From an optimization exercise on the open Yosys and OpenROAD flow, aimed at small area; shortcuts taken in it are not production practice.
Only simulation tests tie the RTL to the original design; equivalence was not proved.
The series may have gaps, and a smaller design here may also do less where the tests do not look.
The clock port is modelled as an ideal driver; clocking choices that lean on that would not hold on a real chip.

==> flow/design.v <==
`timescale 1ns / 1ps
module vga_ctl
	(
	input			pix_clk,
	input           reset_n,
	input  [23:0]   VGA_RGB,
	output          VGA_CLK,
	output [11:0]   hcount,
	output [11:0]   vcount,
	output [7:0]	VGA_R,
	output [7:0]	VGA_G,
	output [7:0]	VGA_B,
	output			VGA_HS,
	output			VGA_VS,
	output			VGA_DE,
	output          BLK
	);
        parameter H_Total        =    1056; 
        parameter H_Sync        =    128;  
        parameter H_Back        =    88; 
        parameter H_Active        =  800;          
        parameter H_Front        =   40;      
        parameter H_Start        =    216; 
        parameter H_End          =    1016; 
        parameter V_Total       =    628;
        parameter V_Sync        =    4;
        parameter V_Back        =    23;
        parameter V_Active      =    600;
        parameter V_Front       =    1;
        parameter V_Start       =    27; 
        parameter V_End         =    627; 
reg[11:0]	x_cnt;
reg[11:0]	y_cnt;
reg	        hsync_r;
reg	        hs_de;
reg	        vsync_r;
reg	        vs_de;
always @(posedge pix_clk or negedge reset_n)	  
begin
	if(!reset_n)
	  x_cnt	<=	1;
	else if(x_cnt==H_Total)
	  x_cnt	<=	1;
	else
	  x_cnt	<=	x_cnt+1;
end
always @(posedge pix_clk or negedge reset_n)  
begin
	if(!reset_n)
	  hsync_r	<=	1'b1;
	else if(x_cnt==1)
	  hsync_r	<=	1'b0;
	else if(x_cnt==H_Sync)
	  hsync_r	<=	1'b1;
end
always @(posedge pix_clk or negedge reset_n)  
begin
	if(!reset_n)
	  hs_de	<=	1'b0;
	else if(x_cnt==H_Start)
	  hs_de	<=	1'b1;
	else if(x_cnt==H_End)
	  hs_de	<=	1'b0;
end
always @(posedge pix_clk or negedge reset_n)  
begin
	if(!reset_n)
	  y_cnt	<=	1;
	else if(y_cnt==V_Total)
	  y_cnt	<=	1;
	else if(x_cnt==H_Total)
	  y_cnt	<=	y_cnt+1;
end
always @(posedge pix_clk or negedge reset_n)  
begin
	if(!reset_n)
	  vsync_r	<=	1'b1;
	else if(y_cnt==1)
	  vsync_r	<=	1'b0;
	else if(y_cnt==V_Sync)
	  vsync_r	<=	1'b1;
end
always @(posedge pix_clk or negedge reset_n)  
begin
	if(!reset_n)
	  vs_de	<=	1'b0;
	else if(y_cnt==V_Start)
	  vs_de	<=	1'b1;
	else if(y_cnt==V_End)
	  vs_de	<=	1'b0;
end
assign BLK      =   1'b1;
assign VGA_HS	=	hsync_r;
assign VGA_VS	=	vsync_r;
assign VGA_DE	=	hs_de & vs_de;
assign VGA_CLK  =   pix_clk;
assign VGA_R	=	(hs_de & vs_de)? VGA_RGB[23:16]:8'h0; 
assign VGA_G	=	(hs_de & vs_de)? VGA_RGB[15:8]:8'h0;  
assign VGA_B	=	(hs_de & vs_de)? VGA_RGB[7:0]:8'h0;   
assign hcount   =   (hs_de & vs_de)? (x_cnt - H_Start):12'd0;
assign vcount   =   (hs_de & vs_de)? (y_cnt - V_Start):12'd0;
endmodule
`timescale 1ns/1ps
module	rgb_to_ycbcr(
						input								clk,
						input				[7 : 0]		i_r_8b,
						input				[7 : 0]		i_g_8b,
						input				[7 : 0]		i_b_8b,
						input						      i_h_sync,
						input							   i_v_sync,
						input							   i_data_en,
						output			[7 : 0]		o_y_8b,
						output			[7 : 0]		o_cb_8b,
						output			[7 : 0]		o_cr_8b,
						output							o_h_sync,
						output							o_v_sync,                                                                                                  
						output						   o_data_en                                                                                                
						);
parameter	para_0183_10b = 10'd47;     
parameter	para_0614_10b = 10'd157;
parameter	para_0062_10b = 10'd16;
parameter	para_0101_10b = 10'd26;
parameter	para_0338_10b = 10'd86;
parameter	para_0439_10b = 10'd112;
parameter	para_0399_10b = 10'd102;
parameter	para_0040_10b = 10'd10;
parameter	para_16_18b = 18'd4096;
parameter	para_128_18b = 18'd32768;
wire				sign_cb;
wire				sign_cr;
reg[17: 0]	mult_r_for_y_18b;
reg[17: 0]	mult_r_for_cb_18b;
reg[17: 0]	mult_r_for_cr_18b;
reg[17: 0]	mult_g_for_y_18b;
reg[17: 0]	mult_g_for_cb_18b;
reg[17: 0]	mult_g_for_cr_18b;
reg[17: 0]	mult_b_for_y_18b;
reg[17: 0]	mult_b_for_cb_18b;
reg[17: 0]	mult_b_for_cr_18b;
reg[17: 0]	add_y_0_18b;
reg[17: 0]	add_cb_0_18b;
reg[17: 0]	add_cr_0_18b;
reg[17: 0]	add_y_1_18b;
reg[17: 0]	add_cb_1_18b;
reg[17: 0]	add_cr_1_18b;
reg[17: 0] 	result_y_18b;
reg[17: 0]	result_cb_18b;
reg[17: 0]	result_cr_18b;
reg[9:0] y_tmp;
reg[9:0] cb_tmp;
reg[9:0] cr_tmp;
reg					i_h_sync_delay_1;
reg					i_v_sync_delay_1;
reg					i_data_en_delay_1;
reg					i_h_sync_delay_2;
reg					i_v_sync_delay_2;
reg					i_data_en_delay_2;
reg					i_h_sync_delay_3;
reg					i_v_sync_delay_3;
reg					i_data_en_delay_3;
reg					i_h_sync_delay_4;
reg					i_v_sync_delay_4;
reg					i_data_en_delay_4;
always @ (posedge	clk)
begin
	mult_r_for_y_18b <= i_r_8b * para_0183_10b;
	mult_r_for_cb_18b <= i_r_8b * para_0101_10b;
	mult_r_for_cr_18b <= i_r_8b * para_0439_10b;
end
always @ (posedge	clk)
begin
	mult_g_for_y_18b <= i_g_8b * para_0614_10b;
	mult_g_for_cb_18b <= i_g_8b * para_0338_10b;
	mult_g_for_cr_18b <= i_g_8b * para_0399_10b;
end
always @ (posedge	clk)
begin
	mult_b_for_y_18b <= i_b_8b * para_0062_10b;
	mult_b_for_cb_18b <= i_b_8b * para_0439_10b;
	mult_b_for_cr_18b <= i_b_8b * para_0040_10b;
end
always @ (posedge	clk)
begin
	add_y_0_18b <= mult_r_for_y_18b + mult_g_for_y_18b;
	add_y_1_18b <= mult_b_for_y_18b + para_16_18b;
	add_cb_0_18b <= mult_b_for_cb_18b + para_128_18b;
	add_cb_1_18b <= mult_r_for_cb_18b + mult_g_for_cb_18b;
	add_cr_0_18b <= mult_r_for_cr_18b + para_128_18b;
	add_cr_1_18b <= mult_g_for_cr_18b + mult_b_for_cr_18b;
end
assign	sign_cb = (add_cb_0_18b >= add_cb_1_18b);
assign	sign_cr = (add_cr_0_18b >= add_cr_1_18b);
always @ (posedge	clk)
begin
	result_y_18b <= add_y_0_18b + add_y_1_18b;
	result_cb_18b <= sign_cb ? (add_cb_0_18b - add_cb_1_18b) : 18'd0;
	result_cr_18b <= sign_cr ? (add_cr_0_18b - add_cr_1_18b) : 18'd0;
end
always @ (posedge	clk)
begin
	y_tmp <= result_y_18b[17:8] + {9'd0,result_y_18b[7]};
	cb_tmp <= result_cb_18b[17:8] + {9'd0,result_cb_18b[7]};
	cr_tmp <= result_cr_18b[17:8] + {9'd0,result_cr_18b[7]};
end
assign	o_y_8b 	= (y_tmp[9:8] == 2'b00) ? y_tmp[7 : 0] : 8'hFF;
assign	o_cb_8b 	= (cb_tmp[9:8] == 2'b00) ? cb_tmp[7 : 0] : 8'hFF;
assign	o_cr_8b 	= (cr_tmp[9:8] == 2'b00) ? cr_tmp[7 : 0] : 8'hFF;
always @ (posedge	clk)
begin
	i_h_sync_delay_1 <= i_h_sync;
	i_v_sync_delay_1 <= i_v_sync;
	i_data_en_delay_1 <= i_data_en;
	i_h_sync_delay_2 <= i_h_sync_delay_1;
	i_v_sync_delay_2 <= i_v_sync_delay_1;
	i_data_en_delay_2 <= i_data_en_delay_1;
	i_h_sync_delay_3 <= i_h_sync_delay_2;
	i_v_sync_delay_3 <= i_v_sync_delay_2;
	i_data_en_delay_3 <= i_data_en_delay_2;
	i_h_sync_delay_4 <= i_h_sync_delay_3;
	i_v_sync_delay_4 <= i_v_sync_delay_3;
	i_data_en_delay_4 <= i_data_en_delay_3;
end	
assign	o_h_sync = i_h_sync_delay_4;
assign	o_v_sync = i_v_sync_delay_4;
assign 	o_data_en = i_data_en_delay_4;
endmodule 
`timescale 1ns / 1ps
module vga_ycbcr
	(
	input           clk,
	input           reset_n,
	input  [23:0]   i_rgb,
	output [11:0]   o_hcount,
	output [11:0]   o_vcount,
	output [7:0]    o_y,
	output [7:0]    o_cb,
	output [7:0]    o_cr,
	output          o_hs,
	output          o_vs,
	output          o_de
	);
wire [7:0] vga_r;
wire [7:0] vga_g;
wire [7:0] vga_b;
wire       vga_hs;
wire       vga_vs;
wire       vga_de;
wire       vga_clk;
wire       blk;
vga_ctl U_VGA(
	.pix_clk(clk),
	.reset_n(reset_n),
	.VGA_RGB(i_rgb),
	.VGA_CLK(vga_clk),
	.hcount(o_hcount),
	.vcount(o_vcount),
	.VGA_R(vga_r),
	.VGA_G(vga_g),
	.VGA_B(vga_b),
	.VGA_HS(vga_hs),
	.VGA_VS(vga_vs),
	.VGA_DE(vga_de),
	.BLK(blk)
	);
rgb_to_ycbcr U_YCBCR(
	.clk(clk),
	.i_r_8b(vga_r),
	.i_g_8b(vga_g),
	.i_b_8b(vga_b),
	.i_h_sync(vga_hs),
	.i_v_sync(vga_vs),
	.i_data_en(vga_de),
	.o_y_8b(o_y),
	.o_cb_8b(o_cb),
	.o_cr_8b(o_cr),
	.o_h_sync(o_hs),
	.o_v_sync(o_vs),
	.o_data_en(o_de)
	);
endmodule
==> flow/run.sh <==
#!/bin/bash
# synth_recipe.tcl (not shown) runs the flow's synth.tcl, then flattens the netlist and writes it again
# the make line also repeats each setting of config.mk as NAME=value (left out here)
make -C /OpenROAD-flow-scripts/flow DESIGN_CONFIG=/design/flow/config.mk WORK_HOME=/design/flow/orfs CLKGATE_MAP_FILE= SYNTH_SCRIPT=/design/flow/synth_recipe.tcl finish
==> flow/config.mk <==
export PLATFORM = sky130hd
export DESIGN_NAME = vga_ycbcr
export DESIGN_NICKNAME = vga_ycbcr
export VERILOG_FILES = /design/flow/design.v
export SDC_FILE = /design/flow/constraint.sdc
export NUM_CORES = 4
export LEC_CHECK = 0
export CAP_MARGIN = 20
export CORE_MARGIN = 2
export CORE_UTILIZATION = 40
export SLEW_MARGIN = 20
==> flow/constraint.sdc <==
create_clock -name core_clock -period 10.0 [get_ports {clk}]
set_input_delay 2.0000 -clock core_clock [delete_from_list [all_inputs] [get_ports {clk}]]
set_output_delay 2.0000 -clock core_clock [all_outputs]
set_load 0.01 [all_outputs]
Run 1, pin map:
Drawn at 2 px/um. Pins as bars across the die edge, other pins in grey.
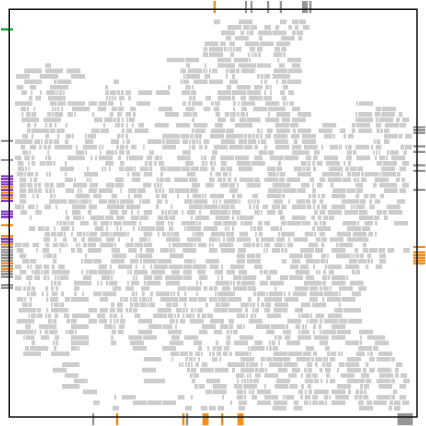
legend:
  `i_rgb`:
    colour: orange
    pins: 24
    direction: input
    edge: 9 bottom, 8 left, 6 right, 1 top
  `clk`:
    colour: green
    pins: 1
    direction: input
    edge: left
  `o_vcount`:
    colour: purple
    pins: 12
    direction: output
    edge: left
all pins by edge: 35 left, 19 bottom, 14 right, 9 top
Die X: 203 um
die height: 203 um
number of buffers added on ports: 76

Run 1, gate-type map:
Drawn at 2 px/um.
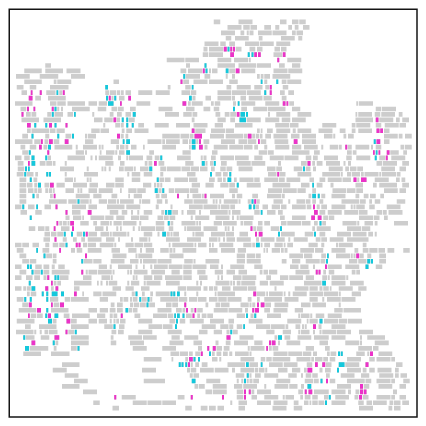
legend:
  NOR gates:
    colour: cyan
    cells: 165
    where: all over the die
  NAND gates:
    colour: magenta
    cells: 143
    where: all over the die
Finished Layout Cells: 2,238
commonest non-fill, non-tap cell in the layout: dfxtp_1
multi-input combinational area share: 51.7%

Run 1, cells by drive strength:
Drawn at 3 px/um.
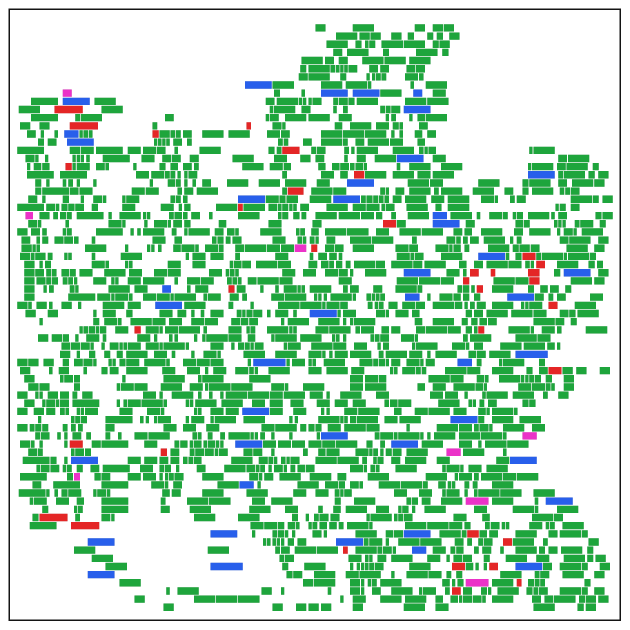
legend:
  _0 and _1 cells:
    colour: green
    cells: 1,634
  _6 and larger:
    colour: blue
    cells: 43
  _2 cells:
    colour: red
    cells: 35
  _3 and _4 cells:
    colour: magenta
    cells: 8
Non-Filler Cell Area, Final: 18,300 um2
PnR worst setup slack: 3.81 ns

Run 1, flops by top-level scope:
Drawn at 2 px/um.
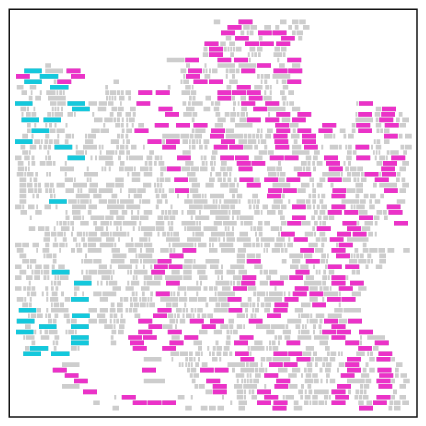
legend:
  `U_YCBCR`:
    colour: magenta
    sequential_cells: 247
  `U_VGA`:
    colour: cyan
    sequential_cells: 28

==> impl_metrics.tcl, run 1 <==
set metrics [dict create \
    status "no timing/DRC/antenna violations" \
    row_count 72 \
    drc 0 \
    cp-start-kind "flop" \
    cp_common_cell "inv_1" \
    first_global_vias 11100 \
    inverters 183 \
    async_flop_share_pct 10.2 \
    clock_skew_ns 0.0421 \
    ys.flop_type "dfxtp_1" \
    routed_wl_mm 32.6 \
    max_stage_delay_ns 0.83 \
    cts.sinks 275 \
    final_cell_mix "dfxtp_1 (247), ha_1 (238), inv_1 (183)" \
    multiInputGateArea_um2 9440 \
    first_pass_iters 5 \
    antenna_found_initial 0 \
    clkCellAreaFrac_pct 5.77 \
    cp_num_buf_inv 4 \
    viasPerCell 4.88 \
    yosys.area.top_type "dfxtp_1" \
    worstSetupPathType "reg -> reg" \
    start_util_pct 40.8 \
    crit_slowest_cell "dfrtp_1" \
    synth-seq-area-share_pct 35.6 \
    worstMarginPinSlew_ns 0.831 \
    wl_met3_mm 1.02 \
    clkbuf_count 44 \
    largestClassByArea "multi-input gates" \
    fillers 3712 \
    min_path_type "reg -> reg" \
    synth.top_cells.by_count "dfxtp_1 (247), ha_1 (238), inv_1 (183)" \
    post-route-period-util_pct 61.9 \
    dp_hpwl_mm 26.5 \
]
## Run 2: files that changed since run 1, shown whole
==> flow/design.v <==
`timescale 1ns / 1ps
module vga_ctl
	(
	input         pix_clk,
	input         reset_n,
	output [11:0] hcount,
	output [11:0] vcount,
	output        VGA_HS,
	output        VGA_VS,
	output        VGA_DE
	);
reg [10:0] hc;    
reg [9:0]  vc;    
reg        hsync_r;
reg        hs_de;
reg        vsync_r;
reg        vs_de;
wire h_end = (hc == 11'd840);           
wire v_end = (vc == 10'd601);           
always @(posedge pix_clk or negedge reset_n)
	if (!reset_n)   hc <= 11'd1833;         
	else if (h_end) hc <= 11'd1833;
	else            hc <= hc + 11'd1;
always @(posedge pix_clk or negedge reset_n)
	if (!reset_n)   vc <= 10'd998;          
	else if (v_end) vc <= 10'd998;
	else if (h_end) vc <= vc + 10'd1;
always @(posedge pix_clk or negedge reset_n)
	if (!reset_n)               hsync_r <= 1'b1;
	else if (hc == 11'd1833)    hsync_r <= 1'b0;    
	else if (hc == 11'd1960)    hsync_r <= 1'b1;    
always @(posedge pix_clk or negedge reset_n)
	if (!reset_n)               hs_de <= 1'b0;
	else if (hc == 11'd0)       hs_de <= 1'b1;      
	else if (hc == 11'd800)     hs_de <= 1'b0;      
always @(posedge pix_clk or negedge reset_n)
	if (!reset_n)               vsync_r <= 1'b1;
	else if (vc == 10'd998)     vsync_r <= 1'b0;    
	else if (vc == 10'd1001)    vsync_r <= 1'b1;    
always @(posedge pix_clk or negedge reset_n)
	if (!reset_n)               vs_de <= 1'b0;
	else if (vc == 10'd0)       vs_de <= 1'b1;      
	else if (vc == 10'd600)     vs_de <= 1'b0;      
wire de = hs_de & vs_de;
assign VGA_HS = hsync_r;
assign VGA_VS = vsync_r;
assign VGA_DE = de;
assign hcount = {1'b0, de ? hc : 11'd0};
assign vcount = {2'b0, de ? vc : 10'd0};
endmodule
`timescale 1ns/1ps
module rgb_to_ycbcr(
	input         clk,
	input  [23:0] i_rgb,
	input         i_h_sync,
	input         i_v_sync,
	input         i_data_en,
	output [7:0]  o_y_8b,
	output [7:0]  o_cb_8b,
	output [7:0]  o_cr_8b,
	output        o_h_sync,
	output        o_v_sync,
	output        o_data_en
	);
reg [23:0] p1;
reg [8:0]  e1, e2;
reg [7:0]  gg;
reg [23:0] q3, q4;
reg [3:0]  hs_d, vs_d, de_d;
always @(posedge clk) begin
	hs_d <= {hs_d[2:0], i_h_sync};
	vs_d <= {vs_d[2:0], i_v_sync};
	de_d <= {de_d[2:0], i_data_en};
end
wire [7:0] r = de_d[0] ? p1[23:16] : 8'd0;
wire [7:0] g = de_d[0] ? p1[15:8]  : 8'd0;
wire [7:0] b = de_d[0] ? p1[7:0]   : 8'd0;
wire t1 = ~(r[0] ^ ~g[0]);
wire t2 = r[0] | ~g[0];
wire t3 = r[1] ^ ~g[1] ^ t2;
wire t4 = (r[1] & ~g[1]) | (r[1] & t2) | (~g[1] & t2);
wire t5 = r[2] ^ ~g[2] ^ t4;
wire t6 = (r[2] & ~g[2]) | (r[2] & t4) | (~g[2] & t4);
wire t7 = r[3] ^ ~g[3] ^ t6;
wire t8 = (r[3] & ~g[3]) | (r[3] & t6) | (~g[3] & t6);
wire t9 = r[4] ^ ~g[4] ^ t8;
wire t10 = (r[4] & ~g[4]) | (r[4] & t8) | (~g[4] & t8);
wire t11 = r[5] ^ ~g[5] ^ t10;
wire t12 = (r[5] & ~g[5]) | (r[5] & t10) | (~g[5] & t10);
wire t13 = r[6] ^ ~g[6] ^ t12;
wire t14 = (r[6] & ~g[6]) | (r[6] & t12) | (~g[6] & t12);
wire t15 = r[7] ^ ~g[7] ^ t14;
wire t16 = (r[7] & ~g[7]) | (r[7] & t14) | (~g[7] & t14);
wire t17 = ~(b[0] ^ ~g[0]);
wire t18 = b[0] | ~g[0];
wire t19 = b[1] ^ ~g[1] ^ t18;
wire t20 = (b[1] & ~g[1]) | (b[1] & t18) | (~g[1] & t18);
wire t21 = b[2] ^ ~g[2] ^ t20;
wire t22 = (b[2] & ~g[2]) | (b[2] & t20) | (~g[2] & t20);
wire t23 = b[3] ^ ~g[3] ^ t22;
wire t24 = (b[3] & ~g[3]) | (b[3] & t22) | (~g[3] & t22);
wire t25 = b[4] ^ ~g[4] ^ t24;
wire t26 = (b[4] & ~g[4]) | (b[4] & t24) | (~g[4] & t24);
wire t27 = b[5] ^ ~g[5] ^ t26;
wire t28 = (b[5] & ~g[5]) | (b[5] & t26) | (~g[5] & t26);
wire t29 = b[6] ^ ~g[6] ^ t28;
wire t30 = (b[6] & ~g[6]) | (b[6] & t28) | (~g[6] & t28);
wire t31 = b[7] ^ ~g[7] ^ t30;
wire t32 = (b[7] & ~g[7]) | (b[7] & t30) | (~g[7] & t30);
wire [8:0] e1_n = {t16, t15, t13, t11, t9, t7, t5, t3, t1};
wire [8:0] e2_n = {t32, t31, t29, t27, t25, t23, t21, t19, t17};
wire t33 = e1[1] ^ e1[0];
wire t34 = e1[1] & e1[0];
wire t35 = e1[2] ^ e1[1] ^ t34;
wire t36 = (e1[2] & e1[1]) | (e1[2] & t34) | (e1[1] & t34);
wire t37 = e1[3] ^ e1[2] ^ t36;
wire t38 = (e1[3] & e1[2]) | (e1[3] & t36) | (e1[2] & t36);
wire t39 = e1[4] ^ e1[3] ^ t38;
wire t40 = (e1[4] & e1[3]) | (e1[4] & t38) | (e1[3] & t38);
wire t41 = e1[5] ^ e1[4] ^ t40;
wire t42 = (e1[5] & e1[4]) | (e1[5] & t40) | (e1[4] & t40);
wire t43 = e1[6] ^ e1[5] ^ t42;
wire t44 = (e1[6] & e1[5]) | (e1[6] & t42) | (e1[5] & t42);
wire t45 = e1[7] ^ e1[6] ^ t44;
wire t46 = (e1[7] & e1[6]) | (e1[7] & t44) | (e1[6] & t44);
wire t47 = e1[8] ^ e1[7] ^ t46;
wire t48 = (e1[8] & e1[7]) | (e1[8] & t46) | (e1[7] & t46);
wire t49 = e1[8] ^ t48;
wire t50 = e1[8] & t48;
wire t51 = ~(~gg[0] ^ ~gg[3]);
wire t52 = ~gg[0] | ~gg[3];
wire t53 = ~gg[1] ^ ~gg[4] ^ t35;
wire t54 = (~gg[1] & ~gg[4]) | (~gg[1] & t35) | (~gg[4] & t35);
wire t55 = ~(~gg[2] ^ ~gg[5]);
wire t56 = ~gg[2] | ~gg[5];
wire t57 = t37 ^ ~e1[7];
wire t58 = t37 & ~e1[7];
wire t59 = ~gg[0] ^ ~gg[3] ^ ~gg[6];
wire t60 = (~gg[0] & ~gg[3]) | (~gg[0] & ~gg[6]) | (~gg[3] & ~gg[6]);
wire t61 = t39 ^ ~e1[8] ^ e2[4];
wire t62 = (t39 & ~e1[8]) | (t39 & e2[4]) | (~e1[8] & e2[4]);
wire t63 = gg[0] ^ ~gg[1] ^ ~gg[4];
wire t64 = (gg[0] & ~gg[1]) | (gg[0] & ~gg[4]) | (~gg[1] & ~gg[4]);
wire t65 = ~gg[7] ^ t41 ^ e2[5];
wire t66 = (~gg[7] & t41) | (~gg[7] & e2[5]) | (t41 & e2[5]);
wire t67 = gg[1] ^ gg[2] ^ ~gg[5];
wire t68 = (gg[1] & gg[2]) | (gg[1] & ~gg[5]) | (gg[2] & ~gg[5]);
wire t69 = t43 ^ e2[6];
wire t70 = t43 & e2[6];
wire t71 = ~(gg[3] ^ ~gg[6]);
wire t72 = gg[3] | ~gg[6];
wire t73 = t45 ^ e2[7];
wire t74 = t45 & e2[7];
wire t75 = gg[4] ^ ~gg[7] ^ t47;
wire t76 = (gg[4] & ~gg[7]) | (gg[4] & t47) | (~gg[7] & t47);
wire t77 = ~gg[2] ^ e1[0];
wire t78 = ~gg[2] & e1[0];
wire t79 = t51 ^ t33 ^ ~e1[5];
wire t80 = (t51 & t33) | (t51 & ~e1[5]) | (t33 & ~e1[5]);
wire t81 = t52 ^ t53 ^ ~e1[6];
wire t82 = (t52 & t53) | (t52 & ~e1[6]) | (t53 & ~e1[6]);
wire t83 = t54 ^ t55 ^ t57;
wire t84 = (t54 & t55) | (t54 & t57) | (t55 & t57);
wire t85 = t56 ^ t58 ^ t59;
wire t86 = (t56 & t58) | (t56 & t59) | (t58 & t59);
wire t87 = t60 ^ t62 ^ t63;
wire t88 = (t60 & t62) | (t60 & t63) | (t62 & t63);
wire t89 = t64 ^ t66 ^ t67;
wire t90 = (t64 & t66) | (t64 & t67) | (t66 & t67);
wire t91 = t68 ^ t70 ^ t71;
wire t92 = (t68 & t70) | (t68 & t71) | (t70 & t71);
wire t93 = t72 ^ t74 ^ t75;
wire t94 = (t72 & t74) | (t72 & t75) | (t74 & t75);
wire t95 = ~(t76 ^ gg[5]);
wire t96 = t76 | gg[5];
wire t97 = ~gg[1] ^ ~e1[3];
wire t98 = ~gg[1] & ~e1[3];
wire t99 = t77 ^ ~e1[4] ^ e2[0];
wire t100 = (t77 & ~e1[4]) | (t77 & e2[0]) | (~e1[4] & e2[0]);
wire t101 = t78 ^ t79 ^ e2[1];
wire t102 = (t78 & t79) | (t78 & e2[1]) | (t79 & e2[1]);
wire t103 = t80 ^ t81 ^ e2[2];
wire t104 = (t80 & t81) | (t80 & e2[2]) | (t81 & e2[2]);
wire t105 = t82 ^ t83 ^ e2[3];
wire t106 = (t82 & t83) | (t82 & e2[3]) | (t83 & e2[3]);
wire t107 = t84 ^ t85 ^ t61;
wire t108 = (t84 & t85) | (t84 & t61) | (t85 & t61);
wire t109 = t86 ^ t87 ^ t65;
wire t110 = (t86 & t87) | (t86 & t65) | (t87 & t65);
wire t111 = t88 ^ t89 ^ t69;
wire t112 = (t88 & t89) | (t88 & t69) | (t89 & t69);
wire t113 = t90 ^ t91 ^ t73;
wire t114 = (t90 & t91) | (t90 & t73) | (t91 & t73);
wire t115 = t92 ^ t93 ^ e2[8];
wire t116 = (t92 & t93) | (t92 & e2[8]) | (t93 & e2[8]);
wire t117 = t94 ^ t95 ^ t49;
wire t118 = (t94 & t95) | (t94 & t49) | (t95 & t49);
wire t119 = t96 ^ gg[6] ^ t50;
wire t120 = (t96 & gg[6]) | (t96 & t50) | (gg[6] & t50);
wire t121 = ~e1[1] & ~e1[0];
wire t122 = (gg[0] & ~e1[2]) | (gg[0] & t121) | (~e1[2] & t121);
wire t123 = (~gg[0] & t97) | (~gg[0] & t122) | (t97 & t122);
wire t124 = (t98 & t99) | (t98 & t123) | (t99 & t123);
wire t125 = (t100 & t101) | (t100 & t124) | (t101 & t124);
wire t126 = (t102 & t103) | (t102 & t125) | (t103 & t125);
wire t127 = (t104 & t105) | (t104 & t126) | (t105 & t126);
wire t128 = t106 ^ t107 ^ t127;
wire t129 = (t106 & t107) | (t106 & t127) | (t107 & t127);
wire t130 = t108 ^ t109 ^ t129;
wire t131 = (t108 & t109) | (t108 & t129) | (t109 & t129);
wire t132 = t110 ^ t111 ^ t131;
wire t133 = (t110 & t111) | (t110 & t131) | (t111 & t131);
wire t134 = t112 ^ t113 ^ t133;
wire t135 = (t112 & t113) | (t112 & t133) | (t113 & t133);
wire t136 = t114 ^ t115 ^ t135;
wire t137 = (t114 & t115) | (t114 & t135) | (t115 & t135);
wire t138 = t116 ^ t117 ^ t137;
wire t139 = (t116 & t117) | (t116 & t137) | (t117 & t137);
wire t140 = t118 ^ t119 ^ t139;
wire t141 = (t118 & t119) | (t118 & t139) | (t119 & t139);
wire t142 = t120 ^ ~gg[7] ^ t141;
wire t143 = e2[1] ^ ~e2[4];
wire t144 = e2[1] & ~e2[4];
wire t145 = ~(e2[2] ^ ~e2[5]);
wire t146 = e2[2] | ~e2[5];
wire t147 = e2[3] ^ ~e2[6];
wire t148 = e2[3] & ~e2[6];
wire t149 = ~(e2[4] ^ ~e2[7]);
wire t150 = e2[4] | ~e2[7];
wire t151 = ~e2[2] ^ t41;
wire t152 = ~e2[2] & t41;
wire t153 = ~e2[0] ^ ~e2[3] ^ t43;
wire t154 = (~e2[0] & ~e2[3]) | (~e2[0] & t43) | (~e2[3] & t43);
wire t155 = e2[0] ^ t143 ^ t45;
wire t156 = (e2[0] & t143) | (e2[0] & t45) | (t143 & t45);
wire t157 = t144 ^ t145 ^ t47;
wire t158 = (t144 & t145) | (t144 & t47) | (t145 & t47);
wire t159 = t146 ^ t147 ^ t49;
wire t160 = (t146 & t147) | (t146 & t49) | (t147 & t49);
wire t161 = t148 ^ t149 ^ t50;
wire t162 = (t148 & t149) | (t148 & t50) | (t149 & t50);
wire t163 = t150 ^ e2[5] ^ ~e2[8];
wire t164 = (t150 & e2[5]) | (t150 & ~e2[8]) | (e2[5] & ~e2[8]);
wire t165 = e2[1] ^ t39 ^ ~e1[0];
wire t166 = (e2[1] & t39) | (e2[1] & ~e1[0]) | (t39 & ~e1[0]);
wire t167 = ~e2[1] ^ t151 ^ ~e1[1];
wire t168 = (~e2[1] & t151) | (~e2[1] & ~e1[1]) | (t151 & ~e1[1]);
wire t169 = t152 ^ t153 ^ ~e1[2];
wire t170 = (t152 & t153) | (t152 & ~e1[2]) | (t153 & ~e1[2]);
wire t171 = t154 ^ t155 ^ ~e1[3];
wire t172 = (t154 & t155) | (t154 & ~e1[3]) | (t155 & ~e1[3]);
wire t173 = t156 ^ t157 ^ ~e1[4];
wire t174 = (t156 & t157) | (t156 & ~e1[4]) | (t157 & ~e1[4]);
wire t175 = t158 ^ t159 ^ ~e1[5];
wire t176 = (t158 & t159) | (t158 & ~e1[5]) | (t159 & ~e1[5]);
wire t177 = t160 ^ t161 ^ ~e1[6];
wire t178 = (t160 & t161) | (t160 & ~e1[6]) | (t161 & ~e1[6]);
wire t179 = t162 ^ t163 ^ ~e1[7];
wire t180 = (t162 & t163) | (t162 & ~e1[7]) | (t163 & ~e1[7]);
wire t181 = t164 ^ e2[6] ^ ~e1[8];
wire t182 = (t164 & e2[6]) | (t164 & ~e1[8]) | (e2[6] & ~e1[8]);
wire t183 = e2[0] & t37;
wire t184 = (~e2[0] & t165) | (~e2[0] & t183) | (t165 & t183);
wire t185 = (t166 & t167) | (t166 & t184) | (t167 & t184);
wire t186 = (t168 & t169) | (t168 & t185) | (t169 & t185);
wire t187 = t170 ^ t171 ^ t186;
wire t188 = (t170 & t171) | (t170 & t186) | (t171 & t186);
wire t189 = t172 ^ t173 ^ t188;
wire t190 = (t172 & t173) | (t172 & t188) | (t173 & t188);
wire t191 = t174 ^ t175 ^ t190;
wire t192 = (t174 & t175) | (t174 & t190) | (t175 & t190);
wire t193 = t176 ^ t177 ^ t192;
wire t194 = (t176 & t177) | (t176 & t192) | (t177 & t192);
wire t195 = t178 ^ t179 ^ t194;
wire t196 = (t178 & t179) | (t178 & t194) | (t179 & t194);
wire t197 = t180 ^ t181 ^ t196;
wire t198 = (t180 & t181) | (t180 & t196) | (t181 & t196);
wire t199 = t182 ^ ~e2[7] ^ t198;
wire t200 = (t182 & ~e2[7]) | (t182 & t198) | (~e2[7] & t198);
wire t201 = e2[7] ^ ~e2[8] ^ t200;
wire t202 = e1[1] ^ ~e1[4];
wire t203 = e1[1] & ~e1[4];
wire t204 = ~(e1[2] ^ ~e1[5]);
wire t205 = e1[2] | ~e1[5];
wire t206 = ~e1[1] ^ ~e2[2];
wire t207 = ~e1[1] & ~e2[2];
wire t208 = ~e1[2] ^ ~e2[3];
wire t209 = ~e1[2] & ~e2[3];
wire t210 = ~e1[0] ^ ~e1[3] ^ ~e2[4];
wire t211 = (~e1[0] & ~e1[3]) | (~e1[0] & ~e2[4]) | (~e1[3] & ~e2[4]);
wire t212 = e1[0] ^ t202 ^ ~e2[5];
wire t213 = (e1[0] & t202) | (e1[0] & ~e2[5]) | (t202 & ~e2[5]);
wire t214 = t203 ^ t204 ^ ~e2[6];
wire t215 = (t203 & t204) | (t203 & ~e2[6]) | (t204 & ~e2[6]);
wire t216 = t205 ^ ~e1[3] ^ ~e1[6];
wire t217 = (t205 & ~e1[3]) | (t205 & ~e1[6]) | (~e1[3] & ~e1[6]);
wire t218 = e1[3] ^ e1[4] ^ ~e1[7];
wire t219 = (e1[3] & e1[4]) | (e1[3] & ~e1[7]) | (e1[4] & ~e1[7]);
wire t220 = e1[0] ^ ~e2[1] ^ ~e2[3];
wire t221 = (e1[0] & ~e2[1]) | (e1[0] & ~e2[3]) | (~e2[1] & ~e2[3]);
wire t222 = ~e1[0] ^ t206 ^ ~e2[4];
wire t223 = (~e1[0] & t206) | (~e1[0] & ~e2[4]) | (t206 & ~e2[4]);
wire t224 = t207 ^ t208 ^ ~e2[5];
wire t225 = (t207 & t208) | (t207 & ~e2[5]) | (t208 & ~e2[5]);
wire t226 = t209 ^ t210 ^ ~e2[6];
wire t227 = (t209 & t210) | (t209 & ~e2[6]) | (t210 & ~e2[6]);
wire t228 = t211 ^ t212 ^ ~e2[7];
wire t229 = (t211 & t212) | (t211 & ~e2[7]) | (t212 & ~e2[7]);
wire t230 = t213 ^ t214 ^ ~e2[8];
wire t231 = (t213 & t214) | (t213 & ~e2[8]) | (t214 & ~e2[8]);
wire t232 = t215 ^ t216 ^ ~e2[7];
wire t233 = (t215 & t216) | (t215 & ~e2[7]) | (t216 & ~e2[7]);
wire t234 = t217 ^ t218 ^ ~e2[8];
wire t235 = (t217 & t218) | (t217 & ~e2[8]) | (t218 & ~e2[8]);
wire t236 = t219 ^ e1[5] ^ ~e1[8];
wire t237 = (t219 & e1[5]) | (t219 & ~e1[8]) | (e1[5] & ~e1[8]);
wire t238 = ~e2[1] & ~e2[0];
wire t239 = (e2[0] & ~e2[2]) | (e2[0] & t238) | (~e2[2] & t238);
wire t240 = (~e2[0] & t220) | (~e2[0] & t239) | (t220 & t239);
wire t241 = (t221 & t222) | (t221 & t240) | (t222 & t240);
wire t242 = (t223 & t224) | (t223 & t241) | (t224 & t241);
wire t243 = (t225 & t226) | (t225 & t242) | (t226 & t242);
wire t244 = t227 ^ t228 ^ t243;
wire t245 = (t227 & t228) | (t227 & t243) | (t228 & t243);
wire t246 = t229 ^ t230 ^ t245;
wire t247 = (t229 & t230) | (t229 & t245) | (t230 & t245);
wire t248 = t231 ^ t232 ^ t247;
wire t249 = (t231 & t232) | (t231 & t247) | (t232 & t247);
wire t250 = t233 ^ t234 ^ t249;
wire t251 = (t233 & t234) | (t233 & t249) | (t234 & t249);
wire t252 = t235 ^ t236 ^ t251;
wire t253 = (t235 & t236) | (t235 & t251) | (t236 & t251);
wire t254 = t237 ^ ~e1[6] ^ t253;
wire t255 = (t237 & ~e1[6]) | (t237 & t253) | (~e1[6] & t253);
wire t256 = e1[6] ^ ~e1[7] ^ t255;
wire t257 = (e1[6] & ~e1[7]) | (e1[6] & t255) | (~e1[7] & t255);
wire t258 = e1[7] ^ ~e1[8] ^ t257;
wire [23:0] ycc_n = {t142, t140, t138, t136, t134, t132, t130, t128, t201, t199, t197, t195, t193, t191, t189, t187, t258, t256, t254, t252, t250, t248, t246, t244};
always @(posedge clk) begin
	p1 <= i_rgb;
	e1 <= e1_n;
	e2 <= e2_n;
	gg <= g;
	q3 <= ycc_n;
	q4 <= q3;
end
assign o_y_8b    = q4[23:16];
assign o_cb_8b   = q4[15:8];
assign o_cr_8b   = q4[7:0];
assign o_h_sync  = hs_d[3];
assign o_v_sync  = vs_d[3];
assign o_data_en = de_d[3];
endmodule
`timescale 1ns / 1ps
module vga_ycbcr
	(
	input           clk,
	input           reset_n,
	input  [23:0]   i_rgb,
	output [11:0]   o_hcount,
	output [11:0]   o_vcount,
	output [7:0]    o_y,
	output [7:0]    o_cb,
	output [7:0]    o_cr,
	output          o_hs,
	output          o_vs,
	output          o_de
	);
wire vga_hs, vga_vs, vga_de;
vga_ctl U_VGA(
	.pix_clk(clk),
	.reset_n(reset_n),
	.hcount(o_hcount),
	.vcount(o_vcount),
	.VGA_HS(vga_hs),
	.VGA_VS(vga_vs),
	.VGA_DE(vga_de)
	);
rgb_to_ycbcr U_YCBCR(
	.clk(clk),
	.i_rgb(i_rgb),
	.i_h_sync(vga_hs),
	.i_v_sync(vga_vs),
	.i_data_en(vga_de),
	.o_y_8b(o_y),
	.o_cb_8b(o_cb),
	.o_cr_8b(o_cr),
	.o_h_sync(o_hs),
	.o_v_sync(o_vs),
	.o_data_en(o_de)
	);
endmodule
==> flow/config.mk <==
export PLATFORM = sky130hd
export DESIGN_NAME = vga_ycbcr
export DESIGN_NICKNAME = vga_ycbcr
export VERILOG_FILES = /design/flow/design.v
export SDC_FILE = /design/flow/constraint.sdc
export NUM_CORES = 4
export LEC_CHECK = 0
export CAP_MARGIN = 20
export CORE_MARGIN = 2
export CORE_UTILIZATION = 40
export CTS_BUF_LIST = sky130_fd_sc_hd__clkbuf_8
export CTS_CLUSTER_DIAMETER = 100
export CTS_CLUSTER_SIZE = 30
export SLEW_MARGIN = 20
Run 2, flops by top-level scope:
Drawn at 4 px/um.
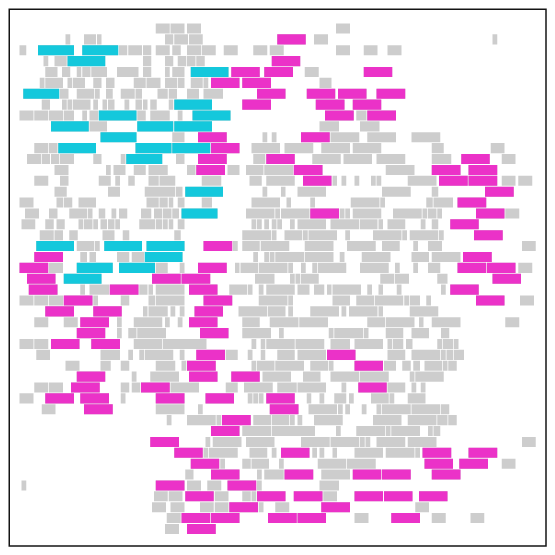
legend:
  `U_YCBCR`:
    colour: magenta
    sequential_cells: 110
    where: all over the die
  `U_VGA`:
    colour: cyan
    sequential_cells: 25
Core Util, Final: 48.8%
Finished Layout Cells: 873

Run 2, the clock tree on the layout:
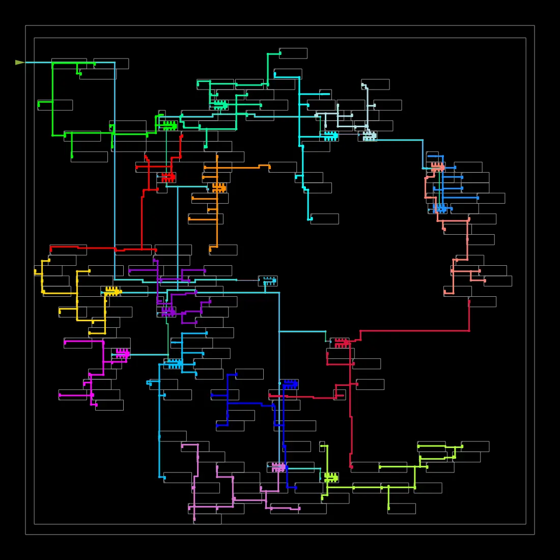
Root Buffer: clkbuf_8
seq_cells: 135
TritonCTS buffer count: 17
clk sinks: 135

==> impl_metrics.tcl, run 2 <==
set metrics [dict create \
    final_common_cell "inv_1" \
    clkCellAreaFrac_pct 4.67 \
    cp-start-kind "flop" \
    clock_skew_ns 0.0123 \
    largestClassByArea "multi-input gates" \
    dieHeight_um 134 \
    antenna_found_initial 0 \
    cp_num_buf_inv 5 \
    row_count 47 \
    clkbuf_count 17 \
    routed_wl_mm 12.8 \
    multi_input_area_share_pct 42.5 \
    async_flop_share_pct 18.5 \
    final_cell_mix "inv_1 (113), dfxtp_1 (110), fa_1 (95)" \
    wl_met3_um 532 \
    cp_common_cell "fa_1" \
    max_stage_delay_ns 0.59 \
    numPortBuffers 73 \
    fillers 1497 \
    worstMarginPinSlew_ns 0.703 \
    drc 0 \
    crit_slowest_cell "dfxtp_1" \
    synth-seq-area-share_pct 42.2 \
    multiInputGateArea_um2 3430 \
    first_global_vias 4430 \
    first_pass_iters 4 \
    min_path_type "reg -> reg" \
    worstSetupPathType "reg -> reg" \
    inverters 110 \
    yosys.area.top_type "dfxtp_1" \
    fin_area_um2 8070 \
    postLayoutSetupSlackWorst_ns 2.56 \
    viasPerCell 4.55 \
    synth.top_cells.by_count "dfxtp_1 (110), inv_1 (110), fa_1 (95)" \
    dp_hpwl_mm 10.1 \
    die_w_um 134 \
    status "no timing/DRC/antenna violations" \
    post-route-period-util_pct 74.4 \
]
Run 2, gate-type map:
Drawn at 4 px/um.
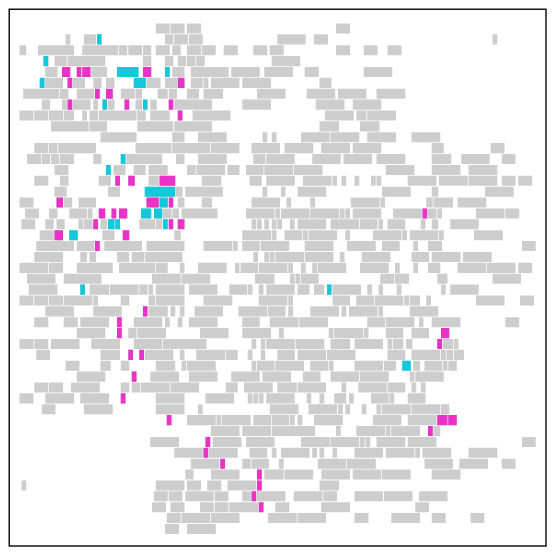
legend:
  NOR gates:
    colour: cyan
    cells: 21
  NAND gates:
    colour: magenta
    cells: 48
    where: all over the die

==> run 3: changes to the inputs <==
--- a/flow/config.mk
+++ b/flow/config.mk
@@ -8,7 +8,4 @@
 export CAP_MARGIN = 20
 export CORE_MARGIN = 2
 export CORE_UTILIZATION = 40
-export CTS_BUF_LIST = sky130_fd_sc_hd__clkbuf_8
-export CTS_CLUSTER_DIAMETER = 100
-export CTS_CLUSTER_SIZE = 30
 export SLEW_MARGIN = 20
Run 3, flops by top-level scope:
Drawn at 4 px/um.
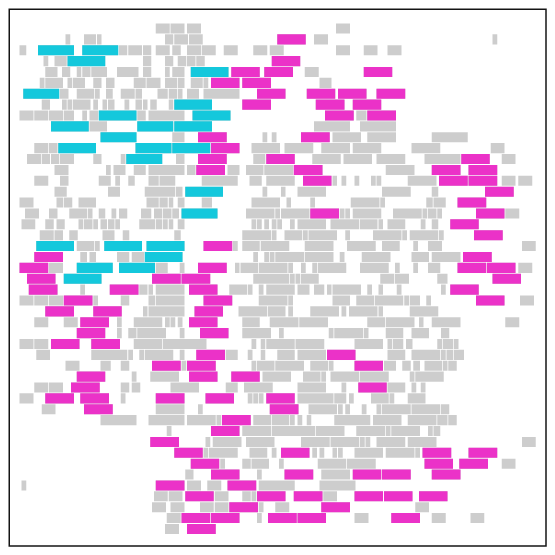
legend:
  `U_VGA`:
    colour: cyan
    sequential_cells: 25
  `U_YCBCR`:
    colour: magenta
    sequential_cells: 110
    where: all over the die
Core Util, Final: 50.0%
die area: 17,900 um2

Run 3, gate-type map:
Drawn at 4 px/um.
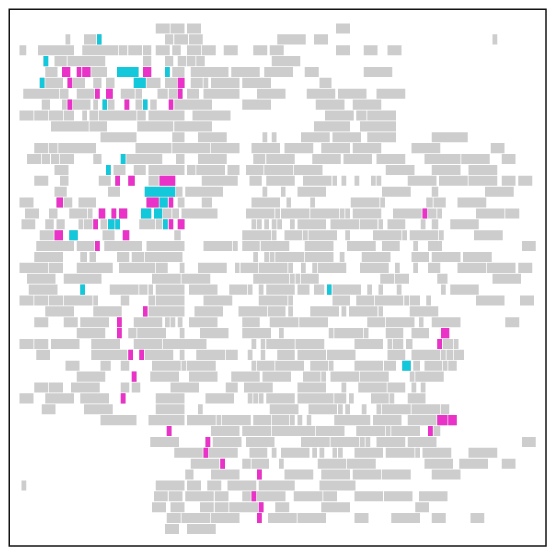
legend:
  NOR gates:
    colour: cyan
    cells: 21
  NAND gates:
    colour: magenta
    cells: 48
    where: all over the die

==> impl_metrics.tcl, run 3 <==
set metrics [dict create \
    status "no timing/DRC/antenna violations" \
    clock_skew_ns 0.00831 \
    synth-seq-area-share_pct 42.2 \
    max_stage_delay_ns 0.58 \
    crit_slowest_cell "dfxtp_1" \
    fin_area_um2 8260 \
    start_util_pct 40.8 \
    row_count 47 \
    multiInputGateArea_um2 3430 \
    final_cell_mix "dfxtp_1 (110), inv_1 (110), fa_1 (95)" \
    worstSetupPathType "reg -> reg" \
    die_w_um 134 \
    clkbuf_count 20 \
    inverters 110 \
    postLayoutSetupSlackWorst_ns 2.56 \
    gp_congestion 0.868 \
    io_pins 77 \
    cp_num_buf_inv 5 \
    cts.sinks 135 \
    dp_hpwl_mm 10.1 \
    drc 0 \
    async_flop_share_pct 18.5 \
    numPortBuffers 73 \
    viasPerCell 4.53 \
    cts_resized 0 \
    fin_cells 873 \
    largestClassByArea "multi-input gates" \
    min_path_type "reg -> reg" \
    ys_top_cells_by_area "dfxtp_1 (33%), fa_1 (28%), ha_1 (6.9%), inv_1 (6.1%), dfstp_2 (5.8%)" \
    first_global_vias 4443 \
    crit_start "U_YCBCR.e1[0]" \
    antenna_found_initial 0 \
    post-route-period-util_pct 74.4 \
    route.top_layer_used "met4" \
    clkCellAreaFrac_pct 6.88 \
    setup-tns-final_ns 0 \
    cts_buffers 17 \
    fillers 1471 \
    cp_common_cell "fa_1" \
    synth.top_cells.by_count "dfxtp_1 (110), inv_1 (110), fa_1 (95)" \
    multi_input_gates 303 \
    coreArea_um2 16500 \
    dieHeight_um 134 \
    yosys.area.top_type "dfxtp_1" \
    worstMarginPinSlew_ns 0.710 \
    routed_wl_mm 12.8 \
    multi_input_area_share_pct 41.5 \
    wl_met3_um 484 \
    cp-start-kind "flop" \
    nFlopsAndLatches 135 \
    nets 798 \
    whs_path_depth 0 \
    first_pass_iters 4 \
]
Run 3, the clock tree on the layout:
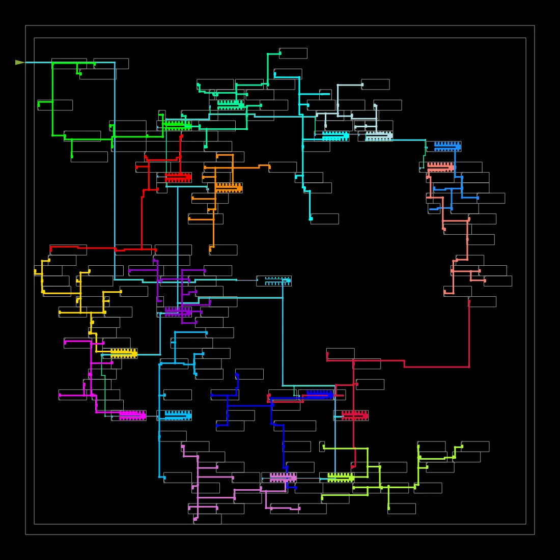
H-tree Lvls: 4
Root Buffer: clkbuf_16

==> run 4: changes to the inputs <==
--- a/flow/config.mk
+++ b/flow/config.mk
@@ -8,4 +8,7 @@
 export CAP_MARGIN = 20
 export CORE_MARGIN = 2
 export CORE_UTILIZATION = 40
+export CTS_BUF_LIST = sky130_fd_sc_hd__clkbuf_8 sky130_fd_sc_hd__clkbuf_4
+export CTS_CLUSTER_DIAMETER = 60
+export CTS_CLUSTER_SIZE = 20
 export SLEW_MARGIN = 20
Run 4, flops by top-level scope:
Drawn at 4 px/um.
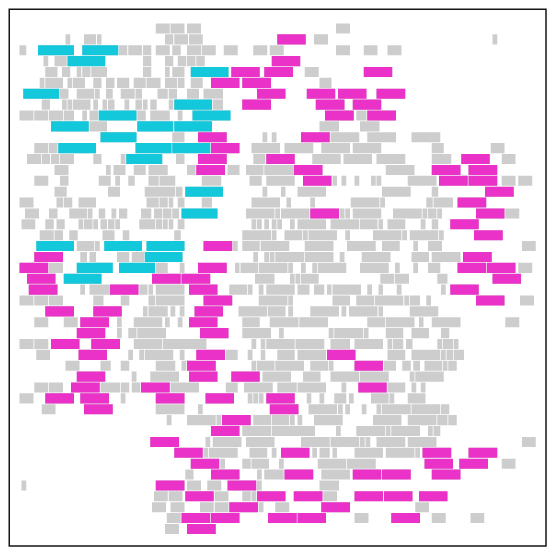
legend:
  `U_YCBCR`:
    colour: magenta
    sequential_cells: 110
    where: all over the die
  `U_VGA`:
    colour: cyan
    sequential_cells: 25

Run 4, pin map:
Drawn at 4 px/um. Pins as bars across the die edge, other pins in grey.
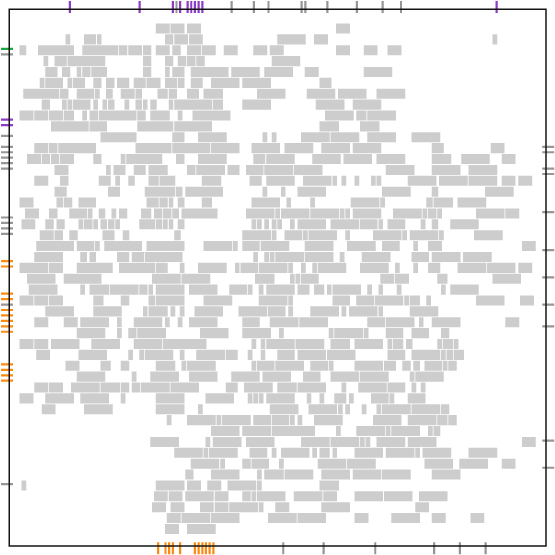
legend:
  `i_rgb`:
    colour: orange
    pins: 24
    direction: input
    edge: 13 left, 11 bottom
  `o_vcount`:
    colour: purple
    pins: 12
    direction: output
    edge: 10 top, 2 left
  `clk`:
    colour: green
    pins: 1
    direction: input
    edge: left
number of buffers added on ports: 73
Die X: 134 um
die height: 134 um

==> impl_metrics.tcl, run 4 <==
set metrics [dict create \
    status "no timing/DRC/antenna violations" \
    max_stage_delay_ns 0.59 \
    multi_input_area_share_pct 42.4 \
    antenna_found_initial 0 \
    cts.sinks 135 \
    async_flop_share_pct 18.5 \
    fillers 1495 \
    io_pins 77 \
    nets 798 \
    viasPerCell 4.56 \
    cp_common_cell "fa_1" \
    clkCellAreaFrac_pct 4.81 \
    setup-tns-final_ns 0 \
    cp-start-kind "flop" \
    yosys.area.top_type "dfxtp_1" \
    first_global_vias 4442 \
    start_util_pct 40.8 \
    row_count 47 \
    largestClassByArea "multi-input gates" \
    postLayoutSetupSlackWorst_ns 2.56 \
    inverters 110 \
    worstMarginPinSlew_ns 1.03 \
    route.top_layer_used "met4" \
    clkbuf_count 20 \
    worstSetupPathType "reg -> reg" \
    multi_input_gates 303 \
    cts-root-buf "clkbuf_8" \
    fin_area_um2 8070 \
    htreeDepth 4 \
]
Run 4, cells by drive strength:
Drawn at 4 px/um.
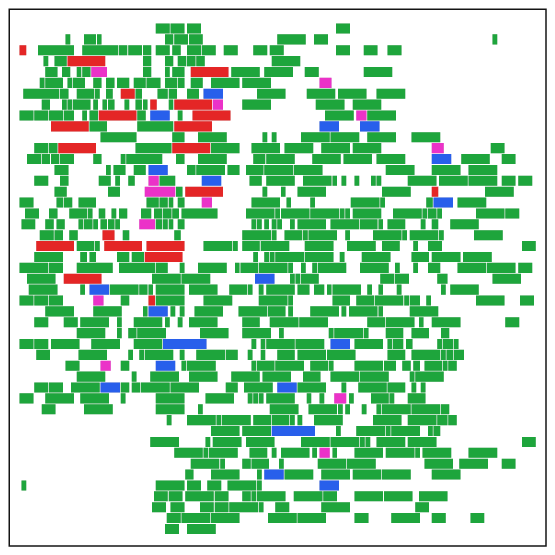
legend:
  _6 and larger:
    colour: blue
    cells: 19
  _3 and _4 cells:
    colour: magenta
    cells: 13
  _0 and _1 cells:
    colour: green
    cells: 600
  _2 cells:
    colour: red
    cells: 21
Area growth syn-to-layout: 19.7%
non-clock buffer count in the final layout: 73

==> run 5: changes to the inputs <==
==> flow/flow/run.sh (new file) <==
#!/bin/bash
# Layout flow: the standard synthesis, a netlist clean-up that removes
# inverters around full adders (flow/fixinv.py: same logic function, same
# registers), then the standard ORFS flow with the ports buffered by the
# smallest buffer and a clock tree without dummy loads.
set -euo pipefail
R=orfs/results/${FLOW_PLATFORM}/vga_ycbcr/base

bash standard.sh synth > synth.log 2>&1

cp $R/1_2_yosys.v yosys_netlist.v
python3 flow/fixinv.py yosys_netlist.v $R/1_2_yosys.v > fixinv.log 2>&1
rm -f $R/1_synth.odb $R/1_synth.sdc

export BUFFER_PORTS_ARGS="-buffer_cell sky130_fd_sc_hd__buf_1"
export CTS_ARGS="-sink_clustering_enable -repair_clock_nets -dont_use_dummy_load -buf_list ${CTS_LEAF_BUF:-sky130_fd_sc_hd__clkbuf_8} -root_buf sky130_fd_sc_hd__clkbuf_8"
bash standard.sh finish > layout.log 2>&1
==> flow/flow/fixinv.py (new file) <==
#!/usr/bin/env python3
"""Post-synthesis clean-up of a flat sky130hd netlist written by Yosys.

A full adder computes the same function with all inputs and both outputs
inverted, so each fa_1 cell may be "flipped": fed the complements of its
inputs, giving the complements of its outputs. Yosys's full-adder extraction
often leaves inverters around fa_1 cells; this script chooses, for every
fa_1, the polarity that needs the fewest inverters, then rebuilds the
inverters that are still needed. It also replaces half adders with one
unused output by a single gate, and deletes half adders with none used.
The logic function of the netlist is unchanged.

usage: fixinv.py IN.v OUT.v
"""
import re
import sys
from collections import defaultdict

INV_RE = re.compile(r'^sky130_fd_sc_hd__(clk)?inv_\d+$')
OUT_PINS = {'X', 'Y', 'Q', 'Q_N', 'SUM', 'COUT', 'HI', 'LO'}


def parse(text):
    m = re.search(r'\bmodule\b.*?;', text, re.S)
    head_end = m.end()
    end = text.rindex('endmodule')
    body = text[head_end:end]
    cell_re = re.compile(r'\s*(sky130_fd_sc_hd__\w+)\s+(\\\S+\s|\S+)\s*\((.*?)\);', re.S)
    decls = []
    cells = []
    pos = 0
    stmts = re.split(r'(?<=;)', body)
    for st in stmts:
        s = st.strip()
        if not s:
            continue
        if s.startswith('sky130_fd_sc_hd__'):
            cm = cell_re.match(st)
            assert cm, st
            typ, name, pins = cm.group(1), cm.group(2).strip(), cm.group(3)
            pd = {}
            for pm in re.finditer(r'\.(\w+)\(\s*(.*?)\s*\)(?=\s*,|\s*$)', pins, re.S):
                pd[pm.group(1)] = pm.group(2).strip()
            cells.append([typ, name, pd])
        else:
            decls.append(st)
    return text[:head_end], decls, cells, text[end:]


def main(inp, outp):
    text = open(inp).read()
    head, decls, cells, tail = parse(text)
    ports_out = set()
    ports_in = set()
    for d in decls:
        mm = re.match(r'\s*(input|output)\s+(\[(\d+):(\d+)\]\s*)?(\S+)\s*;', d)
        if mm:
            nm = mm.group(5)
            if mm.group(2):
                hi, lo = int(mm.group(3)), int(mm.group(4))
                bits = [f'{nm}[{i}]' for i in range(min(hi, lo), max(hi, lo) + 1)]
            else:
                bits = [nm]
            (ports_out if mm.group(1) == 'output' else ports_in).update(bits)
    driver = {}
    for ci, (typ, name, pd) in enumerate(cells):
        for p, n in pd.items():
            if p in OUT_PINS:
                driver[n] = (ci, p)
    users = defaultdict(list)
    for ci, (typ, name, pd) in enumerate(cells):
        for p, n in pd.items():
            if p not in OUT_PINS:
                users[n].append((ci, p))

    def is_inv(ci):
        typ, name, pd = cells[ci]
        return INV_RE.match(typ) and pd['Y'] not in ports_out

    # root literal of a net through inverter chains
    memo = {}
    def root(n):
        if n in memo:
            return memo[n]
        d = driver.get(n)
        if d is not None and is_inv(d[0]) and d[1] == 'Y':
            b, par = root(cells[d[0]][2]['A'])
            r = (b, par ^ 1)
        else:
            r = (n, 0)
        memo[n] = r
        return r

    fa_ids = [ci for ci, c in enumerate(cells) if c[0].startswith('sky130_fd_sc_hd__fa_')]
    # a fa may be flipped unless one of its output nets is a port
    flippable = set(ci for ci in fa_ids if not any(cells[ci][2][p] in ports_out for p in ('SUM', 'COUT')))
    flip = defaultdict(int)                       # ci -> 0/1
    base_owner = {}                               # base net -> fa ci whose output it is
    for ci in fa_ids:
        for p in ('SUM', 'COUT'):
            base_owner[cells[ci][2][p]] = ci
    # needs: list of (consumer ci or None, base, par) for every non-inverter input pin
    need = defaultdict(list)                       # base -> list of (ci, par) ; ci None = port
    for ci, (typ, name, pd) in enumerate(cells):
        if is_inv(ci):
            continue
        for p, n in pd.items():
            if p in OUT_PINS:
                continue
            b, par = root(n)
            need[b].append((ci, par))
    for n in ports_out:
        d = driver.get(n)
        if d is None:
            continue
        if is_inv(d[0]):
            pass
        # a port net driven by a non-inverter is its own base; consumers none
    # inverters driving ports are kept as cells (is_inv false), so their input is in need

    def phys(b):
        ci = base_owner.get(b)
        return flip[ci] if ci is not None else 0

    def cost_base(b):
        f = phys(b)
        pols = set()
        for ci, par in need[b]:
            q = par ^ (flip[ci] if ci in flippable and cells[ci][0].startswith('sky130_fd_sc_hd__fa_') else 0)
            pols.add(q)
        return 1 if (f ^ 1) in pols else 0

    def bases_of(ci):
        pd = cells[ci][2]
        s = set()
        for p in ('A', 'B', 'CIN'):
            s.add(root(pd[p])[0])
        for p in ('SUM', 'COUT'):
            s.add(pd[p])
        return s

    import random
    rng = random.Random(1)
    order = sorted(flippable)
    allb = set()
    for ci in order:
        allb |= bases_of(ci)
    bases_cache = {ci: bases_of(ci) for ci in order}

    def total():
        return sum(cost_base(b) for b in allb)

    def greedy():
        improved = True
        while improved:
            improved = False
            for ci in order:
                bs = bases_cache[ci]
                before = sum(cost_base(b) for b in bs)
                flip[ci] ^= 1
                if sum(cost_base(b) for b in bs) < before:
                    improved = True
                else:
                    flip[ci] ^= 1

    greedy()
    best = total()
    best_flip = {ci: flip[ci] for ci in order}
    if order:
        cur = best
        steps = 40000
        for k in range(steps):
            temp = 1.5 * (1 - k / steps) + 0.05
            ci = rng.choice(order)
            bs = bases_cache[ci]
            before = sum(cost_base(b) for b in bs)
            flip[ci] ^= 1
            d = sum(cost_base(b) for b in bs) - before
            if d <= 0 or rng.random() < pow(2.718, -d / temp):
                cur += d
                if cur < best:
                    best = cur
                    best_flip = {c: flip[c] for c in order}
            else:
                flip[ci] ^= 1
        for c in order:
            flip[c] = best_flip[c]
        greedy()

    # rebuild
    newdecl = []
    invnet = {}
    newcells = []
    cnt = [0]
    pname = {}
    for ci in fa_ids:
        if ci in flippable and flip[ci]:
            for p in ('SUM', 'COUT'):
                cnt[0] += 1
                nm = f'_fixflip_{cnt[0]}_'
                newdecl.append(f'  wire {nm};\n')
                pname[cells[ci][2][p]] = nm

    def lit_net(b, q):
        """net carrying base b xor q (q relative to the true base value)."""
        f = phys(b)
        if (q ^ f) == 0:
            return pname.get(b, b)
        if b not in invnet:
            cnt[0] += 1
            nm = f'_fixinv_{cnt[0]}_'
            newdecl.append(f'  wire {nm};\n')
            newcells.append(['sky130_fd_sc_hd__inv_1', f'_fixinv_cell_{cnt[0]}_', {'A': pname.get(b, b), 'Y': nm}])
            invnet[b] = nm
        return invnet[b]

    stats = defaultdict(int)
    for ci, (typ, name, pd) in enumerate(cells):
        if is_inv(ci):
            stats['inv_removed'] += 1
            continue
        isfa = typ.startswith('sky130_fd_sc_hd__fa_')
        fl = flip[ci] if (isfa and ci in flippable) else 0
        npd = {}
        for p, n in pd.items():
            if p in OUT_PINS:
                npd[p] = n
            else:
                b, par = root(n)
                npd[p] = lit_net(b, par ^ fl)
        if typ.startswith('sky130_fd_sc_hd__ha_'):
            su = pd['SUM']; co = pd['COUT']
            used_s = bool(users.get(su)) or su in ports_out
            used_c = bool(users.get(co)) or co in ports_out
            if not used_s and not used_c:
                stats['ha_deleted'] += 1
                continue
            if not used_s:
                newcells.append(['sky130_fd_sc_hd__and2_1', name, {'A': npd['A'], 'B': npd['B'], 'X': co}])
                stats['ha_to_and'] += 1
                continue
            if not used_c:
                newcells.append(['sky130_fd_sc_hd__xor2_1', name, {'A': npd['A'], 'B': npd['B'], 'X': su}])
                stats['ha_to_xor'] += 1
                continue
        if isfa and fl:
            stats['fa_flipped'] += 1
            for p in ('SUM', 'COUT'):
                npd[p] = pname[pd[p]]
        if npd != pd:
            name = (name[:-1] if name.endswith('_') else name) + '_fx'
        newcells.append([typ, name, npd])
    # sanity: every net used by a cell must be driven or be an input port
    driven = set(ports_in)
    for typ, name, pd in newcells:
        for p, n in pd.items():
            if p in OUT_PINS:
                driven.add(n)
    for typ, name, pd in newcells:
        for p, n in pd.items():
            if p not in OUT_PINS and n not in driven and not re.match(r"^\d+'", n):
                raise SystemExit(f'undriven net {n} at {name}.{p}')
    for n in ports_out:
        assert n in driven or n in ports_in, n
    stats['inv_added'] = len(invnet)
    out = [head]
    out.extend(decls)
    out.extend(newdecl)
    for typ, name, pd in newcells:
        pins = ',\n'.join(f'    .{p}({n}' + (' ' if n.startswith('\\') else '') + ')' for p, n in pd.items())
        nm = name if not name.startswith('\\') else name + ' '
        out.append(f'\n  {typ} {nm} (\n{pins}\n  );')
    out.append('\n')
    out.append(tail)
    open(outp, 'w').write(''.join(out))
    print(dict(stats), file=sys.stderr)


if __name__ == '__main__':
    main(sys.argv[1], sys.argv[2])
==> flow/standard.sh (new file) <==
#!/bin/bash
# synth_recipe.tcl (not shown) runs the flow's synth.tcl, then flattens the netlist and writes it again
# the make line also repeats each setting of config.mk as NAME=value (left out here)
make -C /OpenROAD-flow-scripts/flow DESIGN_CONFIG=/design/flow/config.mk WORK_HOME=/design/flow/orfs CLKGATE_MAP_FILE= SYNTH_SCRIPT=/design/flow/synth_recipe.tcl "${@:-finish}"
--- a/flow/config.mk
+++ b/flow/config.mk
@@ -8,7 +8,4 @@
 export CAP_MARGIN = 20
 export CORE_MARGIN = 2
 export CORE_UTILIZATION = 40
-export CTS_BUF_LIST = sky130_fd_sc_hd__clkbuf_8 sky130_fd_sc_hd__clkbuf_4
-export CTS_CLUSTER_DIAMETER = 60
-export CTS_CLUSTER_SIZE = 20
 export SLEW_MARGIN = 20
removed: flow/run.sh
Run 5, flops by top-level scope:
Drawn at 4 px/um.
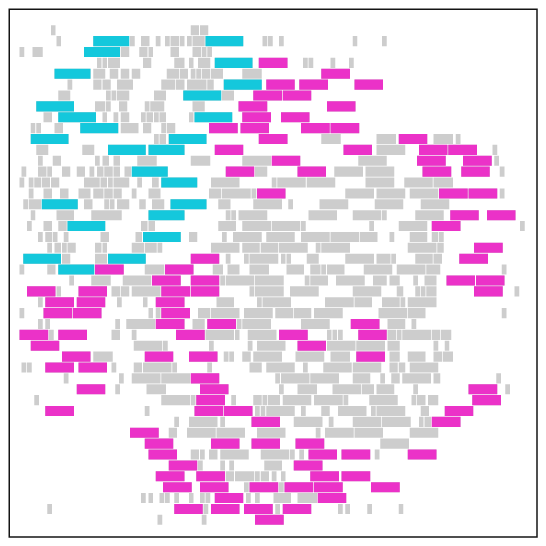
legend:
  `U_YCBCR`:
    colour: magenta
    sequential_cells: 110
    where: all over the die
  `U_VGA`:
    colour: cyan
    sequential_cells: 25
Core Util, Final: 45.6%
die area: 17,300 um2
Finished Layout Cells: 814

Run 5, the clock tree on the layout:
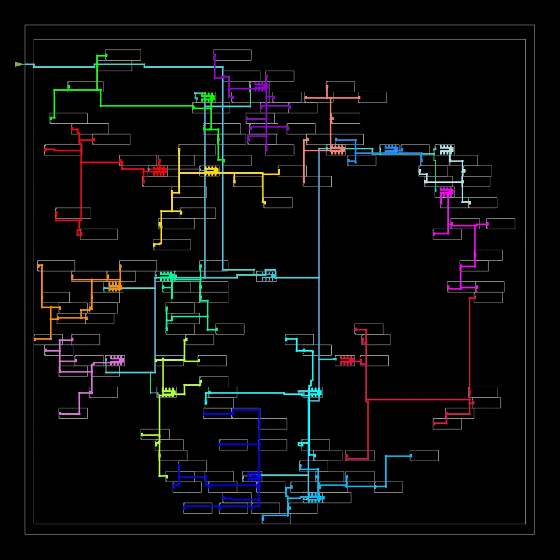
Root Buffer: clkbuf_8

==> impl_metrics.tcl, run 5 <==
set metrics [dict create \
    status "no timing/DRC/antenna violations" \
    final_antenna_net_count 0 \
    worstMarginPinSlew_ns 0.880 \
    clkCellAreaFrac_pct 3.23 \
    multi_input_gates 303 \
    max_stage_delay_ns 0.58 \
    antenna_found_initial 0 \
    cp_common_cell "fa_1" \
    n_all_buffers 75 \
    start_util_pct 41.0 \
    min_path_type "reg -> reg" \
    routed_wl_mm 12.2 \
    numPortBuffers 73 \
    row_count 46 \
    clkLatencyLatePin_ns 0.45 \
    regArea_um2 2850 \
    fillers 1545 \
    postLayoutSetupSlackWorst_ns 2.57 \
    setup-tns-final_ns 0 \
    viasPerCell 4.58 \
    fin_area_um2 7240 \
    syn2layout_area_growth_pct 11.3 \
    clkbuf_count 17 \
    inverters 68 \
    crit_required_ns 10.32 \
    placed_area_um2 7010 \
    setup.worst_path.end "U_YCBCR.q3[15]" \
    route.top_layer_used "met4" \
    htreeDepth 4 \
    die_w_um 132 \
    crit_start "U_YCBCR.e1[0]$_DFF_P_fx" \
    first_global_vias 4247 \
    gp_congestion 0.859 \
    cap_violations 0 \
    r2r_end "U_YCBCR.q3[15]" \
    min_from "U_YCBCR.q3[8]" \
    largestClassByArea "multi-input gates" \
    nets 744 \
    cts.sinks 135 \
    path_delay_family "adder cells" \
    cp-start-kind "flop" \
    worstSetupPathType "reg -> reg" \
    grt.met2_usage_pct 26.2 \
    grt.busiest_layer "met2" \
    worst_hold_path.endpoint "U_YCBCR.q4[8]" \
    cp_num_buf_inv 1 \
    netlist_area_um2 6510 \
    io_pins 77 \
    dieHeight_um 132 \
]
Run 5, gate-type map:
Drawn at 4 px/um.
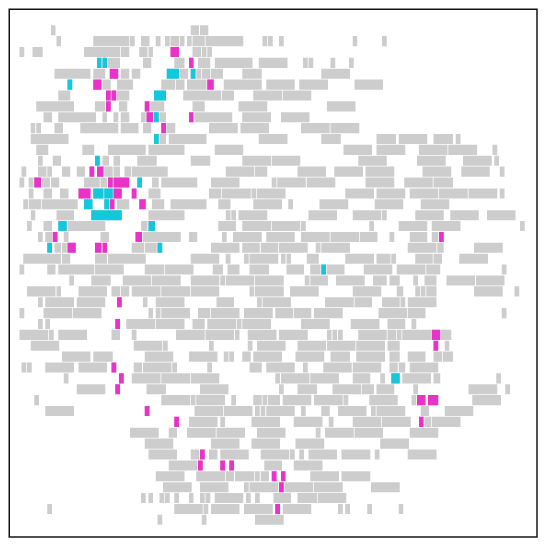
legend:
  NAND gates:
    colour: magenta
    cells: 48
    where: all over the die
  NOR gates:
    colour: cyan
    cells: 21
multi-input combinational area share: 46.2%

## Run 6: large edit since run 5, in outline
flow/design.v: 392 -> 402 lines; modules unchanged: 1
  vga_ctl: edited, 49 -> 51 lines
  rgb_to_ycbcr: edited, 302 -> 302 lines
  ycc_fa: new, 4 lines
  ycc_ha: new, 4 lines
==> module vga_ctl as of run 6 <==
module vga_ctl
	(
	input         pix_clk,
	input         reset_n,
	output [11:0] hcount,
	output [11:0] vcount,
	output        VGA_HS,
	output        VGA_VS,
	output        VGA_DE
	);
reg [10:0] hc;    
reg [9:0]  vc;    
reg        vsync_r;
wire h_end = ~hc[10] & hc[9] & hc[8] & hc[6] & hc[3];           
wire v_end = vc[9] & vc[6] & ~vc[5] & vc[4] & vc[3] & vc[0];      
wire y_1   = vc[9] & vc[6] & vc[5] & ~vc[4] & ~vc[3] & ~vc[0];    
wire y_4   = vc[9] & vc[6] & vc[5] & ~vc[4] & ~vc[2] & ~vc[1] & vc[0];  
wire [10:0] hn;
wire [10:0] hcy;
assign hn[0] = ~hc[0];
assign hcy[0] = hc[0];
genvar i;
generate for (i = 1; i < 11; i = i + 1) begin : g_hinc
	ycc_ha u_ha (.a(hc[i]), .b(hcy[i-1]), .s(hn[i]), .co(hcy[i]));
end endgenerate
wire [9:0] vn;
wire [9:0] vcy;
generate for (i = 0; i < 10; i = i + 1) begin : g_vinc
	ycc_ha u_ha (.a(vc[i]), .b(i == 0 ? h_end : vcy[i-1]), .s(vn[i]), .co(vcy[i]));
end endgenerate
always @(posedge pix_clk or negedge reset_n)
	if (!reset_n) hc <= 11'd1833;         
	else          hc <= {hn[10] | h_end, hn[9:7], hn[6] & ~h_end, hn[5] | h_end, hn[4:0]};
always @(posedge pix_clk or negedge reset_n)
	if (!reset_n)   vc <= 10'd998;        
	else if (v_end) vc <= 10'd998;
	else            vc <= vn;
always @(posedge pix_clk or negedge reset_n)
	if (!reset_n)  vsync_r <= 1'b1;
	else if (y_1)  vsync_r <= 1'b0;
	else if (y_4)  vsync_r <= 1'b1;
wire hs_low = hc[10] & (hc[9:0] > 10'd809) & (hc[9:0] < 10'd937);
wire hde = ~hc[10] & (|hc[9:0]) & ~(hc[9] & hc[8] & (hc[6] | (hc[5] & (|hc[4:0]))));
wire vde = ~(vc[9] & (vc[8] | (vc[6] & vc[4] & vc[3])));
wire de = hde & vde;
assign VGA_HS = ~hs_low;
assign VGA_VS = vsync_r;
assign VGA_DE = de;
assign hcount = {2'b0, hc[9:0] & {10{de}}};
assign vcount = {2'b0, vc[9:0] & {10{de}}};
endmodule
==> module ycc_fa as of run 6 <==
module ycc_fa(input a, input b, input c, output s, output co);
assign s = a ^ b ^ c;
assign co = (a & b) | (a & c) | (b & c);
endmodule
==> module ycc_ha as of run 6 <==
module ycc_ha(input a, input b, output s, output co);
assign s = a ^ b;
assign co = a & b;
endmodule
--- a/flow/flow/run.sh
+++ b/flow/flow/run.sh
@@ -14,4 +14,4 @@
 
 export BUFFER_PORTS_ARGS="-buffer_cell sky130_fd_sc_hd__buf_1"
-export CTS_ARGS="-sink_clustering_enable -repair_clock_nets -dont_use_dummy_load -buf_list ${CTS_LEAF_BUF:-sky130_fd_sc_hd__clkbuf_8} -root_buf sky130_fd_sc_hd__clkbuf_8"
+export CTS_ARGS="-sink_clustering_enable -repair_clock_nets -dont_use_dummy_load -buf_list ${CTS_LEAF_BUF:-sky130_fd_sc_hd__clkbuf_4} -root_buf sky130_fd_sc_hd__clkbuf_8"
 bash standard.sh finish > layout.log 2>&1
--- a/flow/flow/fixinv.py
+++ b/flow/flow/fixinv.py
@@ -100,4 +100,11 @@
         for p in ('SUM', 'COUT'):
             base_owner[cells[ci][2][p]] = ci
+    ha_ids = [ci for ci, c in enumerate(cells) if c[0].startswith('sky130_fd_sc_hd__ha_')]
+    ha_base = {}                                  # ha output net -> ci (outputs that are not ports)
+    for ci in ha_ids:
+        for p in ('SUM', 'COUT'):
+            if cells[ci][2][p] not in ports_out:
+                ha_base[cells[ci][2][p]] = ci
+    hphys = {}                                    # ha output net -> 1 if it will carry the complement
     # needs: list of (consumer ci or None, base, par) for every non-inverter input pin
     need = defaultdict(list)                       # base -> list of (ci, par) ; ci None = port
@@ -120,13 +127,22 @@
 
     def phys(b):
+        if b in hphys:
+            return hphys[b]
         ci = base_owner.get(b)
         return flip[ci] if ci is not None else 0
 
-    def cost_base(b):
-        f = phys(b)
+    def pols_of(b):
         pols = set()
         for ci, par in need[b]:
             q = par ^ (flip[ci] if ci in flippable and cells[ci][0].startswith('sky130_fd_sc_hd__fa_') else 0)
             pols.add(q)
+        return pols
+
+    def cost_base(b):
+        pols = pols_of(b)
+        if b in ha_base:
+            # a half adder output can be made in either polarity (xnor2 / nand2)
+            return 1 if len(pols) == 2 else 0
+        f = phys(b)
         return 1 if (f ^ 1) in pols else 0
 
@@ -188,4 +204,8 @@
         greedy()
 
+    for b in ha_base:
+        if pols_of(b) == {1}:
+            hphys[b] = 1
+
     # rebuild
     newdecl = []
@@ -194,4 +214,9 @@
     cnt = [0]
     pname = {}
+    for b in hphys:
+        cnt[0] += 1
+        nm = f'_fixha_{cnt[0]}_'
+        newdecl.append(f'  wire {nm};\n')
+        pname[b] = nm
     for ci in fa_ids:
         if ci in flippable and flip[ci]:
@@ -236,17 +261,28 @@
                 stats['ha_deleted'] += 1
                 continue
-            if not used_s:
-                newcells.append(['sky130_fd_sc_hd__and2_1', name, {'A': npd['A'], 'B': npd['B'], 'X': co}])
-                stats['ha_to_and'] += 1
+            ps = hphys.get(su, 0); pc = hphys.get(co, 0)
+            if used_s and used_c and ps == 0 and pc == 0:
+                newcells.append([typ, name if npd == pd else (name[:-1] if name.endswith('_') else name) + '_fx', npd])
                 continue
-            if not used_c:
-                newcells.append(['sky130_fd_sc_hd__xor2_1', name, {'A': npd['A'], 'B': npd['B'], 'X': su}])
-                stats['ha_to_xor'] += 1
-                continue
+            base = name[:-1] if name.endswith('_') else name
+            if used_s:
+                if ps:
+                    newcells.append(['sky130_fd_sc_hd__xnor2_1', base + '_fs', {'A': npd['A'], 'B': npd['B'], 'Y': pname[su]}])
+                else:
+                    newcells.append(['sky130_fd_sc_hd__xor2_1', base + '_fs', {'A': npd['A'], 'B': npd['B'], 'X': su}])
+                stats['ha_sum_gate'] += 1
+            if used_c:
+                if pc:
+                    newcells.append(['sky130_fd_sc_hd__nand2_1', base + '_fc', {'A': npd['A'], 'B': npd['B'], 'Y': pname[co]}])
+                else:
+                    newcells.append(['sky130_fd_sc_hd__and2_1', base + '_fc', {'A': npd['A'], 'B': npd['B'], 'X': co}])
+                stats['ha_carry_gate'] += 1
+            continue
         if isfa and fl:
             stats['fa_flipped'] += 1
             for p in ('SUM', 'COUT'):
                 npd[p] = pname[pd[p]]
-        if npd != pd:
+        if npd != pd and '__df' not in typ and '__sdf' not in typ and '__edf' not in typ:
+            # a changed combinational cell gets a new name; registers keep theirs
             name = (name[:-1] if name.endswith('_') else name) + '_fx'
         newcells.append([typ, name, npd])
--- a/flow/config.mk
+++ b/flow/config.mk
@@ -8,4 +8,5 @@
 export CAP_MARGIN = 20
 export CORE_MARGIN = 2
-export CORE_UTILIZATION = 40
+export CORE_UTILIZATION = 65
 export SLEW_MARGIN = 20
+export SYNTH_HIERARCHICAL = 1
Run 6, flops by top-level scope:
Drawn at 4 px/um.
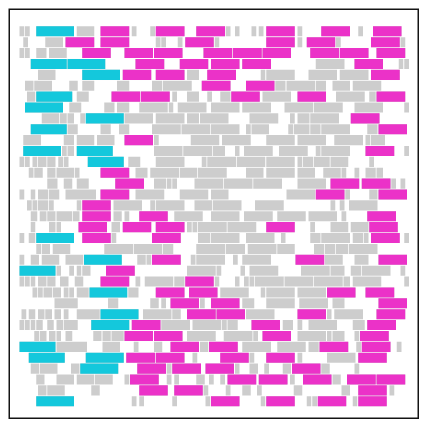
legend:
  `U_VGA`:
    colour: cyan
    sequential_cells: 22
  `U_YCBCR`:
    colour: magenta
    sequential_cells: 110
    where: all over the die

Run 6, the clock tree on the layout:
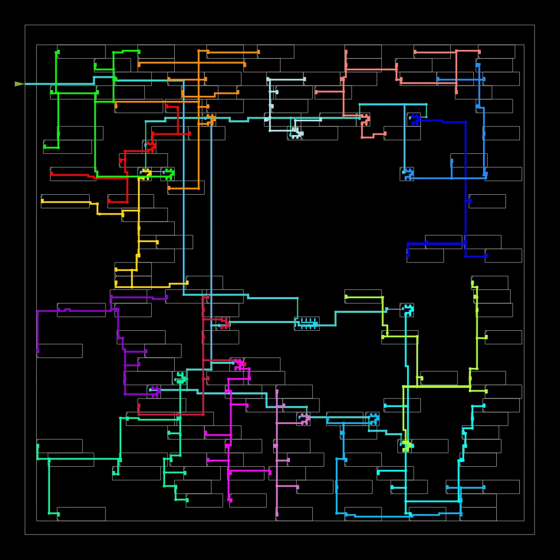
clk sinks: 132
seq_cells: 132

==> impl_metrics.tcl, run 6 <==
set metrics [dict create \
    fin_cells 659 \
    finalCoreUtilization_pct 72.7 \
    grt.met2_usage_pct 40.1 \
    regArea_um2 2770 \
    inverters 40 \
    crit_slowest_cell "fa_1" \
    setup-tns-final_ns 0 \
    clkCellAreaFrac_pct 1.98 \
    cp_common_cell "fa_1" \
    cp-start-kind "flop" \
    die_area_um2 10400 \
    status "no timing/DRC/antenna violations" \
    clkLatencyLatePin_ns 0.41 \
    worst_hold_path.endpoint "U_YCBCR.q4[15]" \
    route.top_layer_used "met4" \
    antenna_found_initial 0 \
    nets 686 \
    fillers 665 \
    numPortBuffers 72 \
    path_delay_family "adder cells" \
    postLayoutSetupSlackWorst_ns 2.85 \
    min_path_type "reg -> reg" \
    syn2layout_area_growth_pct 8.42 \
    placed_area_um2 6620 \
    grt.busiest_layer "met2" \
    cts_resized 0 \
    multi_input_area_share_pct 48.3 \
    io_pins 77 \
    worstSetupPathType "reg -> reg" \
    largestClassByArea "multi-input gates" \
    multi_input_gates 268 \
    routed_wl_mm 10.4 \
    final_antenna_net_count 0 \
    r2r_end "U_YCBCR.q3[15]" \
    max_stage_delay_ns 0.55 \
    first_global_vias 3688 \
    fin_area_um2 6750 \
    n_all_buffers 73 \
    crit_start "U_YCBCR.e1[0]" \
    row_count 35 \
    cts-root-buf "clkbuf_8" \
    crit_required_ns 10.26 \
    setup.worst_path.end "U_YCBCR.q3[15]" \
    worstMarginPinSlew_ns 0.641 \
]
Run 6, pin map:
Drawn at 4 px/um. Pins as bars across the die edge, other pins in grey.
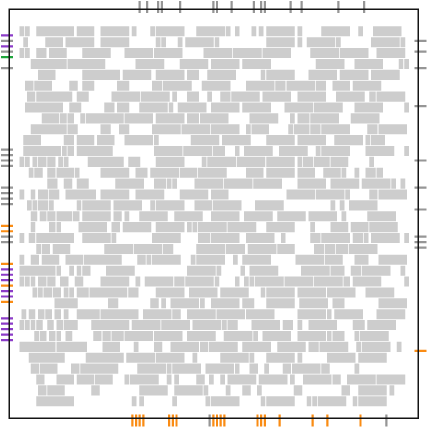
legend:
  `o_vcount`:
    colour: purple
    pins: 12
    direction: output
    edge: left
  `i_rgb`:
    colour: orange
    pins: 24
    direction: input
    edge: 18 bottom, 5 left, 1 right
  `clk`:
    colour: green
    pins: 1
    direction: input
    edge: left
all pins by edge: 31 left, 20 bottom, 15 top, 11 right

## Run 7: files that changed since run 6, shown whole
==> flow/design.v <==
`timescale 1ns / 1ps
module vga_ctl
	(
	input         pix_clk,
	input         reset_n,
	output [11:0] hcount,
	output [11:0] vcount,
	output        VGA_HS,
	output        VGA_VS,
	output        VGA_DE
	);
reg [10:0] hc;    
reg [9:0]  vc;    
reg        vsync_r;
wire h_end = ~hc[10] & hc[9] & hc[8] & hc[6] & hc[3];           
wire v_end = vc[9] & vc[6] & ~vc[5] & vc[4] & vc[3] & vc[0];      
wire y_1   = vc[9] & vc[6] & vc[5] & ~vc[4] & ~vc[3] & ~vc[0];    
wire y_4   = vc[9] & vc[6] & vc[5] & ~vc[4] & ~vc[2] & ~vc[1] & vc[0];  
wire [10:0] hn;
wire [10:0] hcy;
assign hn[0] = ~hc[0];
assign hcy[0] = hc[0];
genvar i;
generate for (i = 1; i < 11; i = i + 1) begin : g_hinc
	ycc_ha u_ha (.a(hc[i]), .b(hcy[i-1]), .s(hn[i]), .co(hcy[i]));
end endgenerate
wire [9:0] vn;
wire [9:0] vcy;
generate for (i = 0; i < 10; i = i + 1) begin : g_vinc
	ycc_ha u_ha (.a(vc[i]), .b(i == 0 ? h_end : vcy[i-1]), .s(vn[i]), .co(vcy[i]));
end endgenerate
always @(posedge pix_clk or negedge reset_n)
	if (!reset_n) hc <= 11'd1833;         
	else          hc <= {hn[10] | h_end, hn[9:7], hn[6] & ~h_end, hn[5] | h_end, hn[4:0]};
always @(posedge pix_clk or negedge reset_n)
	if (!reset_n)   vc <= 10'd998;        
	else if (v_end) vc <= 10'd998;
	else            vc <= vn;
always @(posedge pix_clk or negedge reset_n)
	if (!reset_n)  vsync_r <= 1'b1;
	else if (y_1)  vsync_r <= 1'b0;
	else if (y_4)  vsync_r <= 1'b1;
wire hs_low = hc[10] & (hc[9:0] > 10'd809) & (hc[9:0] < 10'd937);
wire hde = ~hc[10] & (|hc[9:0]) & ~(hc[9] & hc[8] & (hc[6] | (hc[5] & (|hc[4:0]))));
wire vde = ~(vc[9] & (vc[8] | (vc[6] & vc[4] & vc[3])));
wire de = hde & vde;
assign VGA_HS = ~hs_low;
assign VGA_VS = vsync_r;
assign VGA_DE = de;
assign hcount = {2'b0, hc[9:0] & {10{de}}};
assign vcount = {2'b0, vc[9:0] & {10{de}}};
endmodule
`timescale 1ns/1ps
module rgb_to_ycbcr(
	input         clk,
	input  [23:0] i_rgb,
	input         i_h_sync,
	input         i_v_sync,
	input         i_data_en,
	output [7:0]  o_y_8b,
	output [7:0]  o_cb_8b,
	output [7:0]  o_cr_8b,
	output        o_h_sync,
	output        o_v_sync,
	output        o_data_en
	);
reg [23:0] p1;
reg [8:0]  e1, e2;
reg [7:0]  gg;
reg [23:0] q3, q4;
reg [3:0]  hs_d, vs_d, de_d;
always @(posedge clk) begin
	hs_d <= {hs_d[2:0], i_h_sync};
	vs_d <= {vs_d[2:0], i_v_sync};
	de_d <= {de_d[2:0], i_data_en};
end
wire [7:0] nr = ~(p1[23:16] & {8{de_d[0]}});
wire [7:0] g  = p1[15:8] & {8{de_d[0]}};
wire [7:0] nb = ~(p1[7:0] & {8{de_d[0]}});
wire t1, t2;
ycc_ha u_t1 (.a(nr[0]), .b(g[0]), .s(t1), .co(t2));
wire t3, t4;
ycc_fa u_t3 (.a(nr[1]), .b(g[1]), .c(t2), .s(t3), .co(t4));
wire t5, t6;
ycc_fa u_t5 (.a(nr[2]), .b(g[2]), .c(t4), .s(t5), .co(t6));
wire t7, t8;
ycc_fa u_t7 (.a(nr[3]), .b(g[3]), .c(t6), .s(t7), .co(t8));
wire t9, t10;
ycc_fa u_t9 (.a(nr[4]), .b(g[4]), .c(t8), .s(t9), .co(t10));
wire t11, t12;
ycc_fa u_t11 (.a(nr[5]), .b(g[5]), .c(t10), .s(t11), .co(t12));
wire t13, t14;
ycc_fa u_t13 (.a(nr[6]), .b(g[6]), .c(t12), .s(t13), .co(t14));
wire t15, t16;
ycc_fa u_t15 (.a(nr[7]), .b(g[7]), .c(t14), .s(t15), .co(t16));
wire t17, t18;
ycc_ha u_t17 (.a(nb[0]), .b(g[0]), .s(t17), .co(t18));
wire t19, t20;
ycc_fa u_t19 (.a(nb[1]), .b(g[1]), .c(t18), .s(t19), .co(t20));
wire t21, t22;
ycc_fa u_t21 (.a(nb[2]), .b(g[2]), .c(t20), .s(t21), .co(t22));
wire t23, t24;
ycc_fa u_t23 (.a(nb[3]), .b(g[3]), .c(t22), .s(t23), .co(t24));
wire t25, t26;
ycc_fa u_t25 (.a(nb[4]), .b(g[4]), .c(t24), .s(t25), .co(t26));
wire t27, t28;
ycc_fa u_t27 (.a(nb[5]), .b(g[5]), .c(t26), .s(t27), .co(t28));
wire t29, t30;
ycc_fa u_t29 (.a(nb[6]), .b(g[6]), .c(t28), .s(t29), .co(t30));
wire t31, t32;
ycc_fa u_t31 (.a(nb[7]), .b(g[7]), .c(t30), .s(t31), .co(t32));
wire [8:0] e1_n = {t16, t15, t13, t11, t9, t7, t5, t3, t1};
wire [8:0] e2_n = {t32, t31, t29, t27, t25, t23, t21, t19, t17};
wire t33, t34;
ycc_ha u_t33 (.a(~e1[1]), .b(~e1[0]), .s(t33), .co(t34));
wire t35, t36;
ycc_fa u_t35 (.a(~e1[2]), .b(~e1[1]), .c(t34), .s(t35), .co(t36));
wire t37, t38;
ycc_fa u_t37 (.a(~e1[3]), .b(~e1[2]), .c(t36), .s(t37), .co(t38));
wire t39, t40;
ycc_fa u_t39 (.a(~e1[4]), .b(~e1[3]), .c(t38), .s(t39), .co(t40));
wire t41, t42;
ycc_fa u_t41 (.a(~e1[5]), .b(~e1[4]), .c(t40), .s(t41), .co(t42));
wire t43, t44;
ycc_fa u_t43 (.a(~e1[6]), .b(~e1[5]), .c(t42), .s(t43), .co(t44));
wire t45, t46;
ycc_fa u_t45 (.a(~e1[7]), .b(~e1[6]), .c(t44), .s(t45), .co(t46));
wire t47, t48;
ycc_fa u_t47 (.a(~e1[8]), .b(~e1[7]), .c(t46), .s(t47), .co(t48));
wire t49, t50;
ycc_ha u_t49 (.a(~e1[8]), .b(t48), .s(t49), .co(t50));
wire t51 = ~(~gg[0] ^ ~gg[3]);
wire t52 = ~gg[0] | ~gg[3];
wire t53, t54;
ycc_fa u_t53 (.a(~gg[1]), .b(~gg[4]), .c(t35), .s(t53), .co(t54));
wire t55 = ~(~gg[2] ^ ~gg[5]);
wire t56 = ~gg[2] | ~gg[5];
wire t57, t58;
ycc_ha u_t57 (.a(t37), .b(e1[7]), .s(t57), .co(t58));
wire t59, t60;
ycc_fa u_t59 (.a(~gg[0]), .b(~gg[3]), .c(~gg[6]), .s(t59), .co(t60));
wire t61, t62;
ycc_fa u_t61 (.a(t39), .b(e1[8]), .c(~e2[4]), .s(t61), .co(t62));
wire t63, t64;
ycc_fa u_t63 (.a(gg[0]), .b(~gg[1]), .c(~gg[4]), .s(t63), .co(t64));
wire t65, t66;
ycc_fa u_t65 (.a(~gg[7]), .b(t41), .c(~e2[5]), .s(t65), .co(t66));
wire t67, t68;
ycc_fa u_t67 (.a(gg[1]), .b(gg[2]), .c(~gg[5]), .s(t67), .co(t68));
wire t69, t70;
ycc_ha u_t69 (.a(t43), .b(~e2[6]), .s(t69), .co(t70));
wire t71 = ~(gg[3] ^ ~gg[6]);
wire t72 = gg[3] | ~gg[6];
wire t73, t74;
ycc_ha u_t73 (.a(t45), .b(~e2[7]), .s(t73), .co(t74));
wire t75, t76;
ycc_fa u_t75 (.a(gg[4]), .b(~gg[7]), .c(t47), .s(t75), .co(t76));
wire t77, t78;
ycc_ha u_t77 (.a(~gg[2]), .b(~e1[0]), .s(t77), .co(t78));
wire t79, t80;
ycc_fa u_t79 (.a(t51), .b(t33), .c(e1[5]), .s(t79), .co(t80));
wire t81, t82;
ycc_fa u_t81 (.a(t52), .b(t53), .c(e1[6]), .s(t81), .co(t82));
wire t83, t84;
ycc_fa u_t83 (.a(t54), .b(t55), .c(t57), .s(t83), .co(t84));
wire t85, t86;
ycc_fa u_t85 (.a(t56), .b(t58), .c(t59), .s(t85), .co(t86));
wire t87, t88;
ycc_fa u_t87 (.a(t60), .b(t62), .c(t63), .s(t87), .co(t88));
wire t89, t90;
ycc_fa u_t89 (.a(t64), .b(t66), .c(t67), .s(t89), .co(t90));
wire t91, t92;
ycc_fa u_t91 (.a(t68), .b(t70), .c(t71), .s(t91), .co(t92));
wire t93, t94;
ycc_fa u_t93 (.a(t72), .b(t74), .c(t75), .s(t93), .co(t94));
wire t95 = ~(t76 ^ gg[5]);
wire t96 = t76 | gg[5];
wire t97, t98;
ycc_ha u_t97 (.a(~gg[1]), .b(e1[3]), .s(t97), .co(t98));
wire t99, t100;
ycc_fa u_t99 (.a(t77), .b(e1[4]), .c(~e2[0]), .s(t99), .co(t100));
wire t101, t102;
ycc_fa u_t101 (.a(t78), .b(t79), .c(~e2[1]), .s(t101), .co(t102));
wire t103, t104;
ycc_fa u_t103 (.a(t80), .b(t81), .c(~e2[2]), .s(t103), .co(t104));
wire t105, t106;
ycc_fa u_t105 (.a(t82), .b(t83), .c(~e2[3]), .s(t105), .co(t106));
wire t107, t108;
ycc_fa u_t107 (.a(t84), .b(t85), .c(t61), .s(t107), .co(t108));
wire t109, t110;
ycc_fa u_t109 (.a(t86), .b(t87), .c(t65), .s(t109), .co(t110));
wire t111, t112;
ycc_fa u_t111 (.a(t88), .b(t89), .c(t69), .s(t111), .co(t112));
wire t113, t114;
ycc_fa u_t113 (.a(t90), .b(t91), .c(t73), .s(t113), .co(t114));
wire t115, t116;
ycc_fa u_t115 (.a(t92), .b(t93), .c(~e2[8]), .s(t115), .co(t116));
wire t117, t118;
ycc_fa u_t117 (.a(t94), .b(t95), .c(t49), .s(t117), .co(t118));
wire t119, t120;
ycc_fa u_t119 (.a(t96), .b(gg[6]), .c(t50), .s(t119), .co(t120));
wire t121 = e1[1] & e1[0];
wire t122 = (gg[0] & e1[2]) | (gg[0] & t121) | (e1[2] & t121);
wire t123 = (~gg[0] & t97) | (~gg[0] & t122) | (t97 & t122);
wire t124 = (t98 & t99) | (t98 & t123) | (t99 & t123);
wire t125 = (t100 & t101) | (t100 & t124) | (t101 & t124);
wire t126 = (t102 & t103) | (t102 & t125) | (t103 & t125);
wire t127 = (t104 & t105) | (t104 & t126) | (t105 & t126);
wire t128, t129;
ycc_fa u_t128 (.a(t106), .b(t107), .c(t127), .s(t128), .co(t129));
wire t130, t131;
ycc_fa u_t130 (.a(t108), .b(t109), .c(t129), .s(t130), .co(t131));
wire t132, t133;
ycc_fa u_t132 (.a(t110), .b(t111), .c(t131), .s(t132), .co(t133));
wire t134, t135;
ycc_fa u_t134 (.a(t112), .b(t113), .c(t133), .s(t134), .co(t135));
wire t136, t137;
ycc_fa u_t136 (.a(t114), .b(t115), .c(t135), .s(t136), .co(t137));
wire t138, t139;
ycc_fa u_t138 (.a(t116), .b(t117), .c(t137), .s(t138), .co(t139));
wire t140, t141;
ycc_fa u_t140 (.a(t118), .b(t119), .c(t139), .s(t140), .co(t141));
wire t142 = t120 ^ ~gg[7] ^ t141;
wire t143, t144;
ycc_ha u_t143 (.a(~e2[1]), .b(e2[4]), .s(t143), .co(t144));
wire t145 = ~(~e2[2] ^ e2[5]);
wire t146 = ~e2[2] | e2[5];
wire t147, t148;
ycc_ha u_t147 (.a(~e2[3]), .b(e2[6]), .s(t147), .co(t148));
wire t149 = ~(~e2[4] ^ e2[7]);
wire t150 = ~e2[4] | e2[7];
wire t151, t152;
ycc_ha u_t151 (.a(e2[2]), .b(t41), .s(t151), .co(t152));
wire t153, t154;
ycc_fa u_t153 (.a(e2[0]), .b(e2[3]), .c(t43), .s(t153), .co(t154));
wire t155, t156;
ycc_fa u_t155 (.a(~e2[0]), .b(t143), .c(t45), .s(t155), .co(t156));
wire t157, t158;
ycc_fa u_t157 (.a(t144), .b(t145), .c(t47), .s(t157), .co(t158));
wire t159, t160;
ycc_fa u_t159 (.a(t146), .b(t147), .c(t49), .s(t159), .co(t160));
wire t161, t162;
ycc_fa u_t161 (.a(t148), .b(t149), .c(t50), .s(t161), .co(t162));
wire t163, t164;
ycc_fa u_t163 (.a(t150), .b(~e2[5]), .c(e2[8]), .s(t163), .co(t164));
wire t165, t166;
ycc_fa u_t165 (.a(~e2[1]), .b(t39), .c(e1[0]), .s(t165), .co(t166));
wire t167, t168;
ycc_fa u_t167 (.a(e2[1]), .b(t151), .c(e1[1]), .s(t167), .co(t168));
wire t169, t170;
ycc_fa u_t169 (.a(t152), .b(t153), .c(e1[2]), .s(t169), .co(t170));
wire t171, t172;
ycc_fa u_t171 (.a(t154), .b(t155), .c(e1[3]), .s(t171), .co(t172));
wire t173, t174;
ycc_fa u_t173 (.a(t156), .b(t157), .c(e1[4]), .s(t173), .co(t174));
wire t175, t176;
ycc_fa u_t175 (.a(t158), .b(t159), .c(e1[5]), .s(t175), .co(t176));
wire t177, t178;
ycc_fa u_t177 (.a(t160), .b(t161), .c(e1[6]), .s(t177), .co(t178));
wire t179, t180;
ycc_fa u_t179 (.a(t162), .b(t163), .c(e1[7]), .s(t179), .co(t180));
wire t181, t182;
ycc_fa u_t181 (.a(t164), .b(~e2[6]), .c(e1[8]), .s(t181), .co(t182));
wire t183 = ~e2[0] & t37;
wire t184 = (e2[0] & t165) | (e2[0] & t183) | (t165 & t183);
wire t185 = (t166 & t167) | (t166 & t184) | (t167 & t184);
wire t186 = (t168 & t169) | (t168 & t185) | (t169 & t185);
wire t187, t188;
ycc_fa u_t187 (.a(t170), .b(t171), .c(t186), .s(t187), .co(t188));
wire t189, t190;
ycc_fa u_t189 (.a(t172), .b(t173), .c(t188), .s(t189), .co(t190));
wire t191, t192;
ycc_fa u_t191 (.a(t174), .b(t175), .c(t190), .s(t191), .co(t192));
wire t193, t194;
ycc_fa u_t193 (.a(t176), .b(t177), .c(t192), .s(t193), .co(t194));
wire t195, t196;
ycc_fa u_t195 (.a(t178), .b(t179), .c(t194), .s(t195), .co(t196));
wire t197, t198;
ycc_fa u_t197 (.a(t180), .b(t181), .c(t196), .s(t197), .co(t198));
wire t199, t200;
ycc_fa u_t199 (.a(t182), .b(e2[7]), .c(t198), .s(t199), .co(t200));
wire t201 = ~e2[7] ^ e2[8] ^ t200;
wire t202, t203;
ycc_ha u_t202 (.a(~e1[1]), .b(e1[4]), .s(t202), .co(t203));
wire t204 = ~(~e1[2] ^ e1[5]);
wire t205 = ~e1[2] | e1[5];
wire t206, t207;
ycc_ha u_t206 (.a(e1[1]), .b(e2[2]), .s(t206), .co(t207));
wire t208, t209;
ycc_ha u_t208 (.a(e1[2]), .b(e2[3]), .s(t208), .co(t209));
wire t210, t211;
ycc_fa u_t210 (.a(e1[0]), .b(e1[3]), .c(e2[4]), .s(t210), .co(t211));
wire t212, t213;
ycc_fa u_t212 (.a(~e1[0]), .b(t202), .c(e2[5]), .s(t212), .co(t213));
wire t214, t215;
ycc_fa u_t214 (.a(t203), .b(t204), .c(e2[6]), .s(t214), .co(t215));
wire t216, t217;
ycc_fa u_t216 (.a(t205), .b(e1[3]), .c(e1[6]), .s(t216), .co(t217));
wire t218, t219;
ycc_fa u_t218 (.a(~e1[3]), .b(~e1[4]), .c(e1[7]), .s(t218), .co(t219));
wire t220, t221;
ycc_fa u_t220 (.a(~e1[0]), .b(e2[1]), .c(e2[3]), .s(t220), .co(t221));
wire t222, t223;
ycc_fa u_t222 (.a(e1[0]), .b(t206), .c(e2[4]), .s(t222), .co(t223));
wire t224, t225;
ycc_fa u_t224 (.a(t207), .b(t208), .c(e2[5]), .s(t224), .co(t225));
wire t226, t227;
ycc_fa u_t226 (.a(t209), .b(t210), .c(e2[6]), .s(t226), .co(t227));
wire t228, t229;
ycc_fa u_t228 (.a(t211), .b(t212), .c(e2[7]), .s(t228), .co(t229));
wire t230, t231;
ycc_fa u_t230 (.a(t213), .b(t214), .c(e2[8]), .s(t230), .co(t231));
wire t232, t233;
ycc_fa u_t232 (.a(t215), .b(t216), .c(e2[7]), .s(t232), .co(t233));
wire t234, t235;
ycc_fa u_t234 (.a(t217), .b(t218), .c(e2[8]), .s(t234), .co(t235));
wire t236, t237;
ycc_fa u_t236 (.a(t219), .b(~e1[5]), .c(e1[8]), .s(t236), .co(t237));
wire t238 = e2[1] & e2[0];
wire t239 = (~e2[0] & e2[2]) | (~e2[0] & t238) | (e2[2] & t238);
wire t240 = (e2[0] & t220) | (e2[0] & t239) | (t220 & t239);
wire t241 = (t221 & t222) | (t221 & t240) | (t222 & t240);
wire t242 = (t223 & t224) | (t223 & t241) | (t224 & t241);
wire t243 = (t225 & t226) | (t225 & t242) | (t226 & t242);
wire t244, t245;
ycc_fa u_t244 (.a(t227), .b(t228), .c(t243), .s(t244), .co(t245));
wire t246, t247;
ycc_fa u_t246 (.a(t229), .b(t230), .c(t245), .s(t246), .co(t247));
wire t248, t249;
ycc_fa u_t248 (.a(t231), .b(t232), .c(t247), .s(t248), .co(t249));
wire t250, t251;
ycc_fa u_t250 (.a(t233), .b(t234), .c(t249), .s(t250), .co(t251));
wire t252, t253;
ycc_fa u_t252 (.a(t235), .b(t236), .c(t251), .s(t252), .co(t253));
wire t254, t255;
ycc_fa u_t254 (.a(t237), .b(e1[6]), .c(t253), .s(t254), .co(t255));
wire t256, t257;
ycc_fa u_t256 (.a(~e1[6]), .b(e1[7]), .c(t255), .s(t256), .co(t257));
wire t258 = ~e1[7] ^ e1[8] ^ t257;
wire [23:0] ycc_n = {t142, t140, t138, t136, t134, t132, t130, t128, t201, t199, t197, t195, t193, t191, t189, t187, t258, t256, t254, t252, t250, t248, t246, t244};
always @(posedge clk) begin
	p1 <= i_rgb;
	e1 <= e1_n;
	e2 <= e2_n;
	gg <= g;
	q3 <= ycc_n;
	q4 <= q3;
end
assign o_y_8b    = q4[23:16];
assign o_cb_8b   = q4[15:8];
assign o_cr_8b   = q4[7:0];
assign o_h_sync  = hs_d[3];
assign o_v_sync  = vs_d[3];
assign o_data_en = de_d[3];
endmodule
module ycc_fa(input a, input b, input c, output s, output co);
assign s = a ^ b ^ c;
assign co = (a & b) | (a & c) | (b & c);
endmodule
module ycc_ha(input a, input b, output s, output co);
assign s = a ^ b;
assign co = a & b;
endmodule
`timescale 1ns / 1ps
module vga_ycbcr
	(
	input           clk,
	input           reset_n,
	input  [23:0]   i_rgb,
	output [11:0]   o_hcount,
	output [11:0]   o_vcount,
	output [7:0]    o_y,
	output [7:0]    o_cb,
	output [7:0]    o_cr,
	output          o_hs,
	output          o_vs,
	output          o_de
	);
wire vga_hs, vga_vs, vga_de;
vga_ctl U_VGA(
	.pix_clk(clk),
	.reset_n(reset_n),
	.hcount(o_hcount),
	.vcount(o_vcount),
	.VGA_HS(vga_hs),
	.VGA_VS(vga_vs),
	.VGA_DE(vga_de)
	);
rgb_to_ycbcr U_YCBCR(
	.clk(clk),
	.i_rgb(i_rgb),
	.i_h_sync(vga_hs),
	.i_v_sync(vga_vs),
	.i_data_en(vga_de),
	.o_y_8b(o_y),
	.o_cb_8b(o_cb),
	.o_cr_8b(o_cr),
	.o_h_sync(o_hs),
	.o_v_sync(o_vs),
	.o_data_en(o_de)
	);
endmodule
Run 7, the clock tree on the layout:
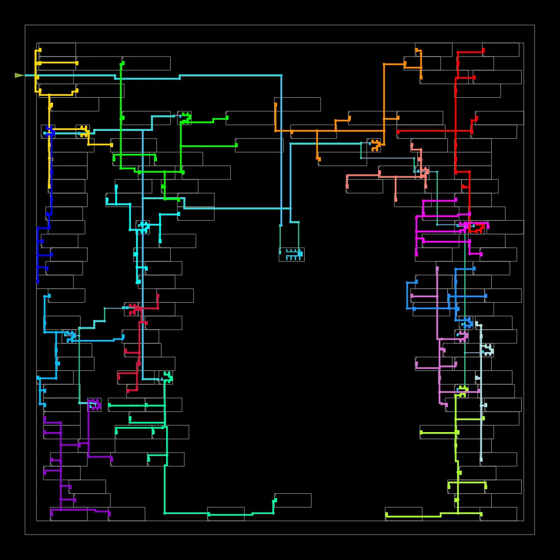

Run 7, gate-type map:
Drawn at 4 px/um.
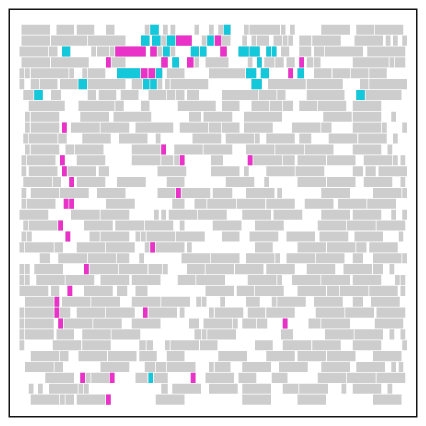
legend:
  NAND gates:
    colour: magenta
    cells: 36
  NOR gates:
    colour: cyan
    cells: 28

==> impl_metrics.tcl, run 7 <==
set metrics [dict create \
    multi_input_gates 264 \
    nets 677 \
    routed_wl_mm 10.4 \
    finalCoreUtilization_pct 72.5 \
    setup.worst_path.end "U_YCBCR.q3[15]" \
    n_all_buffers 73 \
    postLayoutSetupSlackWorst_ns 2.47 \
    worstSetupPathType "reg -> reg" \
    final_antenna_net_count 0 \
    cts-root-buf "clkbuf_8" \
    status "no timing/DRC/antenna violations" \
    path_delay_family "adder cells" \
    antenna_found_initial 0 \
    grt.busiest_layer "met2" \
    cp_common_cell "fa_1" \
    max_stage_delay_ns 0.55 \
    clkCellAreaFrac_pct 2.00 \
    cts.sinks 132 \
    clkLatencyLatePin_ns 0.39 \
    inverters 33 \
    multi_input_area_share_pct 48.3 \
    regArea_um2 2770 \
    first_global_vias 3525 \
]
Run 7, pin map:
Drawn at 4 px/um. Pins as bars across the die edge, other pins in grey.
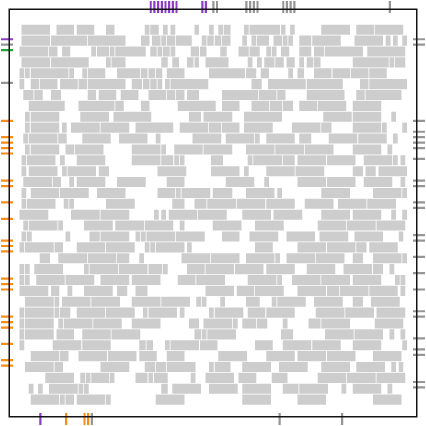
legend:
  `o_vcount`:
    colour: purple
    pins: 12
    direction: output
    edge: 10 top, 1 left, 1 bottom
  `clk`:
    colour: green
    pins: 1
    direction: input
    edge: left
  `i_rgb`:
    colour: orange
    pins: 24
    direction: input
    edge: 21 left, 3 bottom
all pins by edge: 25 left, 24 right, 21 top, 7 bottom

==> run 8: changes to the inputs <==
==> flow/flow/run.sh (replaced) <==
#!/bin/bash
# Layout flow: the standard synthesis, a netlist clean-up (flow/fixinv.py:
# same logic function, same registers) that removes inverters around full
# adders and gives combinational cells their smallest drive strength, then
# the standard ORFS flow with the ports buffered by the smallest buffer and a
# clock tree without dummy loads.
set -euo pipefail
R=orfs/results/${FLOW_PLATFORM}/vga_ycbcr/base
LIB=$FLOW_HOME/platforms/${FLOW_PLATFORM}/lib/sky130_fd_sc_hd__tt_025C_1v80.lib

bash standard.sh synth > synth.log 2>&1

cp $R/1_2_yosys.v yosys_netlist.v
python3 flow/fixinv.py yosys_netlist.v $R/1_2_yosys.v $LIB > fixinv.log 2>&1
rm -f $R/1_synth.odb $R/1_synth.sdc

export BUFFER_PORTS_ARGS="-buffer_cell sky130_fd_sc_hd__buf_1"
export CTS_ARGS="-sink_clustering_enable -repair_clock_nets -dont_use_dummy_load -buf_list sky130_fd_sc_hd__clkbuf_4 -root_buf sky130_fd_sc_hd__clkbuf_8"
bash standard.sh finish > layout.log 2>&1
--- a/flow/flow/fixinv.py
+++ b/flow/flow/fixinv.py
@@ -10,7 +10,10 @@
 unused output by a single gate, and deletes half adders with none used.
 The logic function of the netlist is unchanged.
 
-usage: fixinv.py IN.v OUT.v
+usage: fixinv.py IN.v OUT.v [LIBERTY]
+
+With the liberty file it also gives every combinational cell its smallest
+drive strength.
 """
 import re
 import sys
@@ -47,6 +50,21 @@
     return text[:head_end], decls, cells, text[end:]
 
 
+LIB = {}
+
+
+def read_lib(path):
+    text = open(path).read()
+    for m in re.finditer(r'\bcell\s*\(\s*"?(sky130_fd_sc_hd__\w+)"?\s*\)\s*\{', text):
+        start = m.end()
+        nxt = text.find('cell (', start)
+        body = text[start:nxt if nxt > 0 else len(text)]
+        am = re.search(r'\barea\s*:\s*([\d.]+)', body)
+        pins = tuple(sorted(re.findall(r'\bpin\s*\(\s*"?(\w+)"?\s*\)', body)))
+        if am:
+            LIB[m.group(1)] = (float(am.group(1)), pins)
+
+
 def main(inp, outp):
     text = open(inp).read()
     head, decls, cells, tail = parse(text)
@@ -299,6 +317,19 @@
     for n in ports_out:
         assert n in driven or n in ports_in, n
     stats['inv_added'] = len(invnet)
+    # smallest drive strength of each combinational cell; the layout flow's
+    # repair steps size up again where a net needs it
+    if LIB:
+        for c in newcells:
+            typ = c[0]
+            m = re.match(r'^(sky130_fd_sc_hd__[a-z0-9]+)_(\d+)$', typ)
+            if not m or re.search(r'__(df|sdf|edf|dl|sdl|buf|clk|conb|tap|fill|decap|diode|probe|lpflow|ha|fa)', typ):
+                continue
+            fam = [t for t in LIB if re.match('^' + re.escape(m.group(1)) + r'_\d+$', t) and LIB[t][1] == LIB[typ][1]]
+            best = min(fam, key=lambda t: (LIB[t][0], t != m.group(1) + '_1'))
+            if LIB[best][0] < LIB[typ][0]:
+                c[0] = best
+                stats['downsized'] += 1
     out = [head]
     out.extend(decls)
     out.extend(newdecl)
@@ -313,4 +344,6 @@
 
 
 if __name__ == '__main__':
+    if len(sys.argv) > 3:
+        read_lib(sys.argv[3])
     main(sys.argv[1], sys.argv[2])
Run 8, flops by top-level scope:
Drawn at 4 px/um.
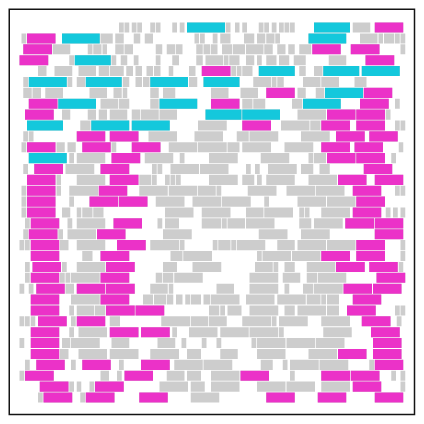
legend:
  `U_VGA`:
    colour: cyan
    sequential_cells: 22
  `U_YCBCR`:
    colour: magenta
    sequential_cells: 110
    where: all over the die
die area: 10,200 um2
Core Util, Final: 72.0%
Finished Layout Cells: 630

Run 8, the clock tree on the layout:
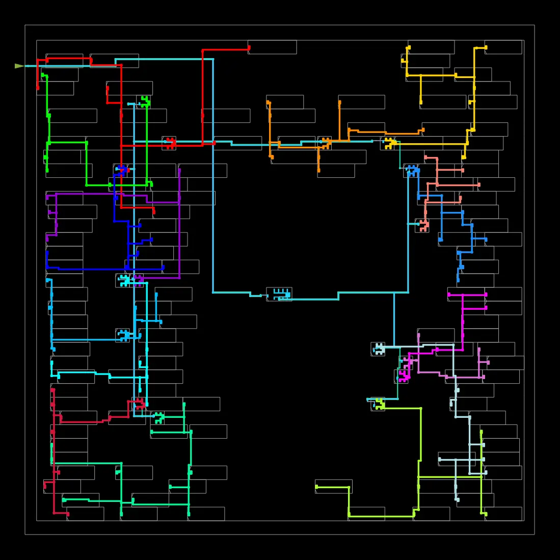

==> impl_metrics.tcl, run 8 <==
set metrics [dict create \
    multi_input_gates 264 \
    setup.worst_path.end "U_YCBCR.q3[15]" \
    clkCellAreaFrac_pct 2.02 \
    route.met2.wl_mm 4.84 \
    max_stage_delay_ns 0.56 \
    nFlopsAndLatches 132 \
    numPortBuffers 72 \
    clock_skew_ns 0.0503 \
    first_global_vias 3534 \
    grt.busiest_layer "met2" \
    final_antenna_net_count 0 \
    path_delay_family "adder cells" \
    routed_wl_mm 10.1 \
    finalSetupViolations 0 \
    cts-root-buf "clkbuf_8" \
    setup-tns-final_ns 0 \
    antenna_found_initial 0 \
    status "no timing/DRC/antenna violations" \
    regArea_um2 2770 \
    cp_num_buf_inv 1 \
    inverters 33 \
    syn2layout_area_growth_pct 8.31 \
    drc 0 \
    clkLatencyLatePin_ns 0.41 \
    crit_start "U_YCBCR.e1[0]" \
    cp-start-kind "flop" \
    cts_tree "done" \
    worstSetupPathType "reg -> reg" \
    syn_inst 434 \
    n_all_buffers 73 \
    nets 677 \
    crit_slowest_cell "fa_1" \
    drv_slew 0 \
]
Run 8, cells by drive strength:
Drawn at 6 px/um.
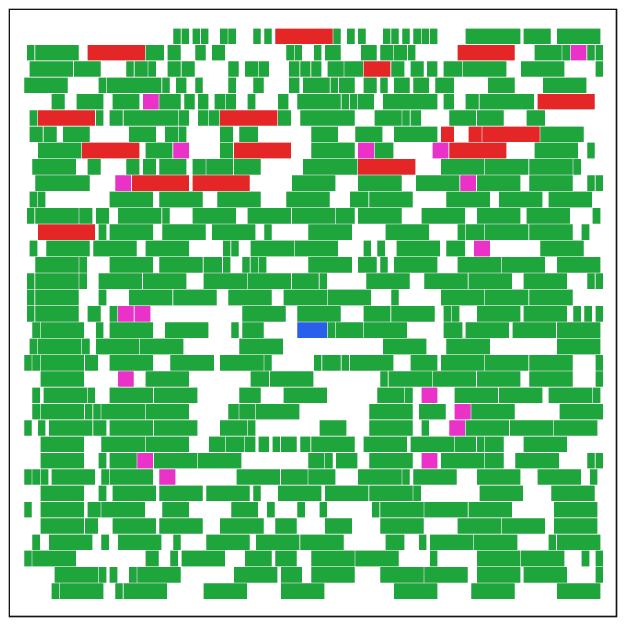
legend:
  _0 and _1 cells:
    colour: green
    cells: 484
  _2 cells:
    colour: red
    cells: 17
  _6 and larger:
    colour: blue
    cells: 1
  _3 and _4 cells:
    colour: magenta
    cells: 17
PnR worst setup slack: 2.40 ns
Non-Filler Cell Area, Final: 6620 um2

==> run 9: too many edits to list; what changed since run 8 <==
flow/design.v: 402 -> 400 lines; modules unchanged: 4
  rgb_to_ycbcr: edited, 302 -> 300 lines
--- a/flow/flow/run.sh
+++ b/flow/flow/run.sh
@@ -4,5 +4,6 @@
 # adders and gives combinational cells their smallest drive strength, then
 # the standard ORFS flow with the ports buffered by the smallest buffer and a
-# clock tree without dummy loads.
+# clock tree without dummy loads whose slow leaf buffers are strengthened
+# (flow/post_cts.tcl).
 set -euo pipefail
 R=orfs/results/${FLOW_PLATFORM}/vga_ycbcr/base
@@ -17,3 +18,4 @@
 export BUFFER_PORTS_ARGS="-buffer_cell sky130_fd_sc_hd__buf_1"
 export CTS_ARGS="-sink_clustering_enable -repair_clock_nets -dont_use_dummy_load -buf_list sky130_fd_sc_hd__clkbuf_4 -root_buf sky130_fd_sc_hd__clkbuf_8"
+export POST_CTS_TCL=$PWD/flow/post_cts.tcl
 bash standard.sh finish > layout.log 2>&1
==> flow/flow/post_cts.tcl (new file) <==
set_propagated_clock [all_clocks]
# After clock tree synthesis: a clock buffer whose flip-flop clock pins see a
# slew over 115 ps (estimated from placement) is replaced by the next
# stronger clkbuf, and the placement legalized again.
proc upsize_slow_clock_buffers { limit } {
  estimate_parasitics -placement
  set bufs {}
  foreach pin [get_pins -hierarchical */CLK] {
    if { [get_property $pin slew_max] <= $limit } { continue }
    set net [get_nets -of_objects $pin]
    foreach drv [get_pins -of_objects $net -filter "direction==output"] {
      set inst [get_cells -of_objects $drv]
      dict set bufs [get_full_name $inst] [get_property $inst ref_name]
    }
  }
  set n 0
  dict for {name ref} $bufs {
    set next [dict get {sky130_fd_sc_hd__clkbuf_1 sky130_fd_sc_hd__clkbuf_2 sky130_fd_sc_hd__clkbuf_2 sky130_fd_sc_hd__clkbuf_4 sky130_fd_sc_hd__clkbuf_4 sky130_fd_sc_hd__clkbuf_8 sky130_fd_sc_hd__clkbuf_8 sky130_fd_sc_hd__clkbuf_16 sky130_fd_sc_hd__clkbuf_16 sky130_fd_sc_hd__clkbuf_16} $ref]
    if { $next ne $ref } {
      replace_cell [get_cells $name] $next
      incr n
    }
  }
  return $n
}
for {set i 0} {$i < 3} {incr i} {
  set n [upsize_slow_clock_buffers 0.115]
  puts "upsized $n clock buffers"
  if { $n == 0 } { break }
  detailed_placement
}
estimate_parasitics -placement
Run 9, pin map:
Drawn at 4 px/um. Pins as bars across the die edge, other pins in grey.
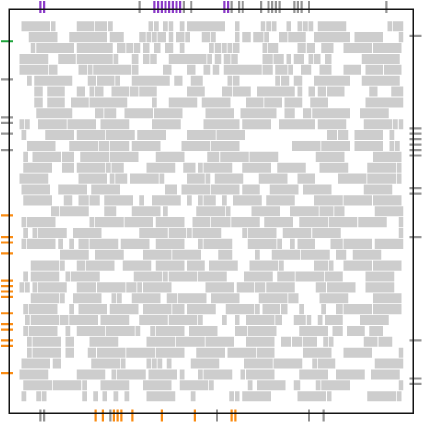
legend:
  `o_vcount`:
    colour: purple
    pins: 12
    direction: output
    edge: top
  `clk`:
    colour: green
    pins: 1
    direction: input
    edge: left
  `i_rgb`:
    colour: orange
    pins: 24
    direction: input
    edge: 14 left, 10 bottom
all pins by edge: 28 top, 20 left, 16 bottom, 13 right
number of buffers added on ports: 72
die height: 101 um

Run 9, flops by top-level scope:
Drawn at 4 px/um.
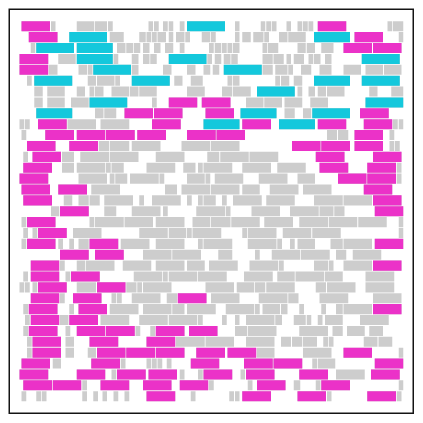
legend:
  `U_VGA`:
    colour: cyan
    sequential_cells: 22
  `U_YCBCR`:
    colour: magenta
    sequential_cells: 108
    where: all over the die
die area: 10,100 um2
Core Util, Final: 72.0%
Finished Layout Cells: 628

==> impl_metrics.tcl, run 9 <==
set metrics [dict create \
    die_w_um 101 \
    path_delay_family "adder cells" \
    routed_wl_mm 10.6 \
    final_antenna_net_count 0 \
    top_regs "U_YCBCR.p1 x24, U_YCBCR.q3 x24, U_YCBCR.q4 x24" \
    post-place-ws_ns 1.42 \
    row_count 35 \
    grtUsageMet1_pct 34.4 \
    cts_tree "done" \
    regArea_um2 2730 \
    status "no timing/DRC/antenna violations" \
    clkLatencyLatePin_ns 0.40 \
    buf_share_pct 4.21 \
    crit_required_ns 10.31 \
    ys.warnings.count 8 \
    worstSetupPathType "reg -> reg" \
    syn2layout_area_growth_pct 8.58 \
    syn_inst 432 \
    cp_max_fo 6 \
    worst_ep_arrival_time_ns 8.88 \
    setup.worst_path.end "U_YCBCR.q3[15]" \
    grt.busiest_layer "met2" \
    n_all_buffers 73 \
    hold_viol_final 0 \
    nFlopsAndLatches 130 \
    fin_area_um2 6590 \
    multi_input_gates 264 \
    first_global_vias 3555 \
    nets 675 \
    drc 0 \
    cp_num_buf_inv 1 \
    max_stage_delay_ns 0.68 \
    grt_use_met3_pct 4.72 \
    postLayoutSetupSlackWorst_ns 1.44 \
    clock_skew_ns 0.0338 \
    finalSetupViolations 0 \
    drv_slew 0 \
    diodes 0 \
    route.met2.wl_mm 5.19 \
    clkCellAreaFrac_pct 2.22 \
    crit_start "U_YCBCR.gg[0]" \
    inverters 33 \
    crit_slowest_cell "fa_1" \
    antenna_found_initial 0 \
    multiInputGateArea_um2 3170 \
    cp-start-kind "flop" \
    setup-tns-final_ns 0 \
]
Run 9, gate-type map:
Drawn at 4 px/um.
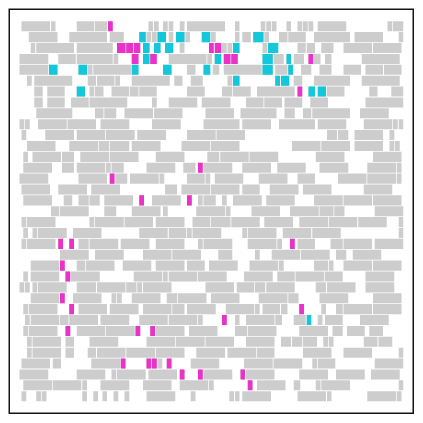
legend:
  NOR gates:
    colour: cyan
    cells: 28
    where: top middle
  NAND gates:
    colour: magenta
    cells: 36


==> notes/layouts.md <==
Pictures saved along the way, in no particular order.

Cells by drive strength.
image #1
Drawn at 6 px/um.
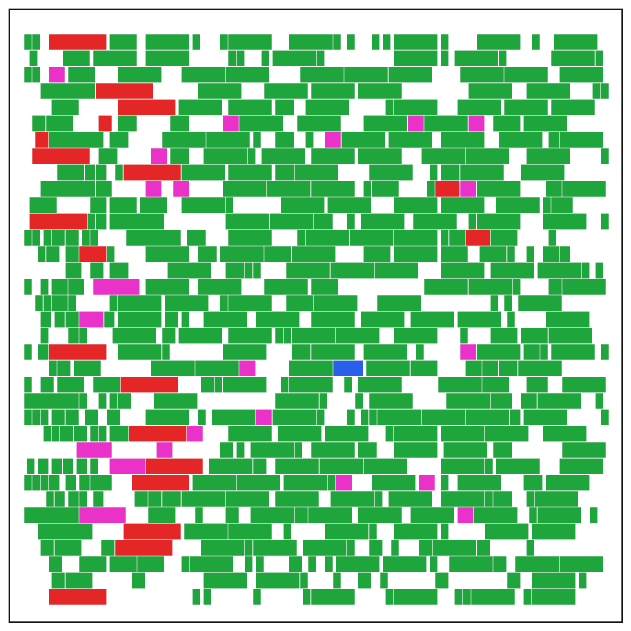
image #2
Drawn at 6 px/um.
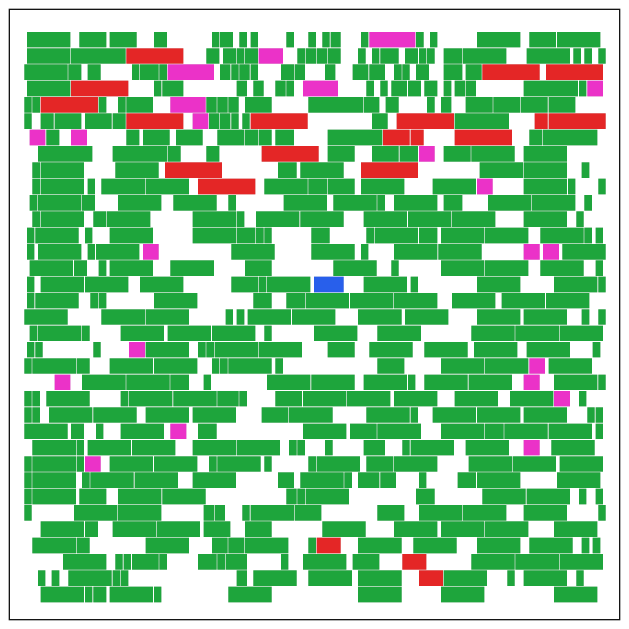
image #3
Drawn at 6 px/um.
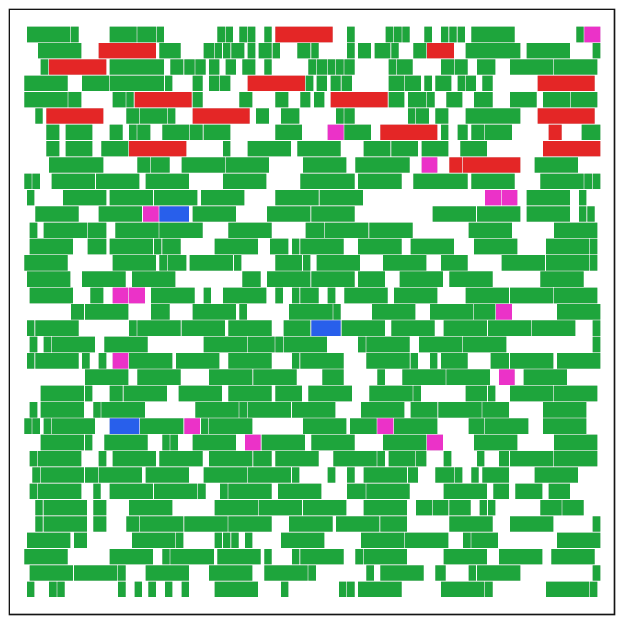
image #4
Drawn at 4 px/um.
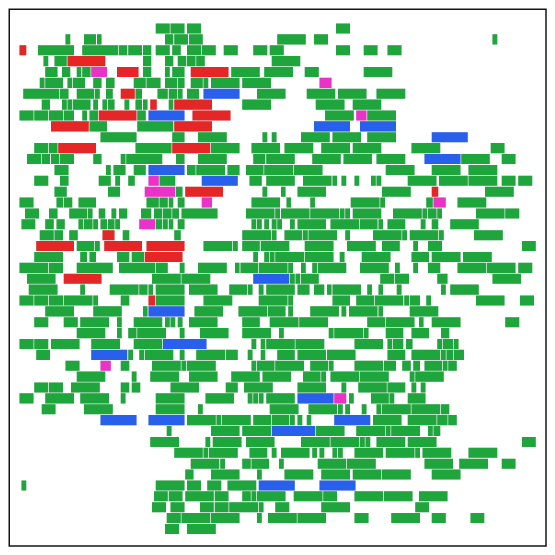
For run 6, see image #1.
For run 7, see image #2.
For run 9, see image #3.
For run 3, see image #4.

Key to image #4:
legend:
  _0 and _1 cells:
    colour: green
    cells: 602
  _6 and larger:
    colour: blue
    cells: 19
  _3 and _4 cells:
    colour: magenta
    cells: 10
  _2 cells:
    colour: red
    cells: 22


==> screenshots <==
Pin map.
Drawn at 4 px/um. Pins as bars across the die edge, other pins in grey.
picture 1
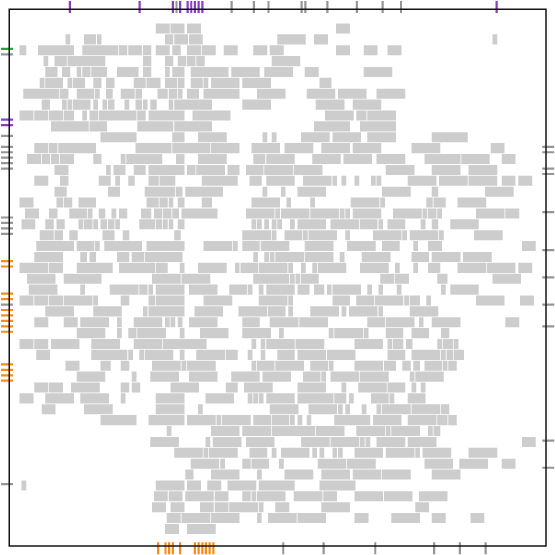
picture 2
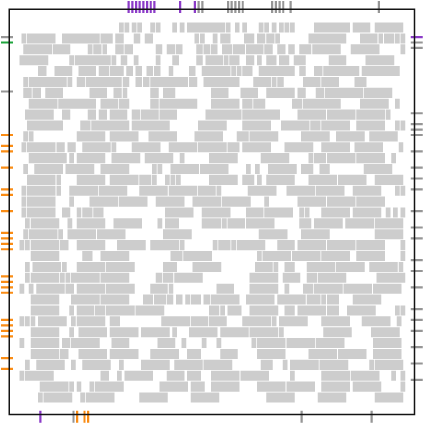
Picture 1 is run 3.
Picture 2 is run 8.

[afterwards: timing with drivers on the ports]
How much do the figures lean on ideal ports? The routed layouts below were timed once more, with nothing changed but the port constraints.
Step 1 assumes that a clkbuf_16 drives the clock port and a buf_2 every other input.
Step 2 also shifts input and output timing later by t, the mid clock arrival at the registers, as if the neighbouring blocks saw the same clock.
Three values: ideal ports, drivers, drivers and shift; two values: the first two.
run	t, ns	slack for setup (ns)	worst setup path at the end
run 1	0.603	3.812 / 3.812 / 3.636	input to register
run 2	0.475	2.557 / 2.557 / 2.557	register to register
run 3	0.455	2.564 / 2.564 / 2.564	register to register
run 4	0.477	2.557 / 2.557 / 2.557	register to register
run 5	0.471	2.568 / 2.568 / 2.568	register to register
run 6	0.421	2.851 / 2.851 / 2.851	register to register
run 7	0.408	2.467 / 2.467 / 2.467	register to register
run 8	0.415	2.398 / 2.398 / 2.398	register to register
run 9	0.416	1.438 / 1.438 / 1.438	register to register
After both steps setup and hold are still met in every run listed. The setup slack of run 1, which loses most, moves by 0.000 ns with the drivers and by -0.176 ns with both steps.
